What follows belongs to an exercise in optimizing a design on an open flow for small area and a short achievable clock period; a production flow would make more cautious choices. The RTL was checked by simulation tests, not by an equivalence proof against the original design. Not every run is shown, and edits may drop behaviour that the tests do not exercise. Power is estimated from default activity; no workload was simulated.

--- flow/config.mk ---
export PLATFORM = sky130hd
export DESIGN_NAME = FFT_R2SDF
export DESIGN_NICKNAME = FFT_R2SDF
export VERILOG_FILES = /design/flow/design.v
export SDC_FILE = /design/flow/constraint.sdc
export NUM_CORES = 4
export LEC_CHECK = 0
export CAP_MARGIN = 20
export CORE_MARGIN = 2
export CORE_UTILIZATION = 40
export SETUP_SLACK_MARGIN = 3
export SLEW_MARGIN = 20
--- flow/constraint.sdc ---
create_clock -name core_clock -period 30.0 [get_ports {iClk}]
set_input_delay 6.0000 -clock core_clock [delete_from_list [all_inputs] [get_ports {iClk}]]
set_output_delay 6.0000 -clock core_clock [all_outputs]
set_load 0.01 [all_outputs]
--- flow/design.v ---
module first_stage (
   iClk,
   iRst_n,
   iData_valid,
   iData,
   oData_valid,
   oData_Re,
   oData_Im);
localparam W = 34;
localparam NS = 7;
localparam NP = 64 - NS;
input         iClk;
input         iRst_n;
input         iData_valid;
input  [20:0] iData;
output        oData_valid;
output [31:0] oData_Re;
output [31:0] oData_Im;
reg           oData_valid;
reg    [31:0] oData_Re;
reg    [31:0] oData_Im;
reg  [7:0] Counter;
wire [7:0] Counter_next = Counter + 8'd1;
wire       Wrap = Counter_next[7] & Counter_next[6];
wire [7:0] Counter_new = Wrap ? 8'd0 : Counter_next;
wire       En = Counter[7] | iData_valid;
wire       Data_valid = Counter[7] | iData_valid & Counter[6];
always @(posedge iClk or negedge iRst_n)
   if (!iRst_n) Counter <= 8'd0;
   else if (En) Counter <= Counter_new;
reg  [23:0]  xA;                
reg  [21:0]  yA;                
reg  [W-1:0] xs [1:NS-1];
reg  [W-1:0] ys [1:NS-1];
wire [21:0] bR = ys[NS-1][31:10];
wire [21:0] inR = {iData[20], iData};
wire [21:0] Neg = bR - inR;
wire [21:0] lR = Counter[6] ? Neg : inR;
reg  [21:0] mem [0:NP-1];
integer k;
always @(posedge iClk)
   if (En) begin
      mem[0] <= lR;
      for (k = 1; k < NP; k = k + 1) mem[k] <= mem[k-1];
   end
wire [21:0] pR = mem[NP-1];
reg  [NS-1:0] g;
reg  [NS-1:0] d;
reg           sw;
reg    [6:0]  cO;
wire   [6:0]  dir [0:NS];
genvar s;
generate for (s = 0; s <= NS; s = s + 1) begin : ctl
   wire [6:0] ph = Counter_new[6:0] + (NS - s);
   cordic_rom rom (.iPhi(ph[5:0]), .oDir(dir[s]));
   if (s < NS) begin : r
      always @(posedge iClk or negedge iRst_n)
         if (!iRst_n) g[s] <= 1'b1;
         else if (En) g[s] <= ~ph[6];
   end
   if (s == 0) begin : d0
      always @(posedge iClk) d[s] <= 1'b0;
   end else if (s < NS) begin : dn
      always @(posedge iClk)
         if (En) d[s] <= dir[s][s-1];
   end
end endgenerate
always @(posedge iClk)
   if (En) begin
      sw <= dir[NS-1][6];
      cO <= dir[NS];
   end
wire [23:0]  x1h = -({{2{pR[21]}}, pR} & {24{g[0]}});
wire [W-1:0] nx [1:NS-1];
wire [W-1:0] ny [1:NS-1];
generate for (s = 1; s < NS; s = s + 1) begin : it
   wire [W-1:0] tx, ty;
   if (s == 1) begin : first
      cordic_iter #(.W(W), .I(1)) u (.iX({xA, 10'b0}), .iY({{2{yA[21]}}, yA, 10'b0}),
         .iG(g[s]), .iD(d[s]), .oX(tx), .oY(ty));
   end else begin : other
      cordic_iter #(.W(W), .I(s)) u (.iX(xs[s-1]), .iY(ys[s-1]), .iG(g[s]), .iD(d[s]), .oX(tx), .oY(ty));
   end
   if (s == 6) begin : last
      assign nx[s] = (g[s] & sw) ? ~ty : tx;
      assign ny[s] = (g[s] & sw) ? tx : ty;
   end else begin : mid
      assign nx[s] = tx;
      assign ny[s] = ty;
   end
end endgenerate
integer j;
always @(posedge iClk)
   if (En) begin
      xA <= x1h;
      yA <= pR;
      for (j = 1; j < NS; j = j + 1) begin
         xs[j] <= nx[j];
         ys[j] <= ny[j];
      end
   end
wire [31:0] ProdRe, ProdIm;
cordic_csd_add #(.N(32)) csd (.iX(xs[NS-1]), .iY(ys[NS-1]), .iNeg(cO[6]), .iSel(Counter[6]),
   .iPaRe({bR, 10'b0}), .iPbRe({inR, 10'b0}), .iPaIm(32'd0), .iPbIm(32'd0), .oRe(ProdRe), .oIm(ProdIm));
always @(posedge iClk or negedge iRst_n)
   if (!iRst_n) oData_valid <= 1'b0;
   else oData_valid <= Data_valid;
always @(posedge iClk) begin
   oData_Re <= ProdRe;
   oData_Im <= ProdIm;
end
endmodule
module plain_stage (
   iClk,
   iRst_n,
   iData_valid,
   iData_Re,
   iData_Im,
   oData_valid,
   oData_Re,
   oData_Im);
parameter N = 37;
parameter B = 1;
localparam L = 1 << B;
input          iClk;
input          iRst_n;
input          iData_valid;
input  [N-2:0] iData_Re;
input  [N-2:0] iData_Im;
output         oData_valid;
output [N-1:0] oData_Re;
output [N-1:0] oData_Im;
reg            oData_valid;
reg    [N-1:0] oData_Re;
reg    [N-1:0] oData_Im;
reg  [7:0] Counter;
wire [7:0] Counter_next = Counter + 8'd1;
wire       Wrap = Counter_next[7] & Counter_next[B];
wire       En = Counter[7] | iData_valid;
wire       Data_valid = Counter[7] | iData_valid & (|Counter[6:B]);
always @(posedge iClk or negedge iRst_n)
   if (!iRst_n) Counter <= 8'd0;
   else if (En) Counter <= Wrap ? 8'd0 : Counter_next;
reg  [2*N-1:0] mem [0:L-1];
wire [N-1:0] bRe = mem[L-1][2*N-1:N];
wire [N-1:0] bIm = mem[L-1][N-1:0];
wire [N-1:0] inRe = {iData_Re[N-2], iData_Re};
wire [N-1:0] inIm = {iData_Im[N-2], iData_Im};
wire [N-1:0] PosRe = bRe + inRe;
wire [N-1:0] PosIm = bIm + inIm;
wire [N-1:0] NegRe = bRe - inRe;
wire [N-1:0] NegIm = bIm - inIm;
wire [N-1:0] lRe = Counter[B] ? NegRe : inRe;
wire [N-1:0] lIm = Counter[B] ? NegIm : inIm;
integer k;
always @(posedge iClk)
   if (En) begin
      mem[0] <= {lRe, lIm};
      for (k = 1; k < L; k = k + 1) mem[k] <= mem[k-1];
   end
wire [N-1:0] ProdRe, ProdIm;
generate if (B == 1) begin : mj
   assign ProdRe = Counter[0] ? bIm : bRe;
   assign ProdIm = Counter[0] ? -bRe : bIm;
end else begin : nt
   assign ProdRe = bRe;
   assign ProdIm = bIm;
end endgenerate
always @(posedge iClk or negedge iRst_n)
   if (!iRst_n) oData_valid <= 1'b0;
   else oData_valid <= Data_valid;
always @(posedge iClk) begin
   oData_Re <= Counter[B] ? PosRe : ProdRe;
   oData_Im <= Counter[B] ? PosIm : ProdIm;
end
endmodule
module cordic_rom (
   iPhi,
   oDir);
input  [5:0] iPhi;
output [6:0] oDir;
reg    [6:0] oDir;
always @(*)
   case (iPhi)
   6'd0: oDir = 7'b0100111;
   6'd1: oDir = 7'b0000111;
   6'd2: oDir = 7'b0011011;
   6'd3: oDir = 7'b0101011;
   6'd4: oDir = 7'b0110011;
   6'd5: oDir = 7'b0010011;
   6'd6: oDir = 7'b0000011;
   6'd7: oDir = 7'b0111101;
   6'd8: oDir = 7'b0101101;
   6'd9: oDir = 7'b0110101;
   6'd10: oDir = 7'b0010101;
   6'd11: oDir = 7'b0000101;
   6'd12: oDir = 7'b0111001;
   6'd13: oDir = 7'b0101001;
   6'd14: oDir = 7'b0001001;
   6'd15: oDir = 7'b0010001;
   6'd16: oDir = 7'b0011110;
   6'd17: oDir = 7'b0101110;
   6'd18: oDir = 7'b0110110;
   6'd19: oDir = 7'b0010110;
   6'd20: oDir = 7'b0000110;
   6'd21: oDir = 7'b0111010;
   6'd22: oDir = 7'b0101010;
   6'd23: oDir = 7'b0001010;
   6'd24: oDir = 7'b0010010;
   6'd25: oDir = 7'b0000010;
   6'd26: oDir = 7'b0111100;
   6'd27: oDir = 7'b0101100;
   6'd28: oDir = 7'b0001100;
   6'd29: oDir = 7'b0010100;
   6'd30: oDir = 7'b0100100;
   6'd31: oDir = 7'b0111000;
   6'd32: oDir = 7'b0101000;
   6'd33: oDir = 7'b1000111;
   6'd34: oDir = 7'b1011011;
   6'd35: oDir = 7'b1101011;
   6'd36: oDir = 7'b1110011;
   6'd37: oDir = 7'b1010011;
   6'd38: oDir = 7'b1000011;
   6'd39: oDir = 7'b1111101;
   6'd40: oDir = 7'b1101101;
   6'd41: oDir = 7'b1110101;
   6'd42: oDir = 7'b1010101;
   6'd43: oDir = 7'b1000101;
   6'd44: oDir = 7'b1111001;
   6'd45: oDir = 7'b1101001;
   6'd46: oDir = 7'b1001001;
   6'd47: oDir = 7'b1010001;
   6'd48: oDir = 7'b1011110;
   6'd49: oDir = 7'b1101110;
   6'd50: oDir = 7'b1110110;
   6'd51: oDir = 7'b1010110;
   6'd52: oDir = 7'b1000110;
   6'd53: oDir = 7'b1111010;
   6'd54: oDir = 7'b1101010;
   6'd55: oDir = 7'b1001010;
   6'd56: oDir = 7'b1010010;
   6'd57: oDir = 7'b1000010;
   6'd58: oDir = 7'b1111100;
   6'd59: oDir = 7'b1101100;
   6'd60: oDir = 7'b1001100;
   6'd61: oDir = 7'b1010100;
   6'd62: oDir = 7'b1100100;
   6'd63: oDir = 7'b1111000;
   default: oDir = 7'b0000000;
   endcase
endmodule
module cordic_iter (
   iX, iY, iG, iD, oX, oY);
parameter W = 35;
parameter I = 1;
input  [W-1:0] iX, iY;
input          iG, iD;
output [W-1:0] oX, oY;
wire   [W-1:0] By = {{I{iY[W-1]}}, iY[W-1:I]};
wire   [W-1:0] Ax = {{I{iX[W-1]}}, iX[W-1:I]};
assign oX = iX + ((By ^ {W{~iD}}) & {W{iG}}) + {{(W-1){1'b0}}, iG & ~iD};
assign oY = iY + ((Ax ^ {W{iD}}) & {W{iG}}) + {{(W-2){1'b0}}, iG & iD, 1'b0};
endmodule
module cordic_csd (
   iX, iY, iNeg, oRe, oIm);
parameter N = 33;
localparam W = N + 2;
input  [W-1:0] iX, iY;
input          iNeg;
output [N-1:0] oRe, oIm;
wire   [W+15:0] er = {{16{iY[W-1]}}, iY};
wire   [W+15:0] ei = {{16{iX[W-1]}}, iX};
wire   [N-1:0] r1 = er[N:1],  r3 = er[N+2:3], r6 = er[N+5:6], r9 = er[N+8:9];
wire   [N-1:0] r12 = er[N+11:12], r14 = er[N+13:14], r16 = er[N+15:16];
wire   [N-1:0] i1 = ei[N:1],  i3 = ei[N+2:3], i6 = ei[N+5:6], i9 = ei[N+8:9];
wire   [N-1:0] i12 = ei[N+11:12], i14 = ei[N+13:14], i16 = ei[N+15:16];
assign oRe = r1 + r3 - r6 - r9 - r12 + r14 - r16;
assign oIm = i1 + i3 + ~i6 + ~i9 + ~i12 + i14 + ~i16 + (iNeg ? 3 : 4);
endmodule
module csa32 (
   iA, iB, iC, oS, oC);
parameter N = 33;
input  [N-1:0] iA, iB, iC;
output [N-1:0] oS, oC;
wire   [N-1:0] mj = (iA & iB) | (iA & iC) | (iB & iC);
assign oS = iA ^ iB ^ iC;
assign oC = {mj[N-2:0], 1'b0};
endmodule
module cordic_csd_add (
   iX, iY, iNeg, iSel, iPaRe, iPbRe, iPaIm, iPbIm, oRe, oIm);
parameter N = 33;
localparam W = N + 2;
input  [W-1:0] iX, iY;
input          iNeg, iSel;
input  [N-1:0] iPaRe, iPbRe, iPaIm, iPbIm;
output [N-1:0] oRe, oIm;
wire   [W+15:0] er = {{16{iY[W-1]}}, iY};
wire   [W+15:0] ei = {{16{iX[W-1]}}, iX};
wire   [N-1:0] ra, rb;
wire   [N-1:0] ia, ib;
cordic_csa7 #(.N(N)) cr (.iT1(er[N:1]), .iT3(er[N+2:3]), .iT6(~er[N+5:6]), .iT9(~er[N+8:9]),
   .iT12(~er[N+11:12]), .iT14(er[N+13:14]), .iT16(~er[N+15:16]), .iK(4), .oS(ra), .oC(rb));
cordic_csa7 #(.N(N)) ci (.iT1(ei[N:1]), .iT3(ei[N+2:3]), .iT6(~ei[N+5:6]), .iT9(~ei[N+8:9]),
   .iT12(~ei[N+11:12]), .iT14(ei[N+13:14]), .iT16(~ei[N+15:16]),
   .iK(iNeg ? 3 : 4), .oS(ia), .oC(ib));
assign oRe = (iSel ? iPaRe : ra) + (iSel ? iPbRe : rb);
assign oIm = (iSel ? iPaIm : ia) + (iSel ? iPbIm : ib);
endmodule
module cordic_csa7 (
   iT1, iT3, iT6, iT9, iT12, iT14, iT16, iK, oS, oC);
parameter N = 33;
input  [N-1:0] iT1, iT3, iT6, iT9, iT12, iT14, iT16;
input  [2:0]   iK;
output [N-1:0] oS, oC;
wire   [N-1:0] s1, c1, s2, c2, s3, c3, s4, c4, s5, c5;
csa32 #(.N(N)) a1 (.iA(iT1), .iB(iT3), .iC(iT6), .oS(s1), .oC(c1));
csa32 #(.N(N)) a2 (.iA(iT9), .iB(iT12), .iC(iT14), .oS(s2), .oC(c2));
csa32 #(.N(N)) a3 (.iA(s1), .iB(c1), .iC(s2), .oS(s3), .oC(c3));
csa32 #(.N(N)) a4 (.iA(c2), .iB(iT16), .iC({{(N-3){1'b0}}, iK}), .oS(s4), .oC(c4));
csa32 #(.N(N)) a5 (.iA(s3), .iB(c3), .iC(s4), .oS(s5), .oC(c5));
csa32 #(.N(N)) a6 (.iA(s5), .iB(c5), .iC(c4), .oS(oS), .oC(oC));
endmodule
module cordic_stage (
   iClk,
   iRst_n,
   iData_valid,
   iData_Re,
   iData_Im,
   oData_valid,
   oData_Re,
   oData_Im);
parameter N = 33;
parameter B = 5;
localparam W = N + 2;
localparam L = 1 << B;
localparam NS = (L >= 8) ? 7 : L;    
localparam NP = L - NS;              
localparam NX = 7 - NS;              
input          iClk;
input          iRst_n;
input          iData_valid;
input  [N-2:0] iData_Re;
input  [N-2:0] iData_Im;
output         oData_valid;
output [N-1:0] oData_Re;
output [N-1:0] oData_Im;
reg  [7:0] Counter;
wire [7:0] Counter_next = Counter + 8'd1;
wire       Wrap = Counter_next[7] & Counter_next[B];
wire [7:0] Counter_new = Wrap ? 8'd0 : Counter_next;
wire       En = Counter[7] | iData_valid;
wire       Data_valid = Counter[7] | iData_valid & (|Counter[6:B]);
always @(posedge iClk or negedge iRst_n)
   if (!iRst_n) Counter <= 8'd0;
   else if (En) Counter <= Counter_new;
reg  [W-1:0] xs [0:NS-1];
reg  [W-1:0] ys [0:NS-1];
wire [N-1:0] bRe = ys[NS-1][N-1:0];
wire [N-1:0] bIm = xs[NS-1][N-1:0];
wire [N-1:0] inRe = {iData_Re[N-2], iData_Re};
wire [N-1:0] inIm = {iData_Im[N-2], iData_Im};
wire [N-1:0] PosRe = bRe + inRe;
wire [N-1:0] PosIm = bIm + inIm;
wire [N-1:0] NegRe = bRe - inRe;
wire [N-1:0] NegIm = bIm - inIm;
wire [N-1:0] lRe = Counter[B] ? NegRe : inRe;
wire [N-1:0] lIm = Counter[B] ? NegIm : inIm;
wire [N-1:0] pRe, pIm;
generate if (NP > 0) begin : plain
   reg [2*N-1:0] mem [0:NP-1];
   integer k;
   always @(posedge iClk)
      if (En) begin
         mem[0] <= {lRe, lIm};
         for (k = 1; k < NP; k = k + 1) mem[k] <= mem[k-1];
      end
   assign pRe = mem[NP-1][2*N-1:N];
   assign pIm = mem[NP-1][N-1:0];
end else begin : noplain
   assign pRe = lRe;
   assign pIm = lIm;
end endgenerate
reg  [NS-1:0] g;
reg  [NS-1:0] d;
reg           sw;                    
wire [6:0]    dir [0:NS];
genvar s;
generate for (s = 0; s <= NS; s = s + 1) begin : ctl
   wire [B:0] ph = Counter_new[B:0] + (NS - s);
   cordic_rom rom (.iPhi({ph[B-1:0], {(6-B){1'b0}}}), .oDir(dir[s]));
   if (s < NS) begin : r
      always @(posedge iClk or negedge iRst_n)
         if (!iRst_n) g[s] <= (((NS - s) >> B) & 1) == 0;
         else if (En) g[s] <= ~ph[B];
   end
   if (s == 0) begin : d0
      always @(posedge iClk) d[s] <= 1'b0;
   end else if (s < NS) begin : dn
      always @(posedge iClk)
         if (En) d[s] <= dir[s][s-1];
   end
end endgenerate
reg    [6:0]  cO;
wire          swO = cO[6];           
always @(posedge iClk)
   if (En) begin
      sw <= dir[NS-1][6];
      cO <= dir[NS];
   end
wire [W-1:0] x0 = {{2{pIm[N-1]}}, pIm};
wire [W-1:0] y0 = {{2{pRe[N-1]}}, pRe};
wire [W-1:0] nx [0:NS-1];
wire [W-1:0] ny [0:NS-1];
assign nx[0] = x0 + ((~y0) & {W{g[0]}}) + {{(W-1){1'b0}}, g[0]};
assign ny[0] = y0 + (x0 & {W{g[0]}});
generate for (s = 1; s < NS; s = s + 1) begin : it
   wire [W-1:0] tx, ty;
   cordic_iter #(.W(W), .I(s)) u (.iX(xs[s-1]), .iY(ys[s-1]), .iG(g[s]), .iD(d[s]), .oX(tx), .oY(ty));
   if (s == 6) begin : last
      assign nx[s] = (g[s] & sw) ? ~ty : tx;
      assign ny[s] = (g[s] & sw) ? tx : ty;
   end else begin : mid
      assign nx[s] = tx;
      assign ny[s] = ty;
   end
end endgenerate
integer j;
always @(posedge iClk)
   if (En)
      for (j = 0; j < NS; j = j + 1) begin
         xs[j] <= nx[j];
         ys[j] <= ny[j];
      end
reg             vO;
reg     [N-1:0] rRe, rIm;
generate if (NX == 0) begin : direct
   wire [N-1:0] ProdRe, ProdIm;
   cordic_csd_add #(.N(N)) csd (.iX(xs[NS-1]), .iY(ys[NS-1]), .iNeg(swO), .iSel(Counter[B]),
      .iPaRe(bRe), .iPbRe(inRe), .iPaIm(bIm), .iPbIm(inIm), .oRe(ProdRe), .oIm(ProdIm));
   always @(posedge iClk or negedge iRst_n)
      if (!iRst_n) vO <= 1'b0;
      else vO <= Data_valid;
   always @(posedge iClk) begin
      rRe <= ProdRe;
      rIm <= ProdIm;
   end
end else begin : after
   reg [W-1:0] ox1, oy1, ox2, oy2, ox3, oy3;
   reg         f1, f2, f3, v1, v2, v3;
   reg  [2:0]  dd1;
   reg  [1:0]  dd2;
   reg         dd3;
   wire [W-1:0] tx1, ty1, tx2, ty2, tx3, ty3;
   cordic_iter #(.W(W), .I(4)) u4 (.iX(xs[NS-1]), .iY(ys[NS-1]), .iG(1'b1), .iD(cO[3]), .oX(tx1), .oY(ty1));
   cordic_iter #(.W(W), .I(5)) u5 (.iX(ox1), .iY(oy1), .iG(~f1), .iD(dd1[0]), .oX(tx2), .oY(ty2));
   cordic_iter #(.W(W), .I(6)) u6 (.iX(ox2), .iY(oy2), .iG(~f2), .iD(dd2[0]), .oX(tx3), .oY(ty3));
   always @(posedge iClk or negedge iRst_n)
      if (!iRst_n) begin
         v1 <= 1'b0; v2 <= 1'b0; v3 <= 1'b0; vO <= 1'b0;
      end else begin
         v1 <= Data_valid; v2 <= v1; v3 <= v2; vO <= v3;
      end
   always @(posedge iClk) begin
      f1 <= Counter[B];
      dd1 <= cO[6:4];
      ox1 <= Counter[B] ? {{2{PosIm[N-1]}}, PosIm} : tx1;
      oy1 <= Counter[B] ? {{2{PosRe[N-1]}}, PosRe} : ty1;
      f2 <= f1; dd2 <= dd1[2:1]; ox2 <= tx2; oy2 <= ty2;
      f3 <= f2; dd3 <= dd2[1];
      ox3 <= (~f2 & dd2[1]) ? ~ty3 : tx3;
      oy3 <= (~f2 & dd2[1]) ? tx3 : ty3;
   end
   wire [N-1:0] ProdRe, ProdIm;
   cordic_csd #(.N(N)) csd (.iX(ox3), .iY(oy3), .iNeg(dd3), .oRe(ProdRe), .oIm(ProdIm));
   always @(posedge iClk) begin
      rRe <= f3 ? oy3[N-1:0] : ProdRe;
      rIm <= f3 ? ox3[N-1:0] : ProdIm;
   end
end endgenerate
assign oData_valid = vO;
assign oData_Re = rRe;
assign oData_Im = rIm;
endmodule
module FFT_R2SDF (
   iClk,
   iRst_n,
   iData_valid,
   iData,
   oData_valid,
   oData_Re,
   oData_Im);
input         iClk;
input         iRst_n;
input         iData_valid;
input  [20:0] iData;
output        oData_valid;
output [37:0] oData_Re;
output [37:0] oData_Im;
reg        rValid;
reg [20:0] rData;
always @(posedge iClk or negedge iRst_n)
   if (!iRst_n) rValid <= 1'b0;
   else rValid <= iData_valid;
always @(posedge iClk)
   rData <= iData;
wire        v1, v2, v3, v4, v5, v6;
wire [31:0] d1r, d1i;
wire [32:0] d2r, d2i;
wire [33:0] d3r, d3i;
wire [34:0] d4r, d4i;
wire [35:0] d5r, d5i;
wire [36:0] d6r, d6i;
first_stage stage_1 (.iClk(iClk), .iRst_n(iRst_n), .iData_valid(rValid), .iData(rData),
   .oData_valid(v1), .oData_Re(d1r), .oData_Im(d1i));
cordic_stage #(.N(33), .B(5)) stage_2 (.iClk(iClk), .iRst_n(iRst_n), .iData_valid(v1),
   .iData_Re(d1r), .iData_Im(d1i), .oData_valid(v2), .oData_Re(d2r), .oData_Im(d2i));
cordic_stage #(.N(34), .B(4)) stage_3 (.iClk(iClk), .iRst_n(iRst_n), .iData_valid(v2),
   .iData_Re(d2r), .iData_Im(d2i), .oData_valid(v3), .oData_Re(d3r), .oData_Im(d3i));
cordic_stage #(.N(35), .B(3)) stage_4 (.iClk(iClk), .iRst_n(iRst_n), .iData_valid(v3),
   .iData_Re(d3r), .iData_Im(d3i), .oData_valid(v4), .oData_Re(d4r), .oData_Im(d4i));
cordic_stage #(.N(36), .B(2)) stage_5 (.iClk(iClk), .iRst_n(iRst_n), .iData_valid(v4),
   .iData_Re(d4r), .iData_Im(d4i), .oData_valid(v5), .oData_Re(d5r), .oData_Im(d5i));
plain_stage #(.N(37), .B(1)) stage_6 (.iClk(iClk), .iRst_n(iRst_n), .iData_valid(v5),
   .iData_Re(d5r), .iData_Im(d5i), .oData_valid(v6), .oData_Re(d6r), .oData_Im(d6i));
plain_stage #(.N(38), .B(0)) stage_7 (.iClk(iClk), .iRst_n(iRst_n), .iData_valid(v6),
   .iData_Re(d6r), .iData_Im(d6i), .oData_valid(oData_valid), .oData_Re(oData_Re), .oData_Im(oData_Im));
endmodule
--- flow/run.sh ---
#!/bin/bash
# synth_recipe.tcl (not shown) runs the flow's synth.tcl, then flattens the netlist and writes it again
# the make line also repeats each setting of config.mk as NAME=value (left out here)
make -C /OpenROAD-flow-scripts/flow DESIGN_CONFIG=/design/flow/config.mk WORK_HOME=/design/flow/orfs CLKGATE_MAP_FILE= SYNTH_SCRIPT=/design/flow/synth_recipe.tcl finish
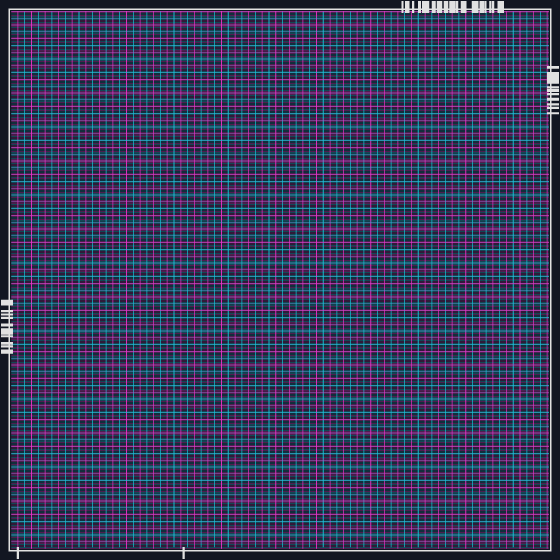
Run 1: PDN straps and rails
Scale: 0.5 px per µm. Pins as bars on the die edge.
cyan -> VDD
magenta -> VSS
rows = 395
signal pins = 101
met4 straps = 79
met5 straps = 79
met1 rails = 396
worst vdd ir: 0.491 mV
Placeable Area: 1.16 mm²

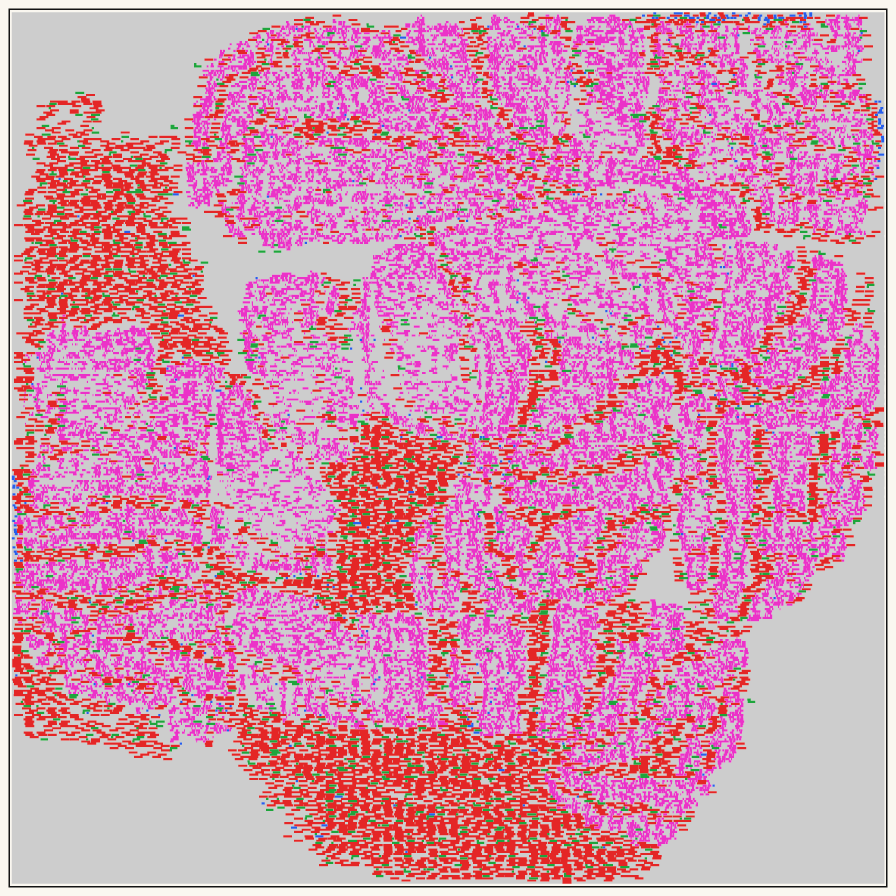
Run 1: placement by cell class
Fill, decap, tap and diode cells in gray.
magenta -> combinational and other logic  # cells 34126
green -> clock drivers and dummy loads  # cells 1442
red -> flops  # cells 6932
blue -> other buffers and delay cells  # cells 348
Seq area share: 39.4%
# rows: 395
Final Util: 43.9%
cell area after layout: 0.508 mm²

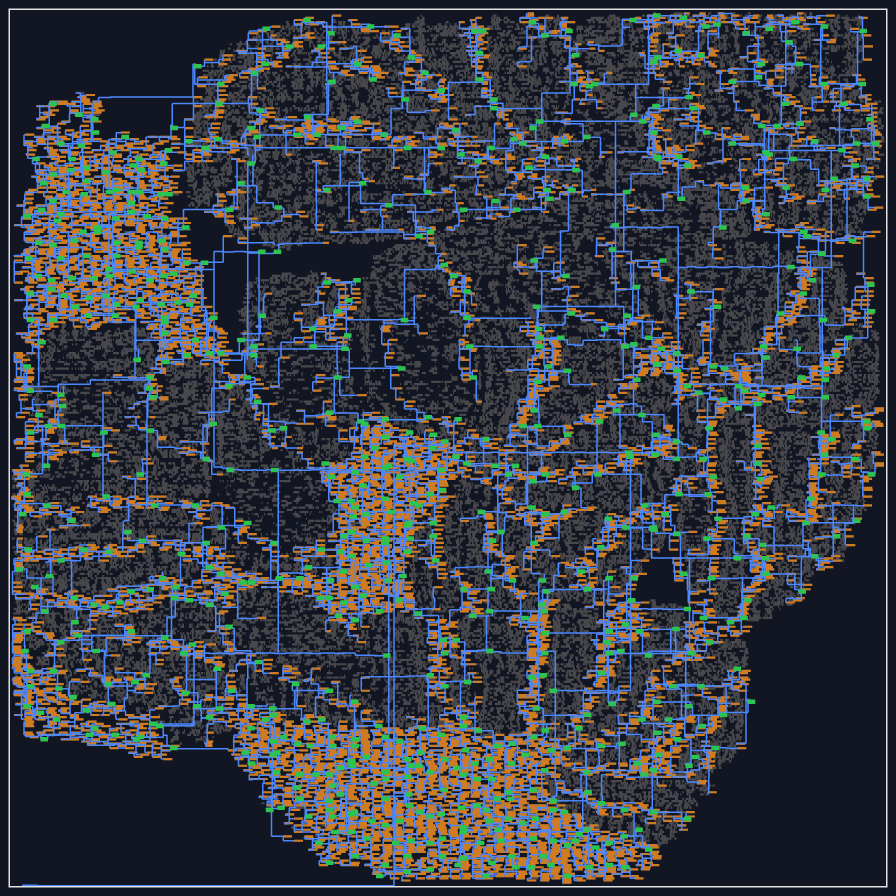
Run 1: clock wires, drivers and flops
blue -> clock wires  # length 96.6 mm
green -> clock drivers  # count 777
orange -> flip-flops  # count 6932
routed clock nets = 778
flops lie = widely spread
Clock Power: 9710 µW
Final Skew: 0.120 ns
worst skew pair latency: 1.20 ns

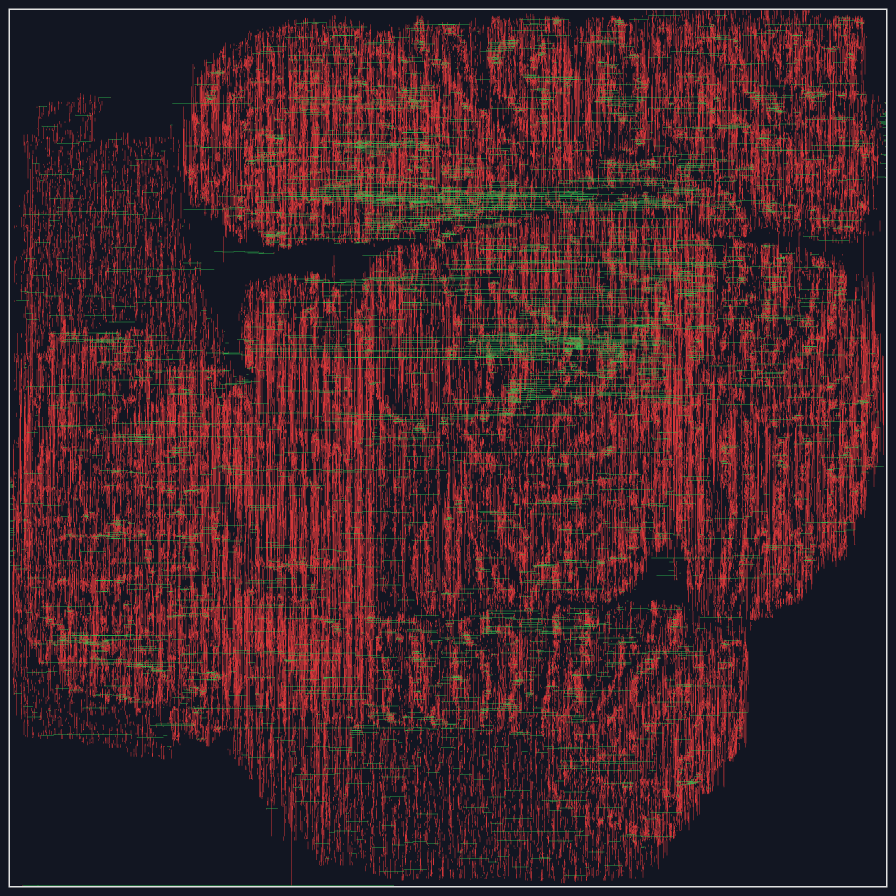
Run 1: wiring by layer
Two of the layers only.
green -> metal 3  # wire length 71.2 mm
red -> metal 2  # wire length 587 mm
detailed-route via count: 313000
Total Routing Usage GR: 22.1%
DRT Wirelength: 1320000 µm
wire per inst: 22.8 µm

==> results_dict.tcl, run 1 <==
set metrics [dict create \
    yosysUniqueCellTypes 101 \
    p_switching_uw 24900 \
    pwr-share-comb_pct 57.5 \
    r2r_cells 20 \
    yosysTopAreaCellShare_pct 39.5 \
    clockBufferDepth 5 \
    yosysSeqAreaShare_pct 43.2 \
    maxPowerGroup "combinational logic" \
    synthSimpleGateAreaFrac_pct 10.4 \
    startpoint "stage_7.oData_Im[19]" \
    synthAdderAreaFrac_pct 19.3 \
    post-route-period-util_pct 26.8 \
    diodes 46 \
    nNonClkBuffers 348 \
    vias_per_cell 5.37 \
    critical_path_arrival_ns 2.04 \
    synth_edf_count 6086 \
    max_stage_delay_ns 0.54 \
    multi_input_area_share_pct 48.6 \
    met1_usage_pct 31.3 \
    hpwl_um 1040000 \
    largest_register "stage_2.plain.mem" \
    largest_reg_flops 1650 \
    grt_overflow 0 \
    layout-drive-gt1-share_pct 4.52 \
    drv_cap 0 \
    hold_viol 0 \
    n_fill_cell 107000 \
    ant_nets 0 \
    synth_top_family_by_area "adder cells" \
    yosysWarnings 47 \
    powerDensity_mw_per_mm2 111 \
    min_from "stage_5.after.dd1[2]" \
    cts.sinks 6932 \
    end_kind "output pin" \
    min_path_cells 0 \
    cts_root_buf "clkbuf_16" \
    fin_setup_tns_ns 0 \
    cts_max_level 6 \
    min_to "stage_5.after.dd2[1]" \
    drtIter0Drc 25800 \
    area_growth_syn_to_layout_pct 9.66 \
    ctsHoldBuffers 0 \
    finalMaxSlewViolations 0 \
    grt_use_met2_pct 34.7 \
    synth_commonest_cells "edfxtp_1, ha_1, inv_1" \
    n_sequential_cell 6932 \
    dr_wl_met2_um 587000 \
    largest_class "multi-input combinational cells" \
    portBuffers 100 \
    status "no timing/DRC/antenna violations" \
    finalPower_uw 56600 \
    setup_violations 0 \
    cts_made_buffers 777 \
    top_regs "stage_2.plain.mem (1650), stage_1.mem (1254), stage_3.plain.mem (612)" \
    synthArstFlopShare_pct 1.41 \
    ys_ff_latch 6932 \
    m1WireLength_um 615000 \
    initial_core_util_pct 40.1 \
    p_int_uw 31700 \
    period_needed_ns 8.04 \
    grt_antenna_before_repair 113 \
    inverters 3295 \
    p_seq_uw 14300 \
    power.leakage_uw 0.215 \
    dieArea_mm2 1.17 \
    placed_cell_area_mm2 0.481 \
    cp_cell_sequence "clkdlybuf4s50_1" \
    nonClkBufAreaFrac_pct 0.621 \
    top_layer "met5" \
    crit_end "oData_Im[19]" \
    drcViolationCount 0 \
    met3WireLength_um 71200 \
    crit-reg2reg-capture "stage_3.rRe[32]" \
    gp_congestion 0.948 \
    sw_frac_of_total_pct 43.9 \
]
-- run 1: layout by cell type (no fill, tap or decap), types with 150 or more instances in the layout --
| cell type | n |
|---|---|
| edfxtp_1 | 6086 |
| ha_1 | 4647 |
| inv_1 | 3279 |
| xnor2_1 | 3223 |
| a21oi_1 | 2797 |
| nor2_1 | 2313 |
| nand2_1 | 2302 |
| o21ai_0 | 2118 |
| xor2_1 | 1871 |
| and2_1 | 1871 |
| fa_1 | 1566 |
| a21o_1 | 1518 |
| clkbuf_16 | 794 |
| dfxtp_1 | 743 |
| nor2b_1 | 551 |
| nand3_1 | 535 |
| o21bai_1 | 499 |
| nand2b_1 | 494 |
| nor3_1 | 483 |
| mux2i_1 | 361 |
| o21a_1 | 344 |
| a31oi_1 | 309 |
| and3_1 | 294 |
| a211oi_1 | 253 |
| buf_4 | 226 |
| or3_1 | 205 |
| nand4_1 | 188 |
| o31ai_1 | 186 |
| mux2_2 | 150 |
-- run 1: metrics by stage --
stage          instances  hold slack (ns)  setup WS [ns]
6_report           58200            0.326          21.96
5_1_grt            58100            0.331          21.84
4_1_cts            58100            0.321          21.84
3_5_place_dp       56700            0.315          22.23
3_3_place_gp       56700            0.312          22.26
2_1_floorplan      42100            0.310          -3.58
Run 1, critical path on the layout:
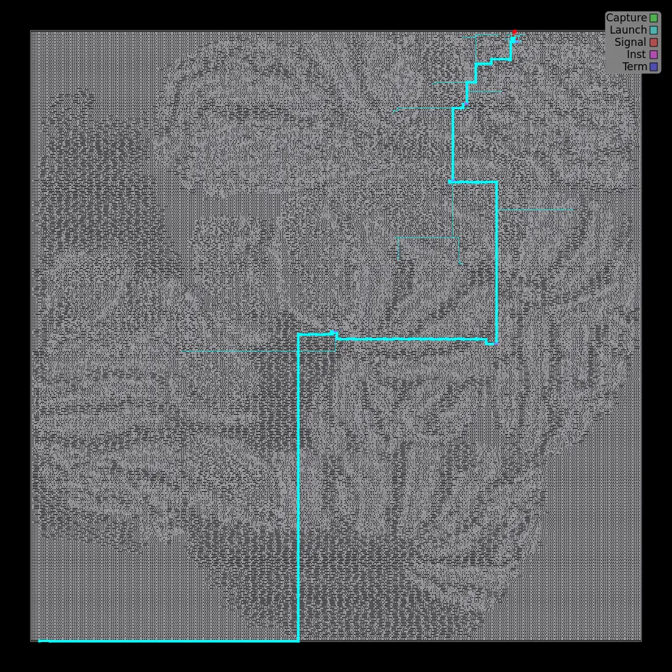

==> inputs of run 2 (changes only) <==
==> flow/flow/run.sh (new file) <==
#!/bin/bash
# The standard layout, with faster port buffers and timing repair aimed at an 8 ns
# period (the clock and constraints are unchanged). The make output goes to standard.log;
# ORFS keeps each tool's own log under orfs/logs.
set -euo pipefail
cd "$(dirname "$0")/.."
bash standard.sh finish \
  "BUFFER_PORTS_ARGS=-buffer_cell sky130_fd_sc_hd__buf_2" \
  SETUP_SLACK_MARGIN=22 \
  > standard.log 2>&1
==> flow/standard.sh (new file) <==
#!/bin/bash
# synth_recipe.tcl (not shown) runs the flow's synth.tcl, then flattens the netlist and writes it again
# the make line also repeats each setting of config.mk as NAME=value (left out here)
make -C /OpenROAD-flow-scripts/flow DESIGN_CONFIG=/design/flow/config.mk WORK_HOME=/design/flow/orfs CLKGATE_MAP_FILE= SYNTH_SCRIPT=/design/flow/synth_recipe.tcl "${@:-finish}"
removed: flow/run.sh
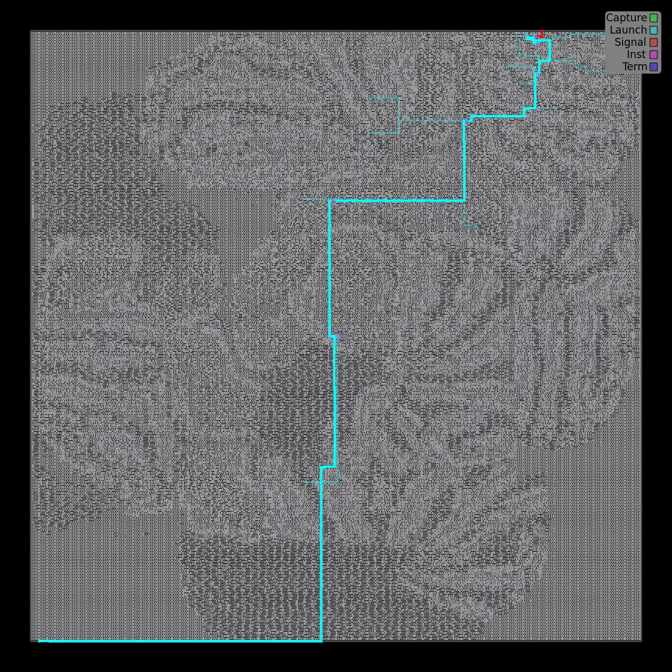
Run 2: critical path on the layout
worst setup margin: 22.34 ns
setup TNS: 0 ns
Final Util: 43.9%

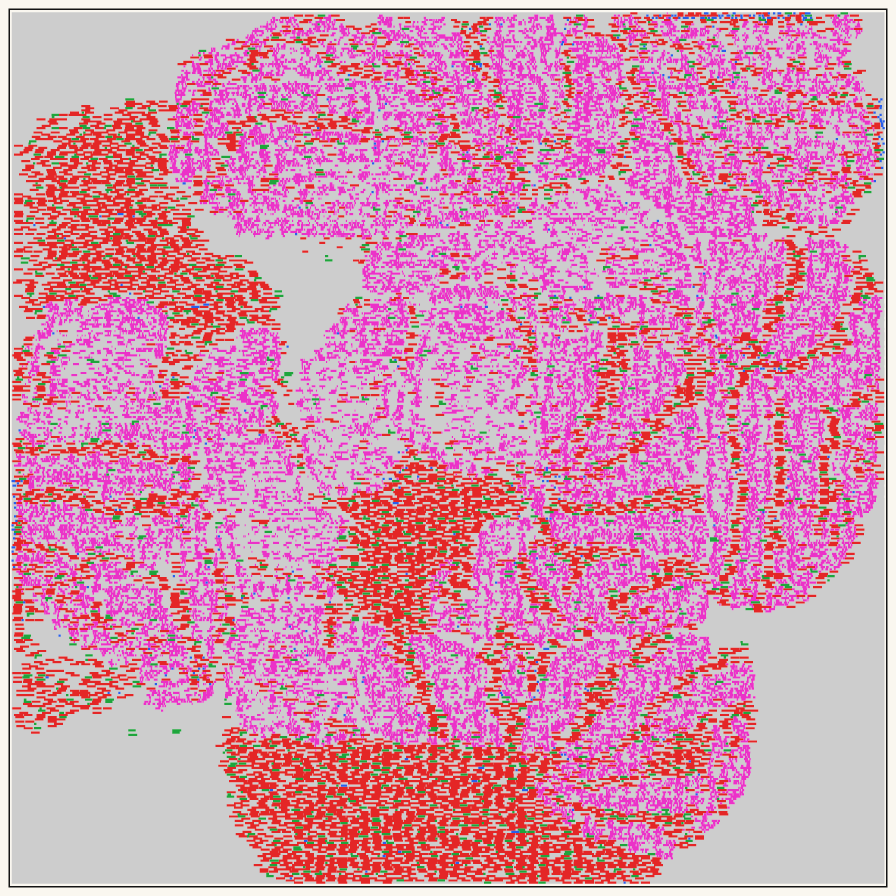
Run 2: placement by cell class
Fill, decap, tap and diode cells in gray.
green -> clock drivers and dummy loads  # cells 1437
red -> flops  # cells 6932
magenta -> combinational and other logic  # cells 34126
blue -> other buffers and delay cells  # cells 353
Seq area share: 39.5%
cell area after layout: 0.507 mm²

==> run 2 against run 1 <==
  * Register-to-register slack better by 0.40 ns
  * Non-clock buffer count rose by 5
  * Still clean on timing, DRC and antenna
  * Wire length increased by 0.87%
  * Hold slack improved by 0.00077 ns
  * Area after synthesis unchanged
  * Clock skew shrank 0.021 ns
  * Critical endpoint is now oData_valid
  * Clock power up 0.8%
  * Largest cell class unchanged
  * Die area did not move
==> results_dict.tcl, run 2 <==
set metrics [dict create \
    status "no timing/DRC/antenna violations" \
    nets 48400 \
    die_y_um 1080 \
    pwr-share-comb_pct 58.3 \
    final_cells 58200 \
    r2r_slack_ns 23.03 \
    core_area_mm2 1.16 \
    dieArea_mm2 1.17 \
    layout-drive-gt1-share_pct 4.69 \
    ys_ff_latch 6932 \
    ant_nets 0 \
    grtUsageTotal_pct 22.3 \
    synth_top_area_cell "edfxtp_1" \
    synth_edf_count 6086 \
    met1_usage_pct 32.1 \
    ctsHoldBuffers 0 \
    r2r_cells 21 \
    synth_commonest_cells "edfxtp_1, ha_1, inv_1" \
    post-place-ws_ns 21.88 \
    clock_power_uw 9790 \
    yosysWarnings 47 \
    peakVddDrop_mv 0.740 \
    area_growth_syn_to_layout_pct 9.59 \
    n_fill_cell 108000 \
    hold_viol 0 \
    vias 313000 \
    min_from "stage_5.after.dd1[1]" \
    cts_made_buffers 777 \
    setup_violations 0 \
    yosysTopAreaCellShare_pct 39.5 \
    p_seq_uw 14300 \
    end_kind "output pin" \
    cts.sinks 6932 \
    powerDensity_mw_per_mm2 114 \
    drcViolationCount 0 \
    pg_comb_uw 33700 \
    min_to "stage_5.after.dd2[0]" \
    drtIter0Drc 27300 \
    largest_reg_flops 1650 \
    first_pass_iters 6 \
    p_switching_uw 26000 \
    sw_frac_of_total_pct 44.9 \
    crit_end "oData_valid" \
    holdWs_ns 0.327 \
    cts_max_level 6 \
    clock_insertion_delay_worst_skew_ns 1.18 \
    top_regs "stage_2.plain.mem (1650), stage_1.mem (1254), stage_3.plain.mem (612)" \
    rows 395 \
    placed_cell_area_mm2 0.481 \
    dp_cells 56700 \
    yosysMostFrequentCell "edfxtp_1" \
    post-route-period-util_pct 25.5 \
    wire_per_inst_um 22.9 \
    use_met3_pct 2.69 \
    critical_path_arrival_ns 1.66 \
    finalMaxSlewViolations 0 \
    power.leakage_uw 0.215 \
    grt_use_met2_pct 34.9 \
    cp.depth 1 \
    gp_congestion 0.949 \
    drv_cap 0 \
    startpoint "stage_7.oData_valid" \
    hpwl_um 1050000 \
    vias_per_cell 5.38 \
    clockBufferDepth 5 \
    regArea_mm2 0.200 \
    cp_cell_sequence "buf_2" \
    layout_common_cells "edfxtp_1, ha_1, inv_1" \
    rr_startpoint "stage_4.xs[6][14]" \
    grt_overflow 0 \
    wl_um 1340000 \
    crit-reg2reg-capture "stage_4.rIm[34]" \
    min_path_cells 0 \
    grt_max_degree 216 \
    cts_root_buf "clkbuf_16" \
    portBuffers 100 \
    initial_core_util_pct 40.1 \
    synthArstFlopShare_pct 1.41 \
    max_stage_delay_ns 0.36 \
    maxPowerGroup "combinational logic" \
    yosysUniqueCellTypes 101 \
    period_needed_ns 7.66 \
    critPathLaunchType "flip-flop" \
    yosysSeqAreaShare_pct 43.2 \
    rsz0062_at_grt "false" \
    slew_headroom_pct 13.8 \
    grt_antenna_before_repair 126 \
    largest_register "stage_2.plain.mem" \
    final_common_cell "edfxtp_1" \
    p_int_uw 31900 \
    finalPower_uw 57800 \
    max_freq_mhz 130 \
    fin_worst_skew_ns 0.0992 \
]
## run 2: cell types whose count changed in the layout (fill, tap and decap cells not counted), moves of 15 or more
cell,previous run,this run
clkinvlp_4,63,48
buf_2,0,99
diode_2,46,87
clkdlybuf4s50_1,99,0
clkinv_2,136,101
clkbuf_1,126,154
## run 2: cells by family (layout without fill, tap and decap cells)
family,after synthesis,in the layout,share of synthesized area [%]
AND/OR/NAND/NOR,9689,9689,10.4
AO/OA/AOI/OAI,9305,9305,12.7
flip-flops,6932,6932,43.2
adder cells (fa/ha/maj),6213,6213,19.3
XOR/XNOR,5107,5107,9.66
buffers and inverters,4366,5085,3.54
multiplexers,512,512,1.15
other,1,92,0.000810
## run 2: area by class of cell
class / count / share of cell area [%]
Multi-Input combinational cell: 30800 / 48.6
Sequential cell: 6932 / 39.5
Clock buffer: 981 / 4.12
Tap cell: 15300 / 3.77
Inverter: 3295 / 2.45
Clock inverter: 456 / 1.05
Timing Repair Buffer: 353 / 0.512
Antenna cell: 87 / 0.0429
## run 2: per-layer routing
layer | vias to the layer above | share of wire [%]
met5 | - | 0.014
met4 | 32 | 3.5
met3 | 1740 | 5.1
met2 | 7968 | 44
met1 | 154000 | 47
li1 | 150000 | -
Run 2, clock wires, drivers and flops:
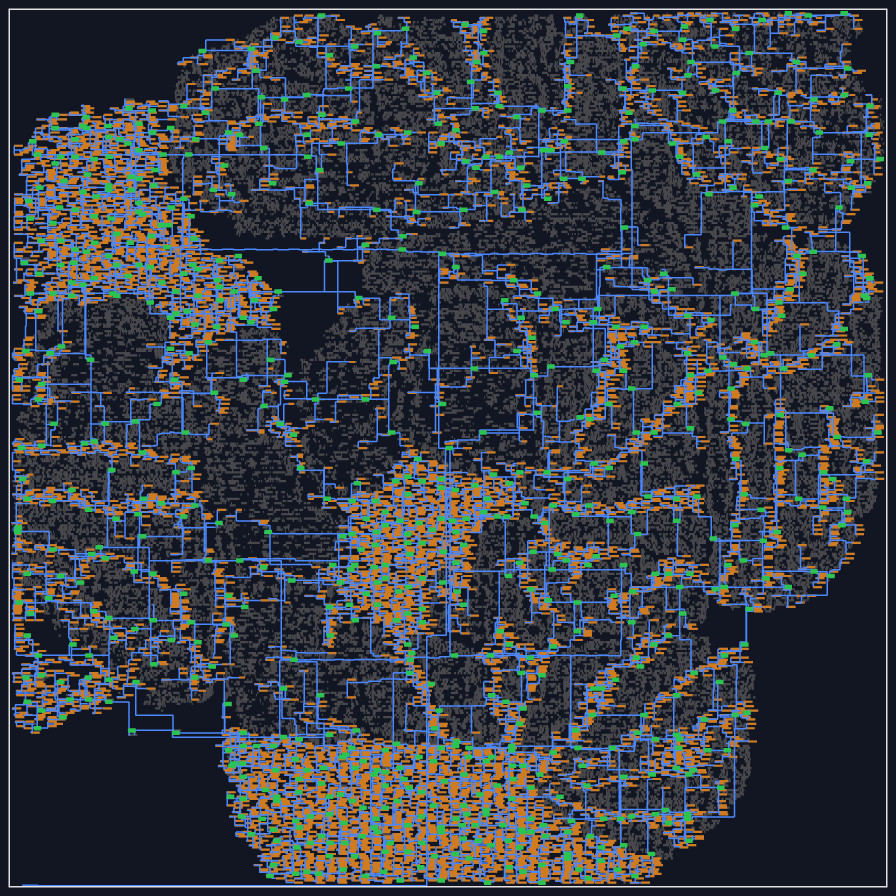

==> inputs of run 3 (changes only) <==
==> flow/flow/run.sh (replaced) <==
#!/bin/bash
# The standard layout, with faster port buffers and timing repair aimed at a 7.6 ns
# period (the clock and constraints are unchanged). The make output goes to standard.log;
# ORFS keeps each tool's own log under orfs/logs.
set -euo pipefail
cd "$(dirname "$0")/.."
bash standard.sh finish \
  "BUFFER_PORTS_ARGS=-buffer_cell sky130_fd_sc_hd__buf_2" \
  SETUP_SLACK_MARGIN=22.4 \
  > standard.log 2>&1
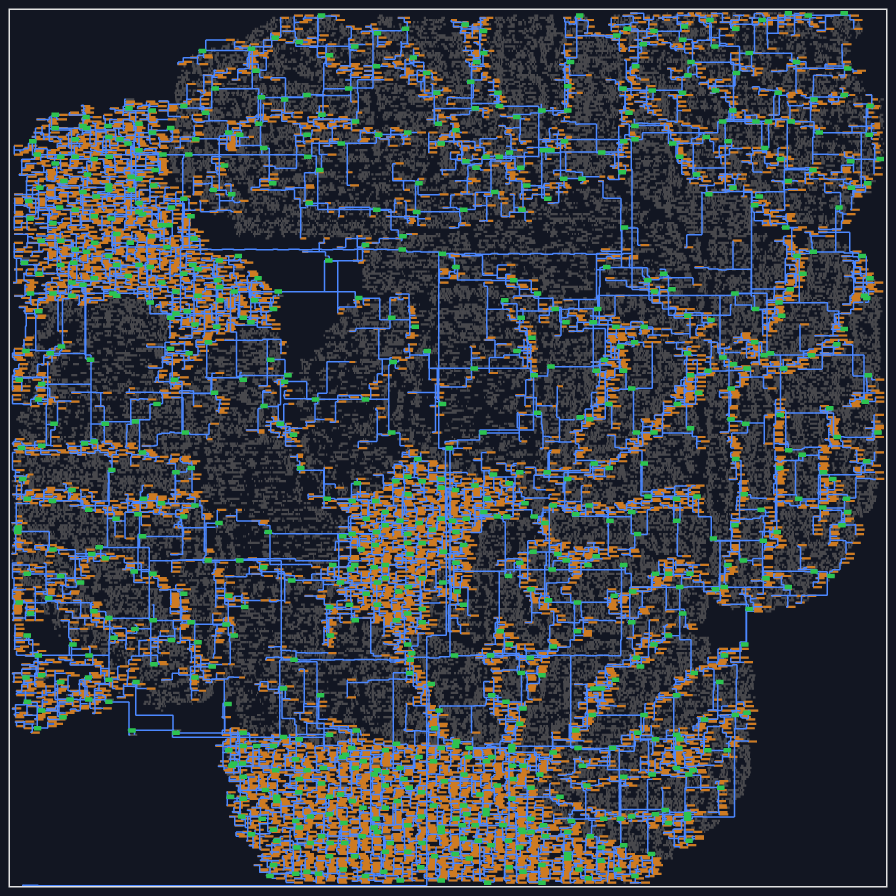
Run 3: clock wires, drivers and flops
green -> clock drivers  # count 777
blue -> clock wires  # length 97.0 mm
orange -> flip-flops  # count 6932
routed clock nets = 778
worst skew pair latency: 1.18 ns
Clock Power: 9790 µW
Clk network pwr share: 16.9%
Final Skew: 0.0991 ns

==> run 3 against run 2 <==
  * Highest routed layer unchanged
  * Largest cell class unchanged
  * Largest power group unchanged
  * Clock power about the same
  * Worst setup slack got worse by 0.0019 ns
  * Die area did not move
  * Core utilization hardly changed
  * Clock-buffer cell count is the same
==> results_dict.tcl, run 3 <==
set metrics [dict create \
    status "no timing/DRC/antenna violations" \
    diodes 91 \
    nonClkBufAreaFrac_pct 0.556 \
    synthArstFlopShare_pct 1.41 \
    dr_wl_met2_um 591000 \
    holdWs_ns 0.327 \
    hpwl_um 1050000 \
    clockBufferDepth 5 \
    drcViolationCount 0 \
    ys_ff_latch 6932 \
    powerDensity_mw_per_mm2 114 \
    area_growth_syn_to_layout_pct 9.65 \
    synth_edf_count 6086 \
    m1WireLength_um 630000 \
    n_fill_cell 108000 \
    finalMaxSlewViolations 0 \
    top_regs "stage_2.plain.mem (1650), stage_1.mem (1254), stage_3.plain.mem (612)" \
    grt_overflow 0 \
    drtIter0Drc 27500 \
    grt_max_degree 216 \
    wl_um 1340000 \
    nMultiInputCombCells 30800 \
    critPathLaunchType "flip-flop" \
    wire_per_inst_um 22.9 \
    met3WireLength_um 67800 \
    grt_antenna_before_repair 126 \
    critical_path_arrival_ns 1.67 \
    final_common_cell "edfxtp_1" \
    final_cells 58200 \
    cts_max_level 6 \
    vias_per_cell 5.38 \
    nNonClkBuffers 353 \
    layout_common_cells "edfxtp_1, ha_1, inv_1" \
    yosysWarnings 47 \
    die_y_um 1080 \
    clk_share_pct 5.17 \
    first_pass_iters 7 \
    largest_register "stage_2.plain.mem" \
    cts_root_buf "clkbuf_16" \
    cts.sinks 6932 \
    end_kind "output pin" \
    post-route-period-util_pct 25.6 \
    nWellTaps 15300 \
    drv_cap 0 \
    worst_slack_ns 22.33 \
    layout-drive-gt1-share_pct 4.77 \
    largest_reg_flops 1650 \
    placed_cell_area_mm2 0.481 \
    synth_top_area_cell "edfxtp_1" \
    finalPower_uw 57800 \
    slew_headroom_pct 13.3 \
    dp_cells 56700 \
    max_stage_delay_ns 0.36 \
    grtUsageTotal_pct 22.3 \
    max_freq_mhz 130 \
    peakVddDrop_mv 0.745 \
    multi_input_area_share_pct 48.6 \
    yosysMostFrequentCell "edfxtp_1" \
]
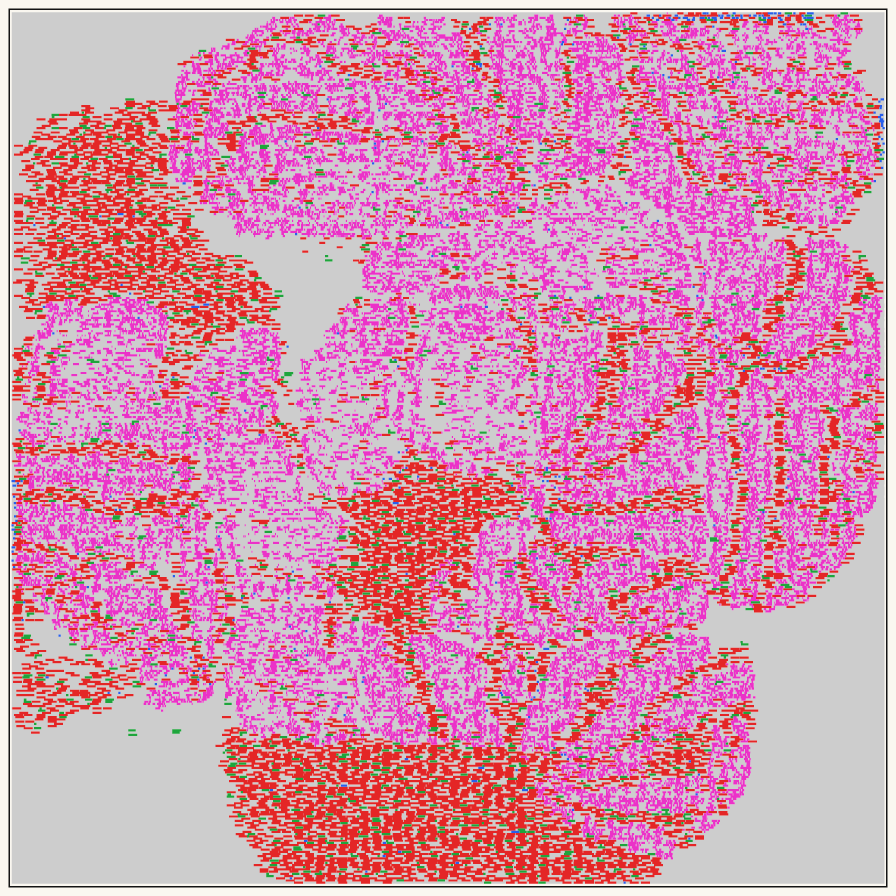
Run 3: placement by cell class
Fill, decap, tap and diode cells in gray.
magenta -> combinational and other logic  # cells 34126
blue -> other buffers and delay cells  # cells 353
green -> clock drivers and dummy loads  # cells 1437
red -> flops  # cells 6932
Seq area share: 39.5%
cell area after layout: 0.508 mm²
Final Util: 43.9%

run 3: changes by cell type in the layout (fill, tap and decap cells not counted):
cell     delta
dfxtp_1    -36
dfxtp_2    +36
diode_2     +4
buf_6      +36
buf_2      -36
run 3: cells by family after synthesis:
group	share of synthesized area, %
and+or+nand+nor	10.4
AOI/OAI and AO/OA	12.7
DFF	43.2
adders and majority gates	19.3
xor gates and xnor gates	9.66
buffers and inverters	3.54
muxes	1.15
other	0.000810
run 3: where the power goes:
group	leakage [µW]	switching [µW]	internal, µW
registers	0.0650	1420	12900
clock network	0.0127	4180	5610
logic	0.137	20400	13400
total	0.215	26000	31900
run 3: path summary, 6_finish.rpt:
kind / from / end / slack (ns) / depth (start not counted)
max reg2reg: stage_4.xs[6][14] / stage_4.rIm[34] / 23.04 / 21
min in group asynchronous: iRst_n / stage_7.oData_valid / 4.72 / 1
max: stage_7.oData_valid / oData_valid / 22.33 / 1
min reg2reg: stage_5.after.dd1[1] / stage_5.after.dd2[0] / 0.33 / 0
min: stage_5.after.dd1[1] / stage_5.after.dd2[0] / 0.33 / 0
max in group asynchronous: iRst_n / stage_1.Counter[6] / 23.08 / 3
Run 3, critical path on the layout:
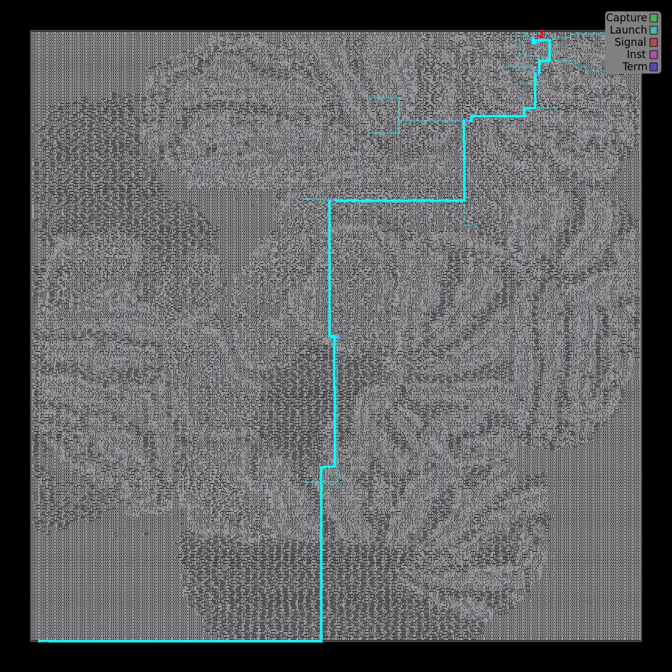

==> inputs of run 4 (changes only) <==
--- a/flow/config.mk
+++ b/flow/config.mk
@@ -8,5 +8,7 @@
 export CAP_MARGIN = 20
 export CORE_MARGIN = 2
 export CORE_UTILIZATION = 40
+export CTS_CLUSTER_DIAMETER = 100
+export CTS_CLUSTER_SIZE = 20
 export SETUP_SLACK_MARGIN = 3
 export SLEW_MARGIN = 20
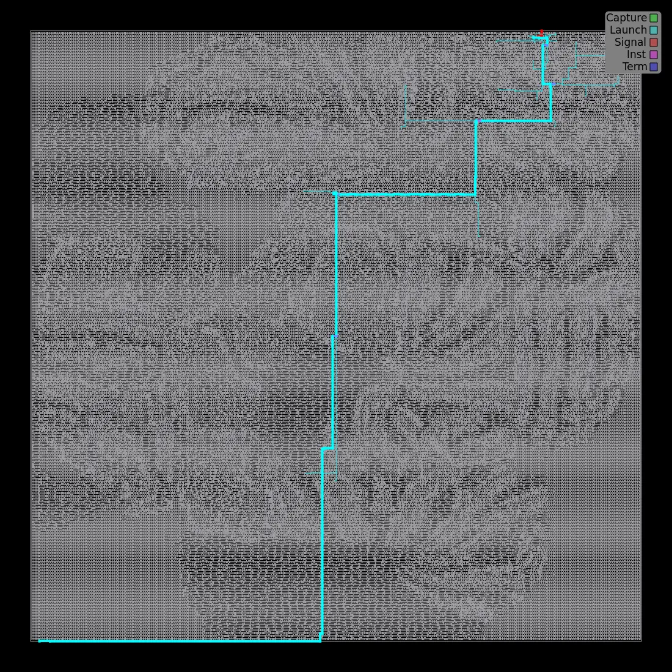
Run 4: critical path on the layout
fin cells: 57500
post-layout minimum cycle time: 7.66 ns
Final Util: 42.9%

==> run 4 against run 3 <==
  * Still clean
  * Via count decreased by 0.78%
  * Register-to-register slack got worse by 0.02 ns
  * Area after synthesis unchanged
  * Die area unchanged
  * Clock-buffer cell count down 385
  * Clock skew rose by 0.012 ns
  * Largest cell class unchanged
==> results_dict.tcl, run 4 <==
set metrics [dict create \
    status "no timing/DRC/antenna violations" \
    yosysWarnings 47 \
    synth_top_area_cell "edfxtp_1" \
    synth_edf_count 6086 \
    dieArea_mm2 1.17 \
    yosysMostFrequentCell "edfxtp_1" \
    p_int_uw 29300 \
    rows 395 \
    synthAdderAreaFrac_pct 19.3 \
    synthArstFlopShare_pct 1.41 \
    p_seq_uw 14300 \
    top_regs "stage_2.plain.mem (1650), stage_1.mem (1254), stage_3.plain.mem (612)" \
    worst_slack_ns 22.34 \
    critical_path_arrival_ns 1.66 \
    holdWs_ns 0.329 \
    sw_frac_of_total_pct 46.4 \
    vias_per_cell 5.40 \
    min_path_type "reg -> reg" \
    initial_core_util_pct 40.1 \
    critPathLaunchType "flip-flop" \
    largest_register "stage_2.plain.mem" \
    powerDensity_mw_per_mm2 110 \
    maxPowerGroup "combinational logic" \
    end_kind "output pin" \
    portBuffers 100 \
    synth_top_family_by_area "adder cells" \
    clkPwrFrac_pct 12.2 \
    synthMuxAreaShare_pct 1.15 \
    n_fill_cell 108000 \
    max_freq_mhz 131 \
    cts_tree "yes" \
    finalMaxSlewViolations 0 \
    setup_violations 0 \
    drv_cap 0 \
    grt_overflow 0 \
    rr_startpoint "stage_4.xs[6][14]" \
    synth_commonest_cells "edfxtp_1, ha_1, inv_1" \
    synthSimpleGateAreaFrac_pct 10.4 \
    pg_comb_uw 33700 \
    layout-drive-gt1-share_pct 3.55 \
    design_area_mm2 0.496 \
    peakVddDrop_mv 0.732 \
    clock_power_uw 6660 \
    path_class "reg -> out" \
    seq_power_share_pct 26.1 \
    ys.flop_type "edfxtp_1" \
    layout_common_cells "edfxtp_1, ha_1, inv_1" \
    dp_cells 56700 \
    hpwl_um 1050000 \
    max_stage_delay_ns 0.37 \
    die_y_um 1080 \
    fin_worst_skew_ns 0.111 \
    yosysSeqAreaShare_pct 43.2 \
    area_growth_syn_to_layout_pct 7.14 \
    p_switching_uw 25400 \
    synth-compound-area-share_pct 12.7 \
    placed_cell_area_mm2 0.481 \
    cts_root_buf "clkbuf_16" \
    first_pass_iters 6 \
    grt_antenna_before_repair 131 \
    grt_max_degree 216 \
    largest_reg_flops 1650 \
    startpoint "stage_7.oData_valid" \
    pwr-share-comb_pct 61.7 \
    synth_xor_area_share_pct 9.66 \
    finalPower_uw 54700 \
    clock_insertion_delay_worst_skew_ns 1.19 \
    post-route-period-util_pct 25.5 \
    cts_max_level 5 \
    cts.sinks 6932 \
    clockBufferDepth 5 \
    slowest_stage "dfrtp_1" \
    tightestPinTransition_ns 1.33 \
    drtIter0Drc 27100 \
    ys_ff_latch 6932 \
    drcViolationCount 0 \
    slew_headroom_pct 10.7 \
    min_from "stage_5.after.dd1[1]" \
    power.leakage_uw 0.210 \
    final_common_cell "edfxtp_1" \
]
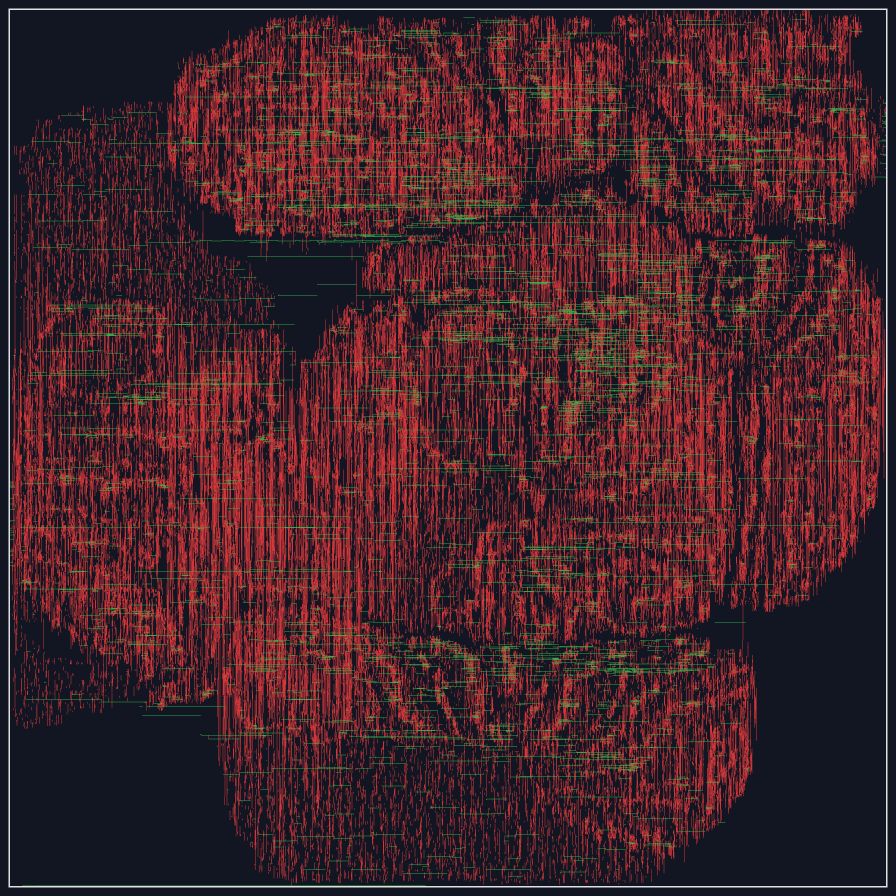
Run 4: wiring by layer
Two of the layers only.
green -> metal 3  # wire length 64.8 mm
red -> metal 2  # wire length 586 mm
Total Routing Usage GR: 22.1%
wire per inst: 23.1 µm
detailed-route via count: 311000
DRT Wirelength: 1330000 µm

run 4: layout make-up:
class | instances | area [µm²] | area share, %
antenna | 90 | 225 | 0.0454
clock buffer | 596 | 12300 | 2.48
clock inverter | 165 | 2310 | 0.465
inverter | 3295 | 12400 | 2.50
multi-input combinational | 30800 | 247000 | 49.7
sequential | 6932 | 200000 | 40.4
tap | 15300 | 19100 | 3.85
timing repair buffer | 353 | 2820 | 0.568
run 4: metal layers:
layer,vias up,GRT usage (%),wire [µm]
met5,-,0,189
met4,30,7.08,47100
met3,1517,2.46,64800
met2,7666,34.7,586000
met1,153000,32.1,629000
li1,148000,-,-
run 4: final timing paths:
kind | to | slack (ns) | depth (start not counted)
min in group asynchronous | stage_7.oData_valid | 4.73 | 1
worst min-delay path | stage_5.after.dd2[0] | 0.33 | 0
worst max-delay path | oData_valid | 22.34 | 1
max in group asynchronous | stage_1.Counter[6] | 23.04 | 3
worst max register to register | stage_4.rIm[34] | 23.02 | 21
worst min register to register | stage_5.after.dd2[0] | 0.33 | 0
Run 4, placement by cell class:
Fill, decap, tap and diode cells in gray.
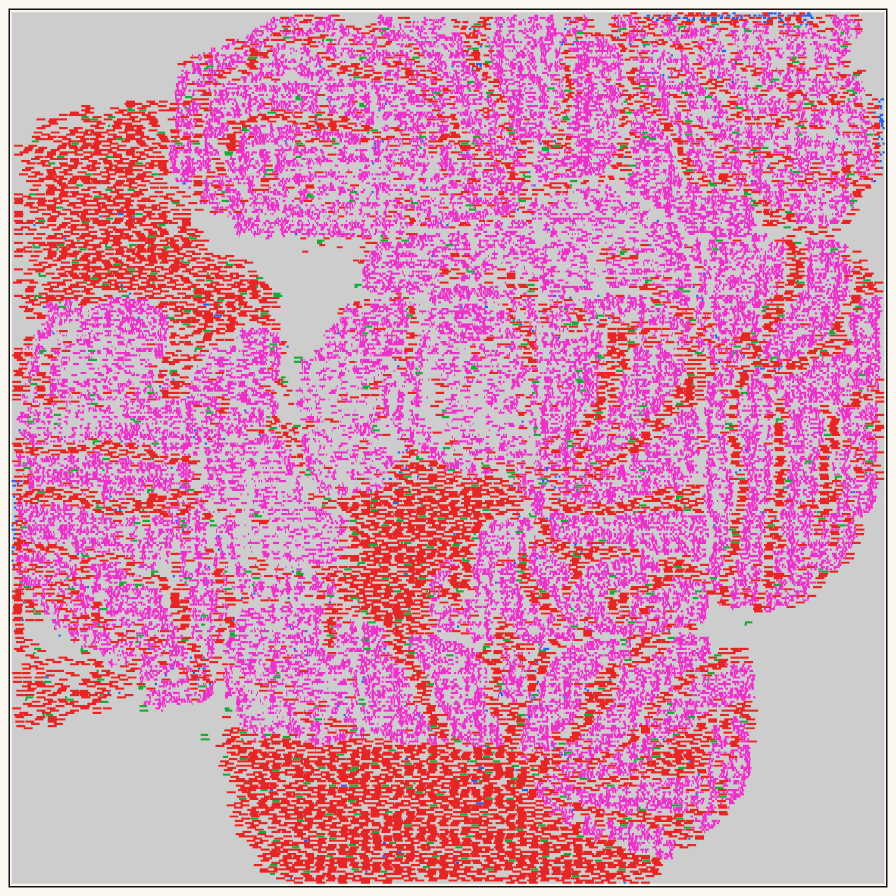

==> inputs of run 5 (changes only) <==
==> flow/flow/run.sh (replaced) <==
#!/bin/bash
# The standard layout with three changes to how it is made (the clock, constraints and
# the design are unchanged): faster port buffers (buf_2), timing repair aimed at an 8 ns
# period, and a clock tree with larger sink clusters and no dummy loads. The make output
# goes to standard.log; ORFS keeps each tool's own log under orfs/logs.
set -euo pipefail
cd "$(dirname "$0")/.."
bash standard.sh finish \
  "BUFFER_PORTS_ARGS=-buffer_cell sky130_fd_sc_hd__buf_2" \
  SETUP_SLACK_MARGIN=22 \
  "CTS_ARGS=-sink_clustering_enable -repair_clock_nets -sink_clustering_size 20 -sink_clustering_max_diameter 100 -dont_use_dummy_load" \
  > standard.log 2>&1
--- a/flow/config.mk
+++ b/flow/config.mk
@@ -8,7 +8,5 @@
 export CAP_MARGIN = 20
 export CORE_MARGIN = 2
 export CORE_UTILIZATION = 40
-export CTS_CLUSTER_DIAMETER = 100
-export CTS_CLUSTER_SIZE = 20
 export SETUP_SLACK_MARGIN = 3
 export SLEW_MARGIN = 20
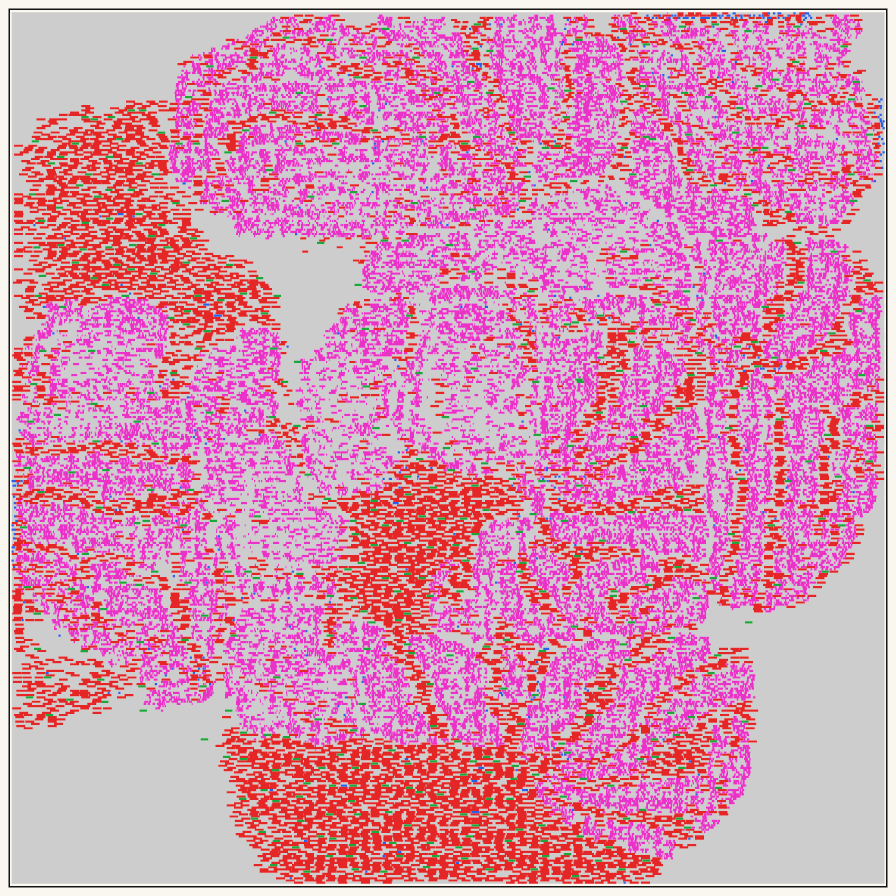
Run 5: placement by cell class
Fill, decap, tap and diode cells in gray.
green -> clock drivers  # cells 462
red -> flops  # cells 6932
blue -> other buffers and delay cells  # cells 353
magenta -> combinational and other logic  # cells 34126
Seq area share: 40.6%
cell area after layout: 0.493 mm²
Final Util: 42.6%

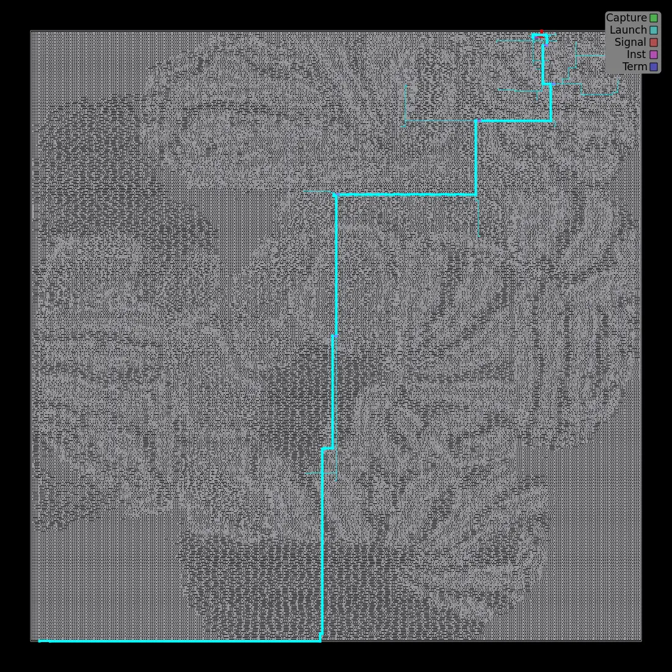
Run 5: critical path on the layout
fin cells: 57300
worst setup margin: 22.35 ns
post-layout minimum cycle time: 7.65 ns

==> run 5 against run 4 <==
  * Via count shrank 0.14%
  * Combinational power is essentially flat
  * First-iteration DRC count shrank 0.50%
  * Worst setup slack gained 0.0053 ns
  * Critical path depth is the same
  * Wire length is essentially flat
  * Die area is the same
  * Critical path type unchanged
  * Highest routed layer unchanged
==> results_dict.tcl, run 5 <==
set metrics [dict create \
    critPathLaunchType "flip-flop" \
    grt_pass1_wl_um 1970000 \
    max_freq_mhz 131 \
    final_common_cell "edfxtp_1" \
    slowest_stage "dfrtp_1" \
    multi_input_area_mm2 0.247 \
    peakVddDrop_mv 0.737 \
    wl_um 1330000 \
    cts_max_level 5 \
    met1_usage_pct 32.0 \
    vias 310000 \
    drtIter0Drc 26900 \
    startpoint "stage_7.oData_valid" \
    use_met3_pct 2.51 \
    ys.flop_type "edfxtp_1" \
    r2r_cells 20 \
    drcViolationCount 0 \
    max_stage_delay_ns 0.37 \
    status "no timing/DRC/antenna violations" \
    layout_common_cells "edfxtp_1, ha_1, inv_1" \
    ys_ff_latch 6932 \
    drv_cap 0 \
    tightestPinTransition_ns 1.30 \
    path_class "reg -> out" \
    grt_use_met2_pct 34.7 \
    placed_cell_area_mm2 0.481 \
    n_fill_cell 109000 \
    min_from "stage_5.after.dd1[1]" \
    layout-drive-gt1-share_pct 3.07 \
    min_path_type "reg -> reg" \
    powerDensity_mw_per_mm2 109 \
    hpwl_um 1050000 \
    yosysMostFrequentCell "edfxtp_1" \
    largest_register "stage_2.plain.mem" \
    grt_most_used_layer "met2" \
    dp_cells 56700 \
    cts_root_buf "clkbuf_16" \
    min_to "stage_5.after.dd2[0]" \
    cp.depth 1 \
    clockBufferDepth 5 \
    cts_tree "yes" \
    critical_path_arrival_ns 1.65 \
    synthArstFlopShare_pct 1.41 \
    fin_worst_skew_ns 0.135 \
    top_regs "stage_2.plain.mem (1650), stage_1.mem (1254), stage_3.plain.mem (612)" \
    cp_data_required_time_ns 24.00 \
    die_y_um 1080 \
    power.leakage_uw 0.208 \
    initial_core_util_pct 40.1 \
    synth_top_area_cell "edfxtp_1" \
    largest_reg_flops 1650 \
    grtUsageTotal_pct 22.1 \
    slew_headroom_pct 12.6 \
    yosysSeqAreaShare_pct 43.2 \
    end_kind "output pin" \
    post-route-period-util_pct 25.5 \
    rows 395 \
    setup_violations 0 \
    portBuffers 100 \
    gp_congestion 0.949 \
    fp.dieW_um 1080 \
    synth_commonest_cells "edfxtp_1, ha_1, inv_1" \
    wire_per_inst_um 23.2 \
    r2r_slack_ns 23.04 \
    area_growth_syn_to_layout_pct 6.43 \
    cts.reportedPaths.clkPinSlew_ns 0.09 \
    grt_antenna_before_repair 132 \
    crit_end "oData_valid" \
    synth_edf_count 6086 \
    cts.sinks 6932 \
    holdWs_ns 0.330 \
    min_path_cells 0 \
    regArea_mm2 0.200 \
    finalMaxSlewViolations 0 \
    ant_nets 0 \
    first_pass_iters 14 \
    dieArea_mm2 1.17 \
    rr_startpoint "stage_3.xs[6][18]" \
    yosysWarnings 47 \
    finalPower_uw 53900 \
    clock_insertion_delay_worst_skew_ns 1.16 \
    vias_per_cell 5.42 \
    grt_overflow 0 \
    crit-reg2reg-capture "stage_3.rIm[33]" \
]
[run 5: cell counts after synthesis]
No cell type changed its count.
[run 5: report_power, final]
group,switching (µW),internal (µW),total (µW)
clock,3190,2700,5890
combinational,20400,13400,33700
sequential,1420,12900,14300
[run 5: logic make-up (layout without fill, tap and decap cells)]
group | after synthesis | after routing | share of synthesized area, %
and+or+nand+nor | 9689 | 9689 | 10.4
AOI/OAI and AO/OA | 9305 | 9305 | 12.7
xor gates and xnor gates | 5107 | 5107 | 9.66
buffers and inverters | 4366 | 4110 | 3.54
muxes | 512 | 512 | 1.15
DFF | 6932 | 6932 | 43.2
adders and majority gates | 6213 | 6213 | 19.3
other | 1 | 105 | 0.000810
[run 5: layout make-up]
cell class                 instances  area share (%)
clock buffer                     462            2.35
antenna                          100          0.0508
inverter                        3295            2.52
multi-input combinational      30800            50.0
sequential                      6932            40.6
timing repair buffer             353           0.528
tap                            15300            3.88
[run 5: metal layers]
layer	up-vias	part of all wire [%]
met5	-	0.013
met4	26	3.4
met3	1532	5.1
met2	7667	44
met1	153000	47
li1	148000	-
Run 5, clock wires, drivers and flops:
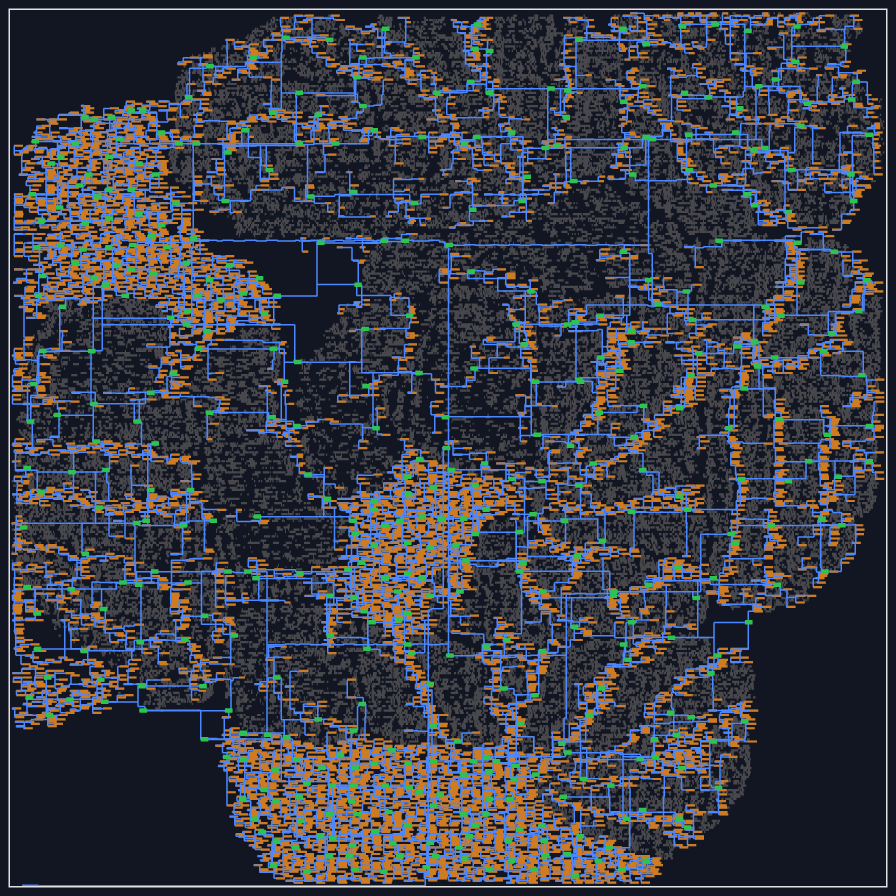

==> inputs of run 6 (changes only) <==
--- a/flow/design.v
+++ b/flow/design.v
@@ -121,6 +121,7 @@
    oData_Im);
 parameter N = 37;
 parameter B = 1;
+parameter SYNCV = 0;     
 localparam L = 1 << B;
 input          iClk;
 input          iRst_n;
@@ -166,9 +167,13 @@
    assign ProdRe = bRe;
    assign ProdIm = bIm;
 end endgenerate
-always @(posedge iClk or negedge iRst_n)
-   if (!iRst_n) oData_valid <= 1'b0;
-   else oData_valid <= Data_valid;
+generate if (SYNCV) begin : sv
+   always @(posedge iClk) oData_valid <= Data_valid & iRst_n;
+end else begin : av
+   always @(posedge iClk or negedge iRst_n)
+      if (!iRst_n) oData_valid <= 1'b0;
+      else oData_valid <= Data_valid;
+end endgenerate
 always @(posedge iClk) begin
    oData_Re <= Counter[B] ? PosRe : ProdRe;
    oData_Im <= Counter[B] ? PosIm : ProdIm;
@@ -522,6 +527,6 @@
    .iData_Re(d4r), .iData_Im(d4i), .oData_valid(v5), .oData_Re(d5r), .oData_Im(d5i));
 plain_stage #(.N(37), .B(1)) stage_6 (.iClk(iClk), .iRst_n(iRst_n), .iData_valid(v5),
    .iData_Re(d5r), .iData_Im(d5i), .oData_valid(v6), .oData_Re(d6r), .oData_Im(d6i));
-plain_stage #(.N(38), .B(0)) stage_7 (.iClk(iClk), .iRst_n(iRst_n), .iData_valid(v6),
+plain_stage #(.N(38), .B(0), .SYNCV(1)) stage_7 (.iClk(iClk), .iRst_n(iRst_n), .iData_valid(v6),
    .iData_Re(d6r), .iData_Im(d6i), .oData_valid(oData_valid), .oData_Re(oData_Re), .oData_Im(oData_Im));
 endmodule
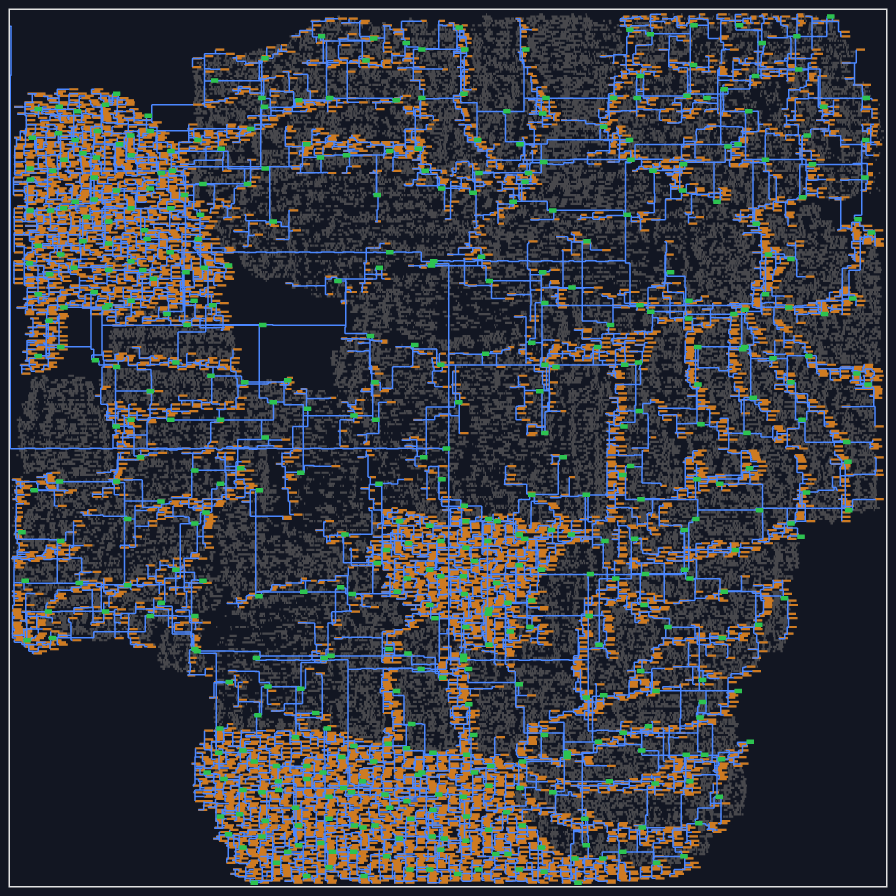
Run 6: clock wires, drivers and flops
blue -> clock wires  # length 87.0 mm
green -> clock drivers  # count 465
orange -> flip-flops  # count 6932
flops lie = widely spread
Clock Power: 5880 µW
worst skew pair latency: 1.21 ns
Final Skew: 0.176 ns
Clk network pwr share: 15.6%

==> run 6 against run 5 <==
  * Clock skew grew 0.041 ns
  * Hold slack gained 0.0013 ns
  * Die area grew 0.21%
  * Clock-buffer cell count grew 3
  * Largest cell class unchanged
  * Combinational power shrank 42%
  * Design area grew 0.22%
==> results_dict.tcl, run 6 <==
set metrics [dict create \
    status "no timing/DRC/antenna violations" \
    grt_overflow 0 \
    yosysSeqAreaShare_pct 43.1 \
    maxPowerGroup "combinational logic" \
    crit_end "oData_valid" \
    p_switching_uw 15100 \
    finalPower_uw 37600 \
    max_stage_delay_ns 0.41 \
    slowest_stage "dfxtp_1" \
    tightestPinTransition_ns 1.25 \
    first_pass_iters 6 \
    gp_congestion 0.941 \
    synth_commonest_cells "edfxtp_1, ha_1, inv_1" \
    min_path_type "reg -> reg" \
    regArea_mm2 0.200 \
    cp.depth 1 \
    ys_ff_latch 6932 \
    layout_common_cells "edfxtp_1, ha_1, inv_1" \
    r2r_cells 20 \
    initial_core_util_pct 40.1 \
    vias_per_cell 5.40 \
    grtUsageTotal_pct 21.7 \
    period_needed_ns 7.73 \
    startpoint "stage_7.oData_valid" \
    critical_path_arrival_ns 1.73 \
    n_fill_cell 109000 \
    grt_antenna_before_repair 131 \
    final_cells 57500 \
    clockBufferDepth 5 \
    ys.flop_type "edfxtp_1" \
    rr_startpoint "stage_4.xs[6][14]" \
    yosysMostFrequentCell "edfxtp_1" \
    p_seq_uw 12100 \
    cp_data_required_time_ns 24.00 \
    yosysWarnings 47 \
    cts.sinks 6932 \
    pg_comb_uw 19600 \
    synth_top_area_cell "edfxtp_1" \
    drcViolationCount 0 \
    rows 395 \
    wl_um 1310000 \
    peakVddDrop_mv 0.489 \
    dieArea_mm2 1.17 \
    synthSimpleGateAreaFrac_pct 10.4 \
    dp_cells 57000 \
    fp.dieW_um 1080 \
    largest_register "stage_2.plain.mem" \
    finalMaxSlewViolations 0 \
    drv_cap 0 \
    grt_pass1_wl_um 1950000 \
    cts.reportedPaths.clkPinSlew_ns 0.07 \
    worst_slack_ns 22.27 \
    top_regs "stage_2.plain.mem (1650), stage_1.mem (1254), stage_3.plain.mem (612)" \
    r2r_slack_ns 22.85 \
]
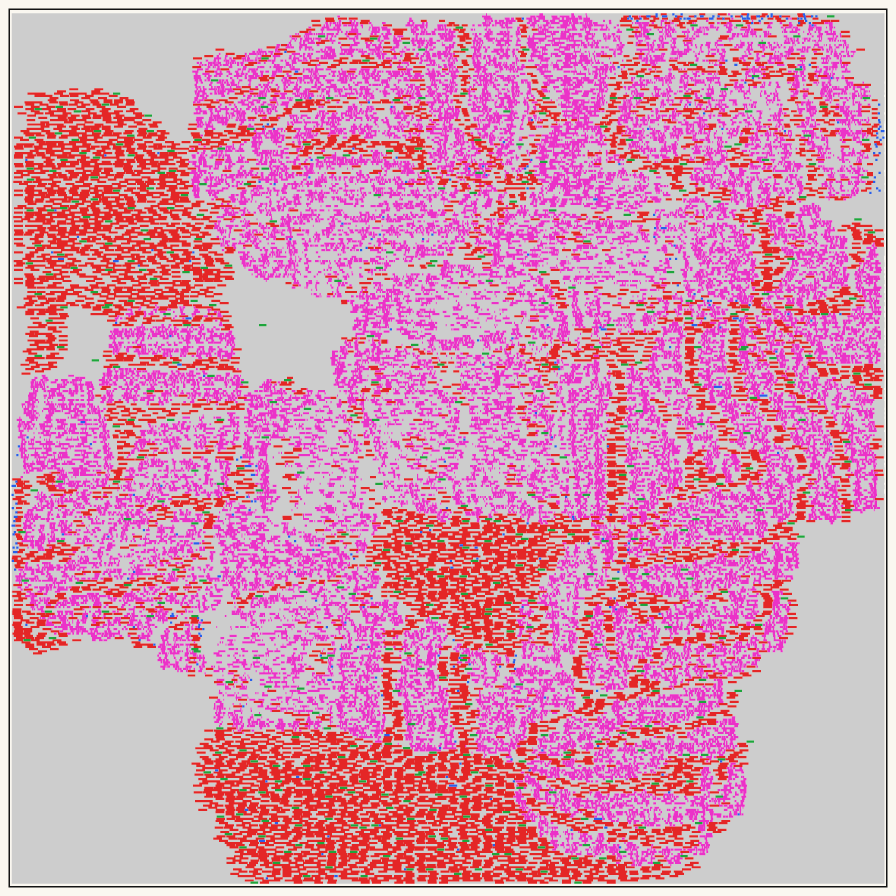
Run 6: placement by cell class
Fill, decap, tap and diode cells in gray.
magenta -> combinational and other logic  # cells 34380
blue -> other buffers and delay cells  # cells 364
green -> clock drivers  # cells 465
red -> flops  # cells 6932
Seq area share: 40.5%
Final Util: 42.7%

## run 6: cell type report
| class | instances | area share [%] |
|---|---|---|
| multi-input cells | 31100 | 50.1 |
| flip-flops and latches | 6932 | 40.5 |
| well taps | 15300 | 3.87 |
| inverters | 3328 | 2.54 |
| clock buffers | 465 | 2.36 |
| repair buffers | 364 | 0.555 |
| diodes | 94 | 0.0476 |
## run 6: how the worst min path moves through the flow
| stage | endpoint | slack, ns | depth (start not counted) |
|---|---|---|---|
| global placement | stage_5.after.dd2[1] | 0.32 | 0 |
| global route | stage_5.after.dd2[1] | 0.33 | 0 |
| floorplan | stage_5.after.dd2[0] | 0.31 | 0 |
| finish | stage_5.after.dd2[1] | 0.33 | 0 |
| detailed placement | stage_5.after.dd2[0] | 0.32 | 0 |
| CTS | stage_5.after.dd2[0] | 0.34 | 0 |
## run 6: routing by layer
metal | track usage [%] | routed length, µm
met5 | 0 | 259
met4 | 6.16 | 42200
met3 | 2.89 | 70700
met2 | 33.7 | 568000
met1 | 31.8 | 625000

==> afterwards: timing with drivers on the ports <==
No port has a modelled driver above. Below, the same layouts with a new extraction and two added sets of constraints.
Step 1 sets driving cells, clkbuf_16 on the clock port and buf_2 on the other inputs (assumed; they add their load-dependent delay and slew).
Step 2 times the ports against the registers' clock, not the clock port: input delays grow and output delays shrink by t, the midpoint of the rising clock arrivals with the driver on.
a / b / c = ideal ports / drivers / drivers and shift; a / b = the first two.
| run | shift t [ns] | setup WS [ns] | hold slack, ns | worst setup path at the end |
|---|---|---|---|---|
| run 1 | 1.293 | 21.958 / 21.807 / 22.299 | 0.326 / 0.326 / 0.326 | input, reset recovery |
| run 2 | 1.278 | 22.335 / 22.187 / 21.933 | 0.327 / 0.327 / 0.327 | input, reset recovery |
| run 3 | 1.282 | 22.333 / 22.182 / 21.912 | 0.327 / 0.327 / 0.327 | input, reset recovery |
| run 4 | 1.289 | 22.344 / 22.194 / 21.865 | 0.329 / 0.329 / 0.329 | input, reset recovery |
| run 5 | 1.245 | 22.350 / 22.199 / 21.893 | 0.330 / 0.330 / 0.330 | input, reset recovery |
| run 6 | 1.255 | 22.275 / 22.118 / 22.100 | 0.331 / 0.331 / 0.331 | input, reset recovery |
After both steps every run listed still meets setup and hold. The setup slack of run 4, which loses most, moves by -0.150 ns with the drivers and by -0.479 ns with both steps. Setup slack includes reset recovery checks.
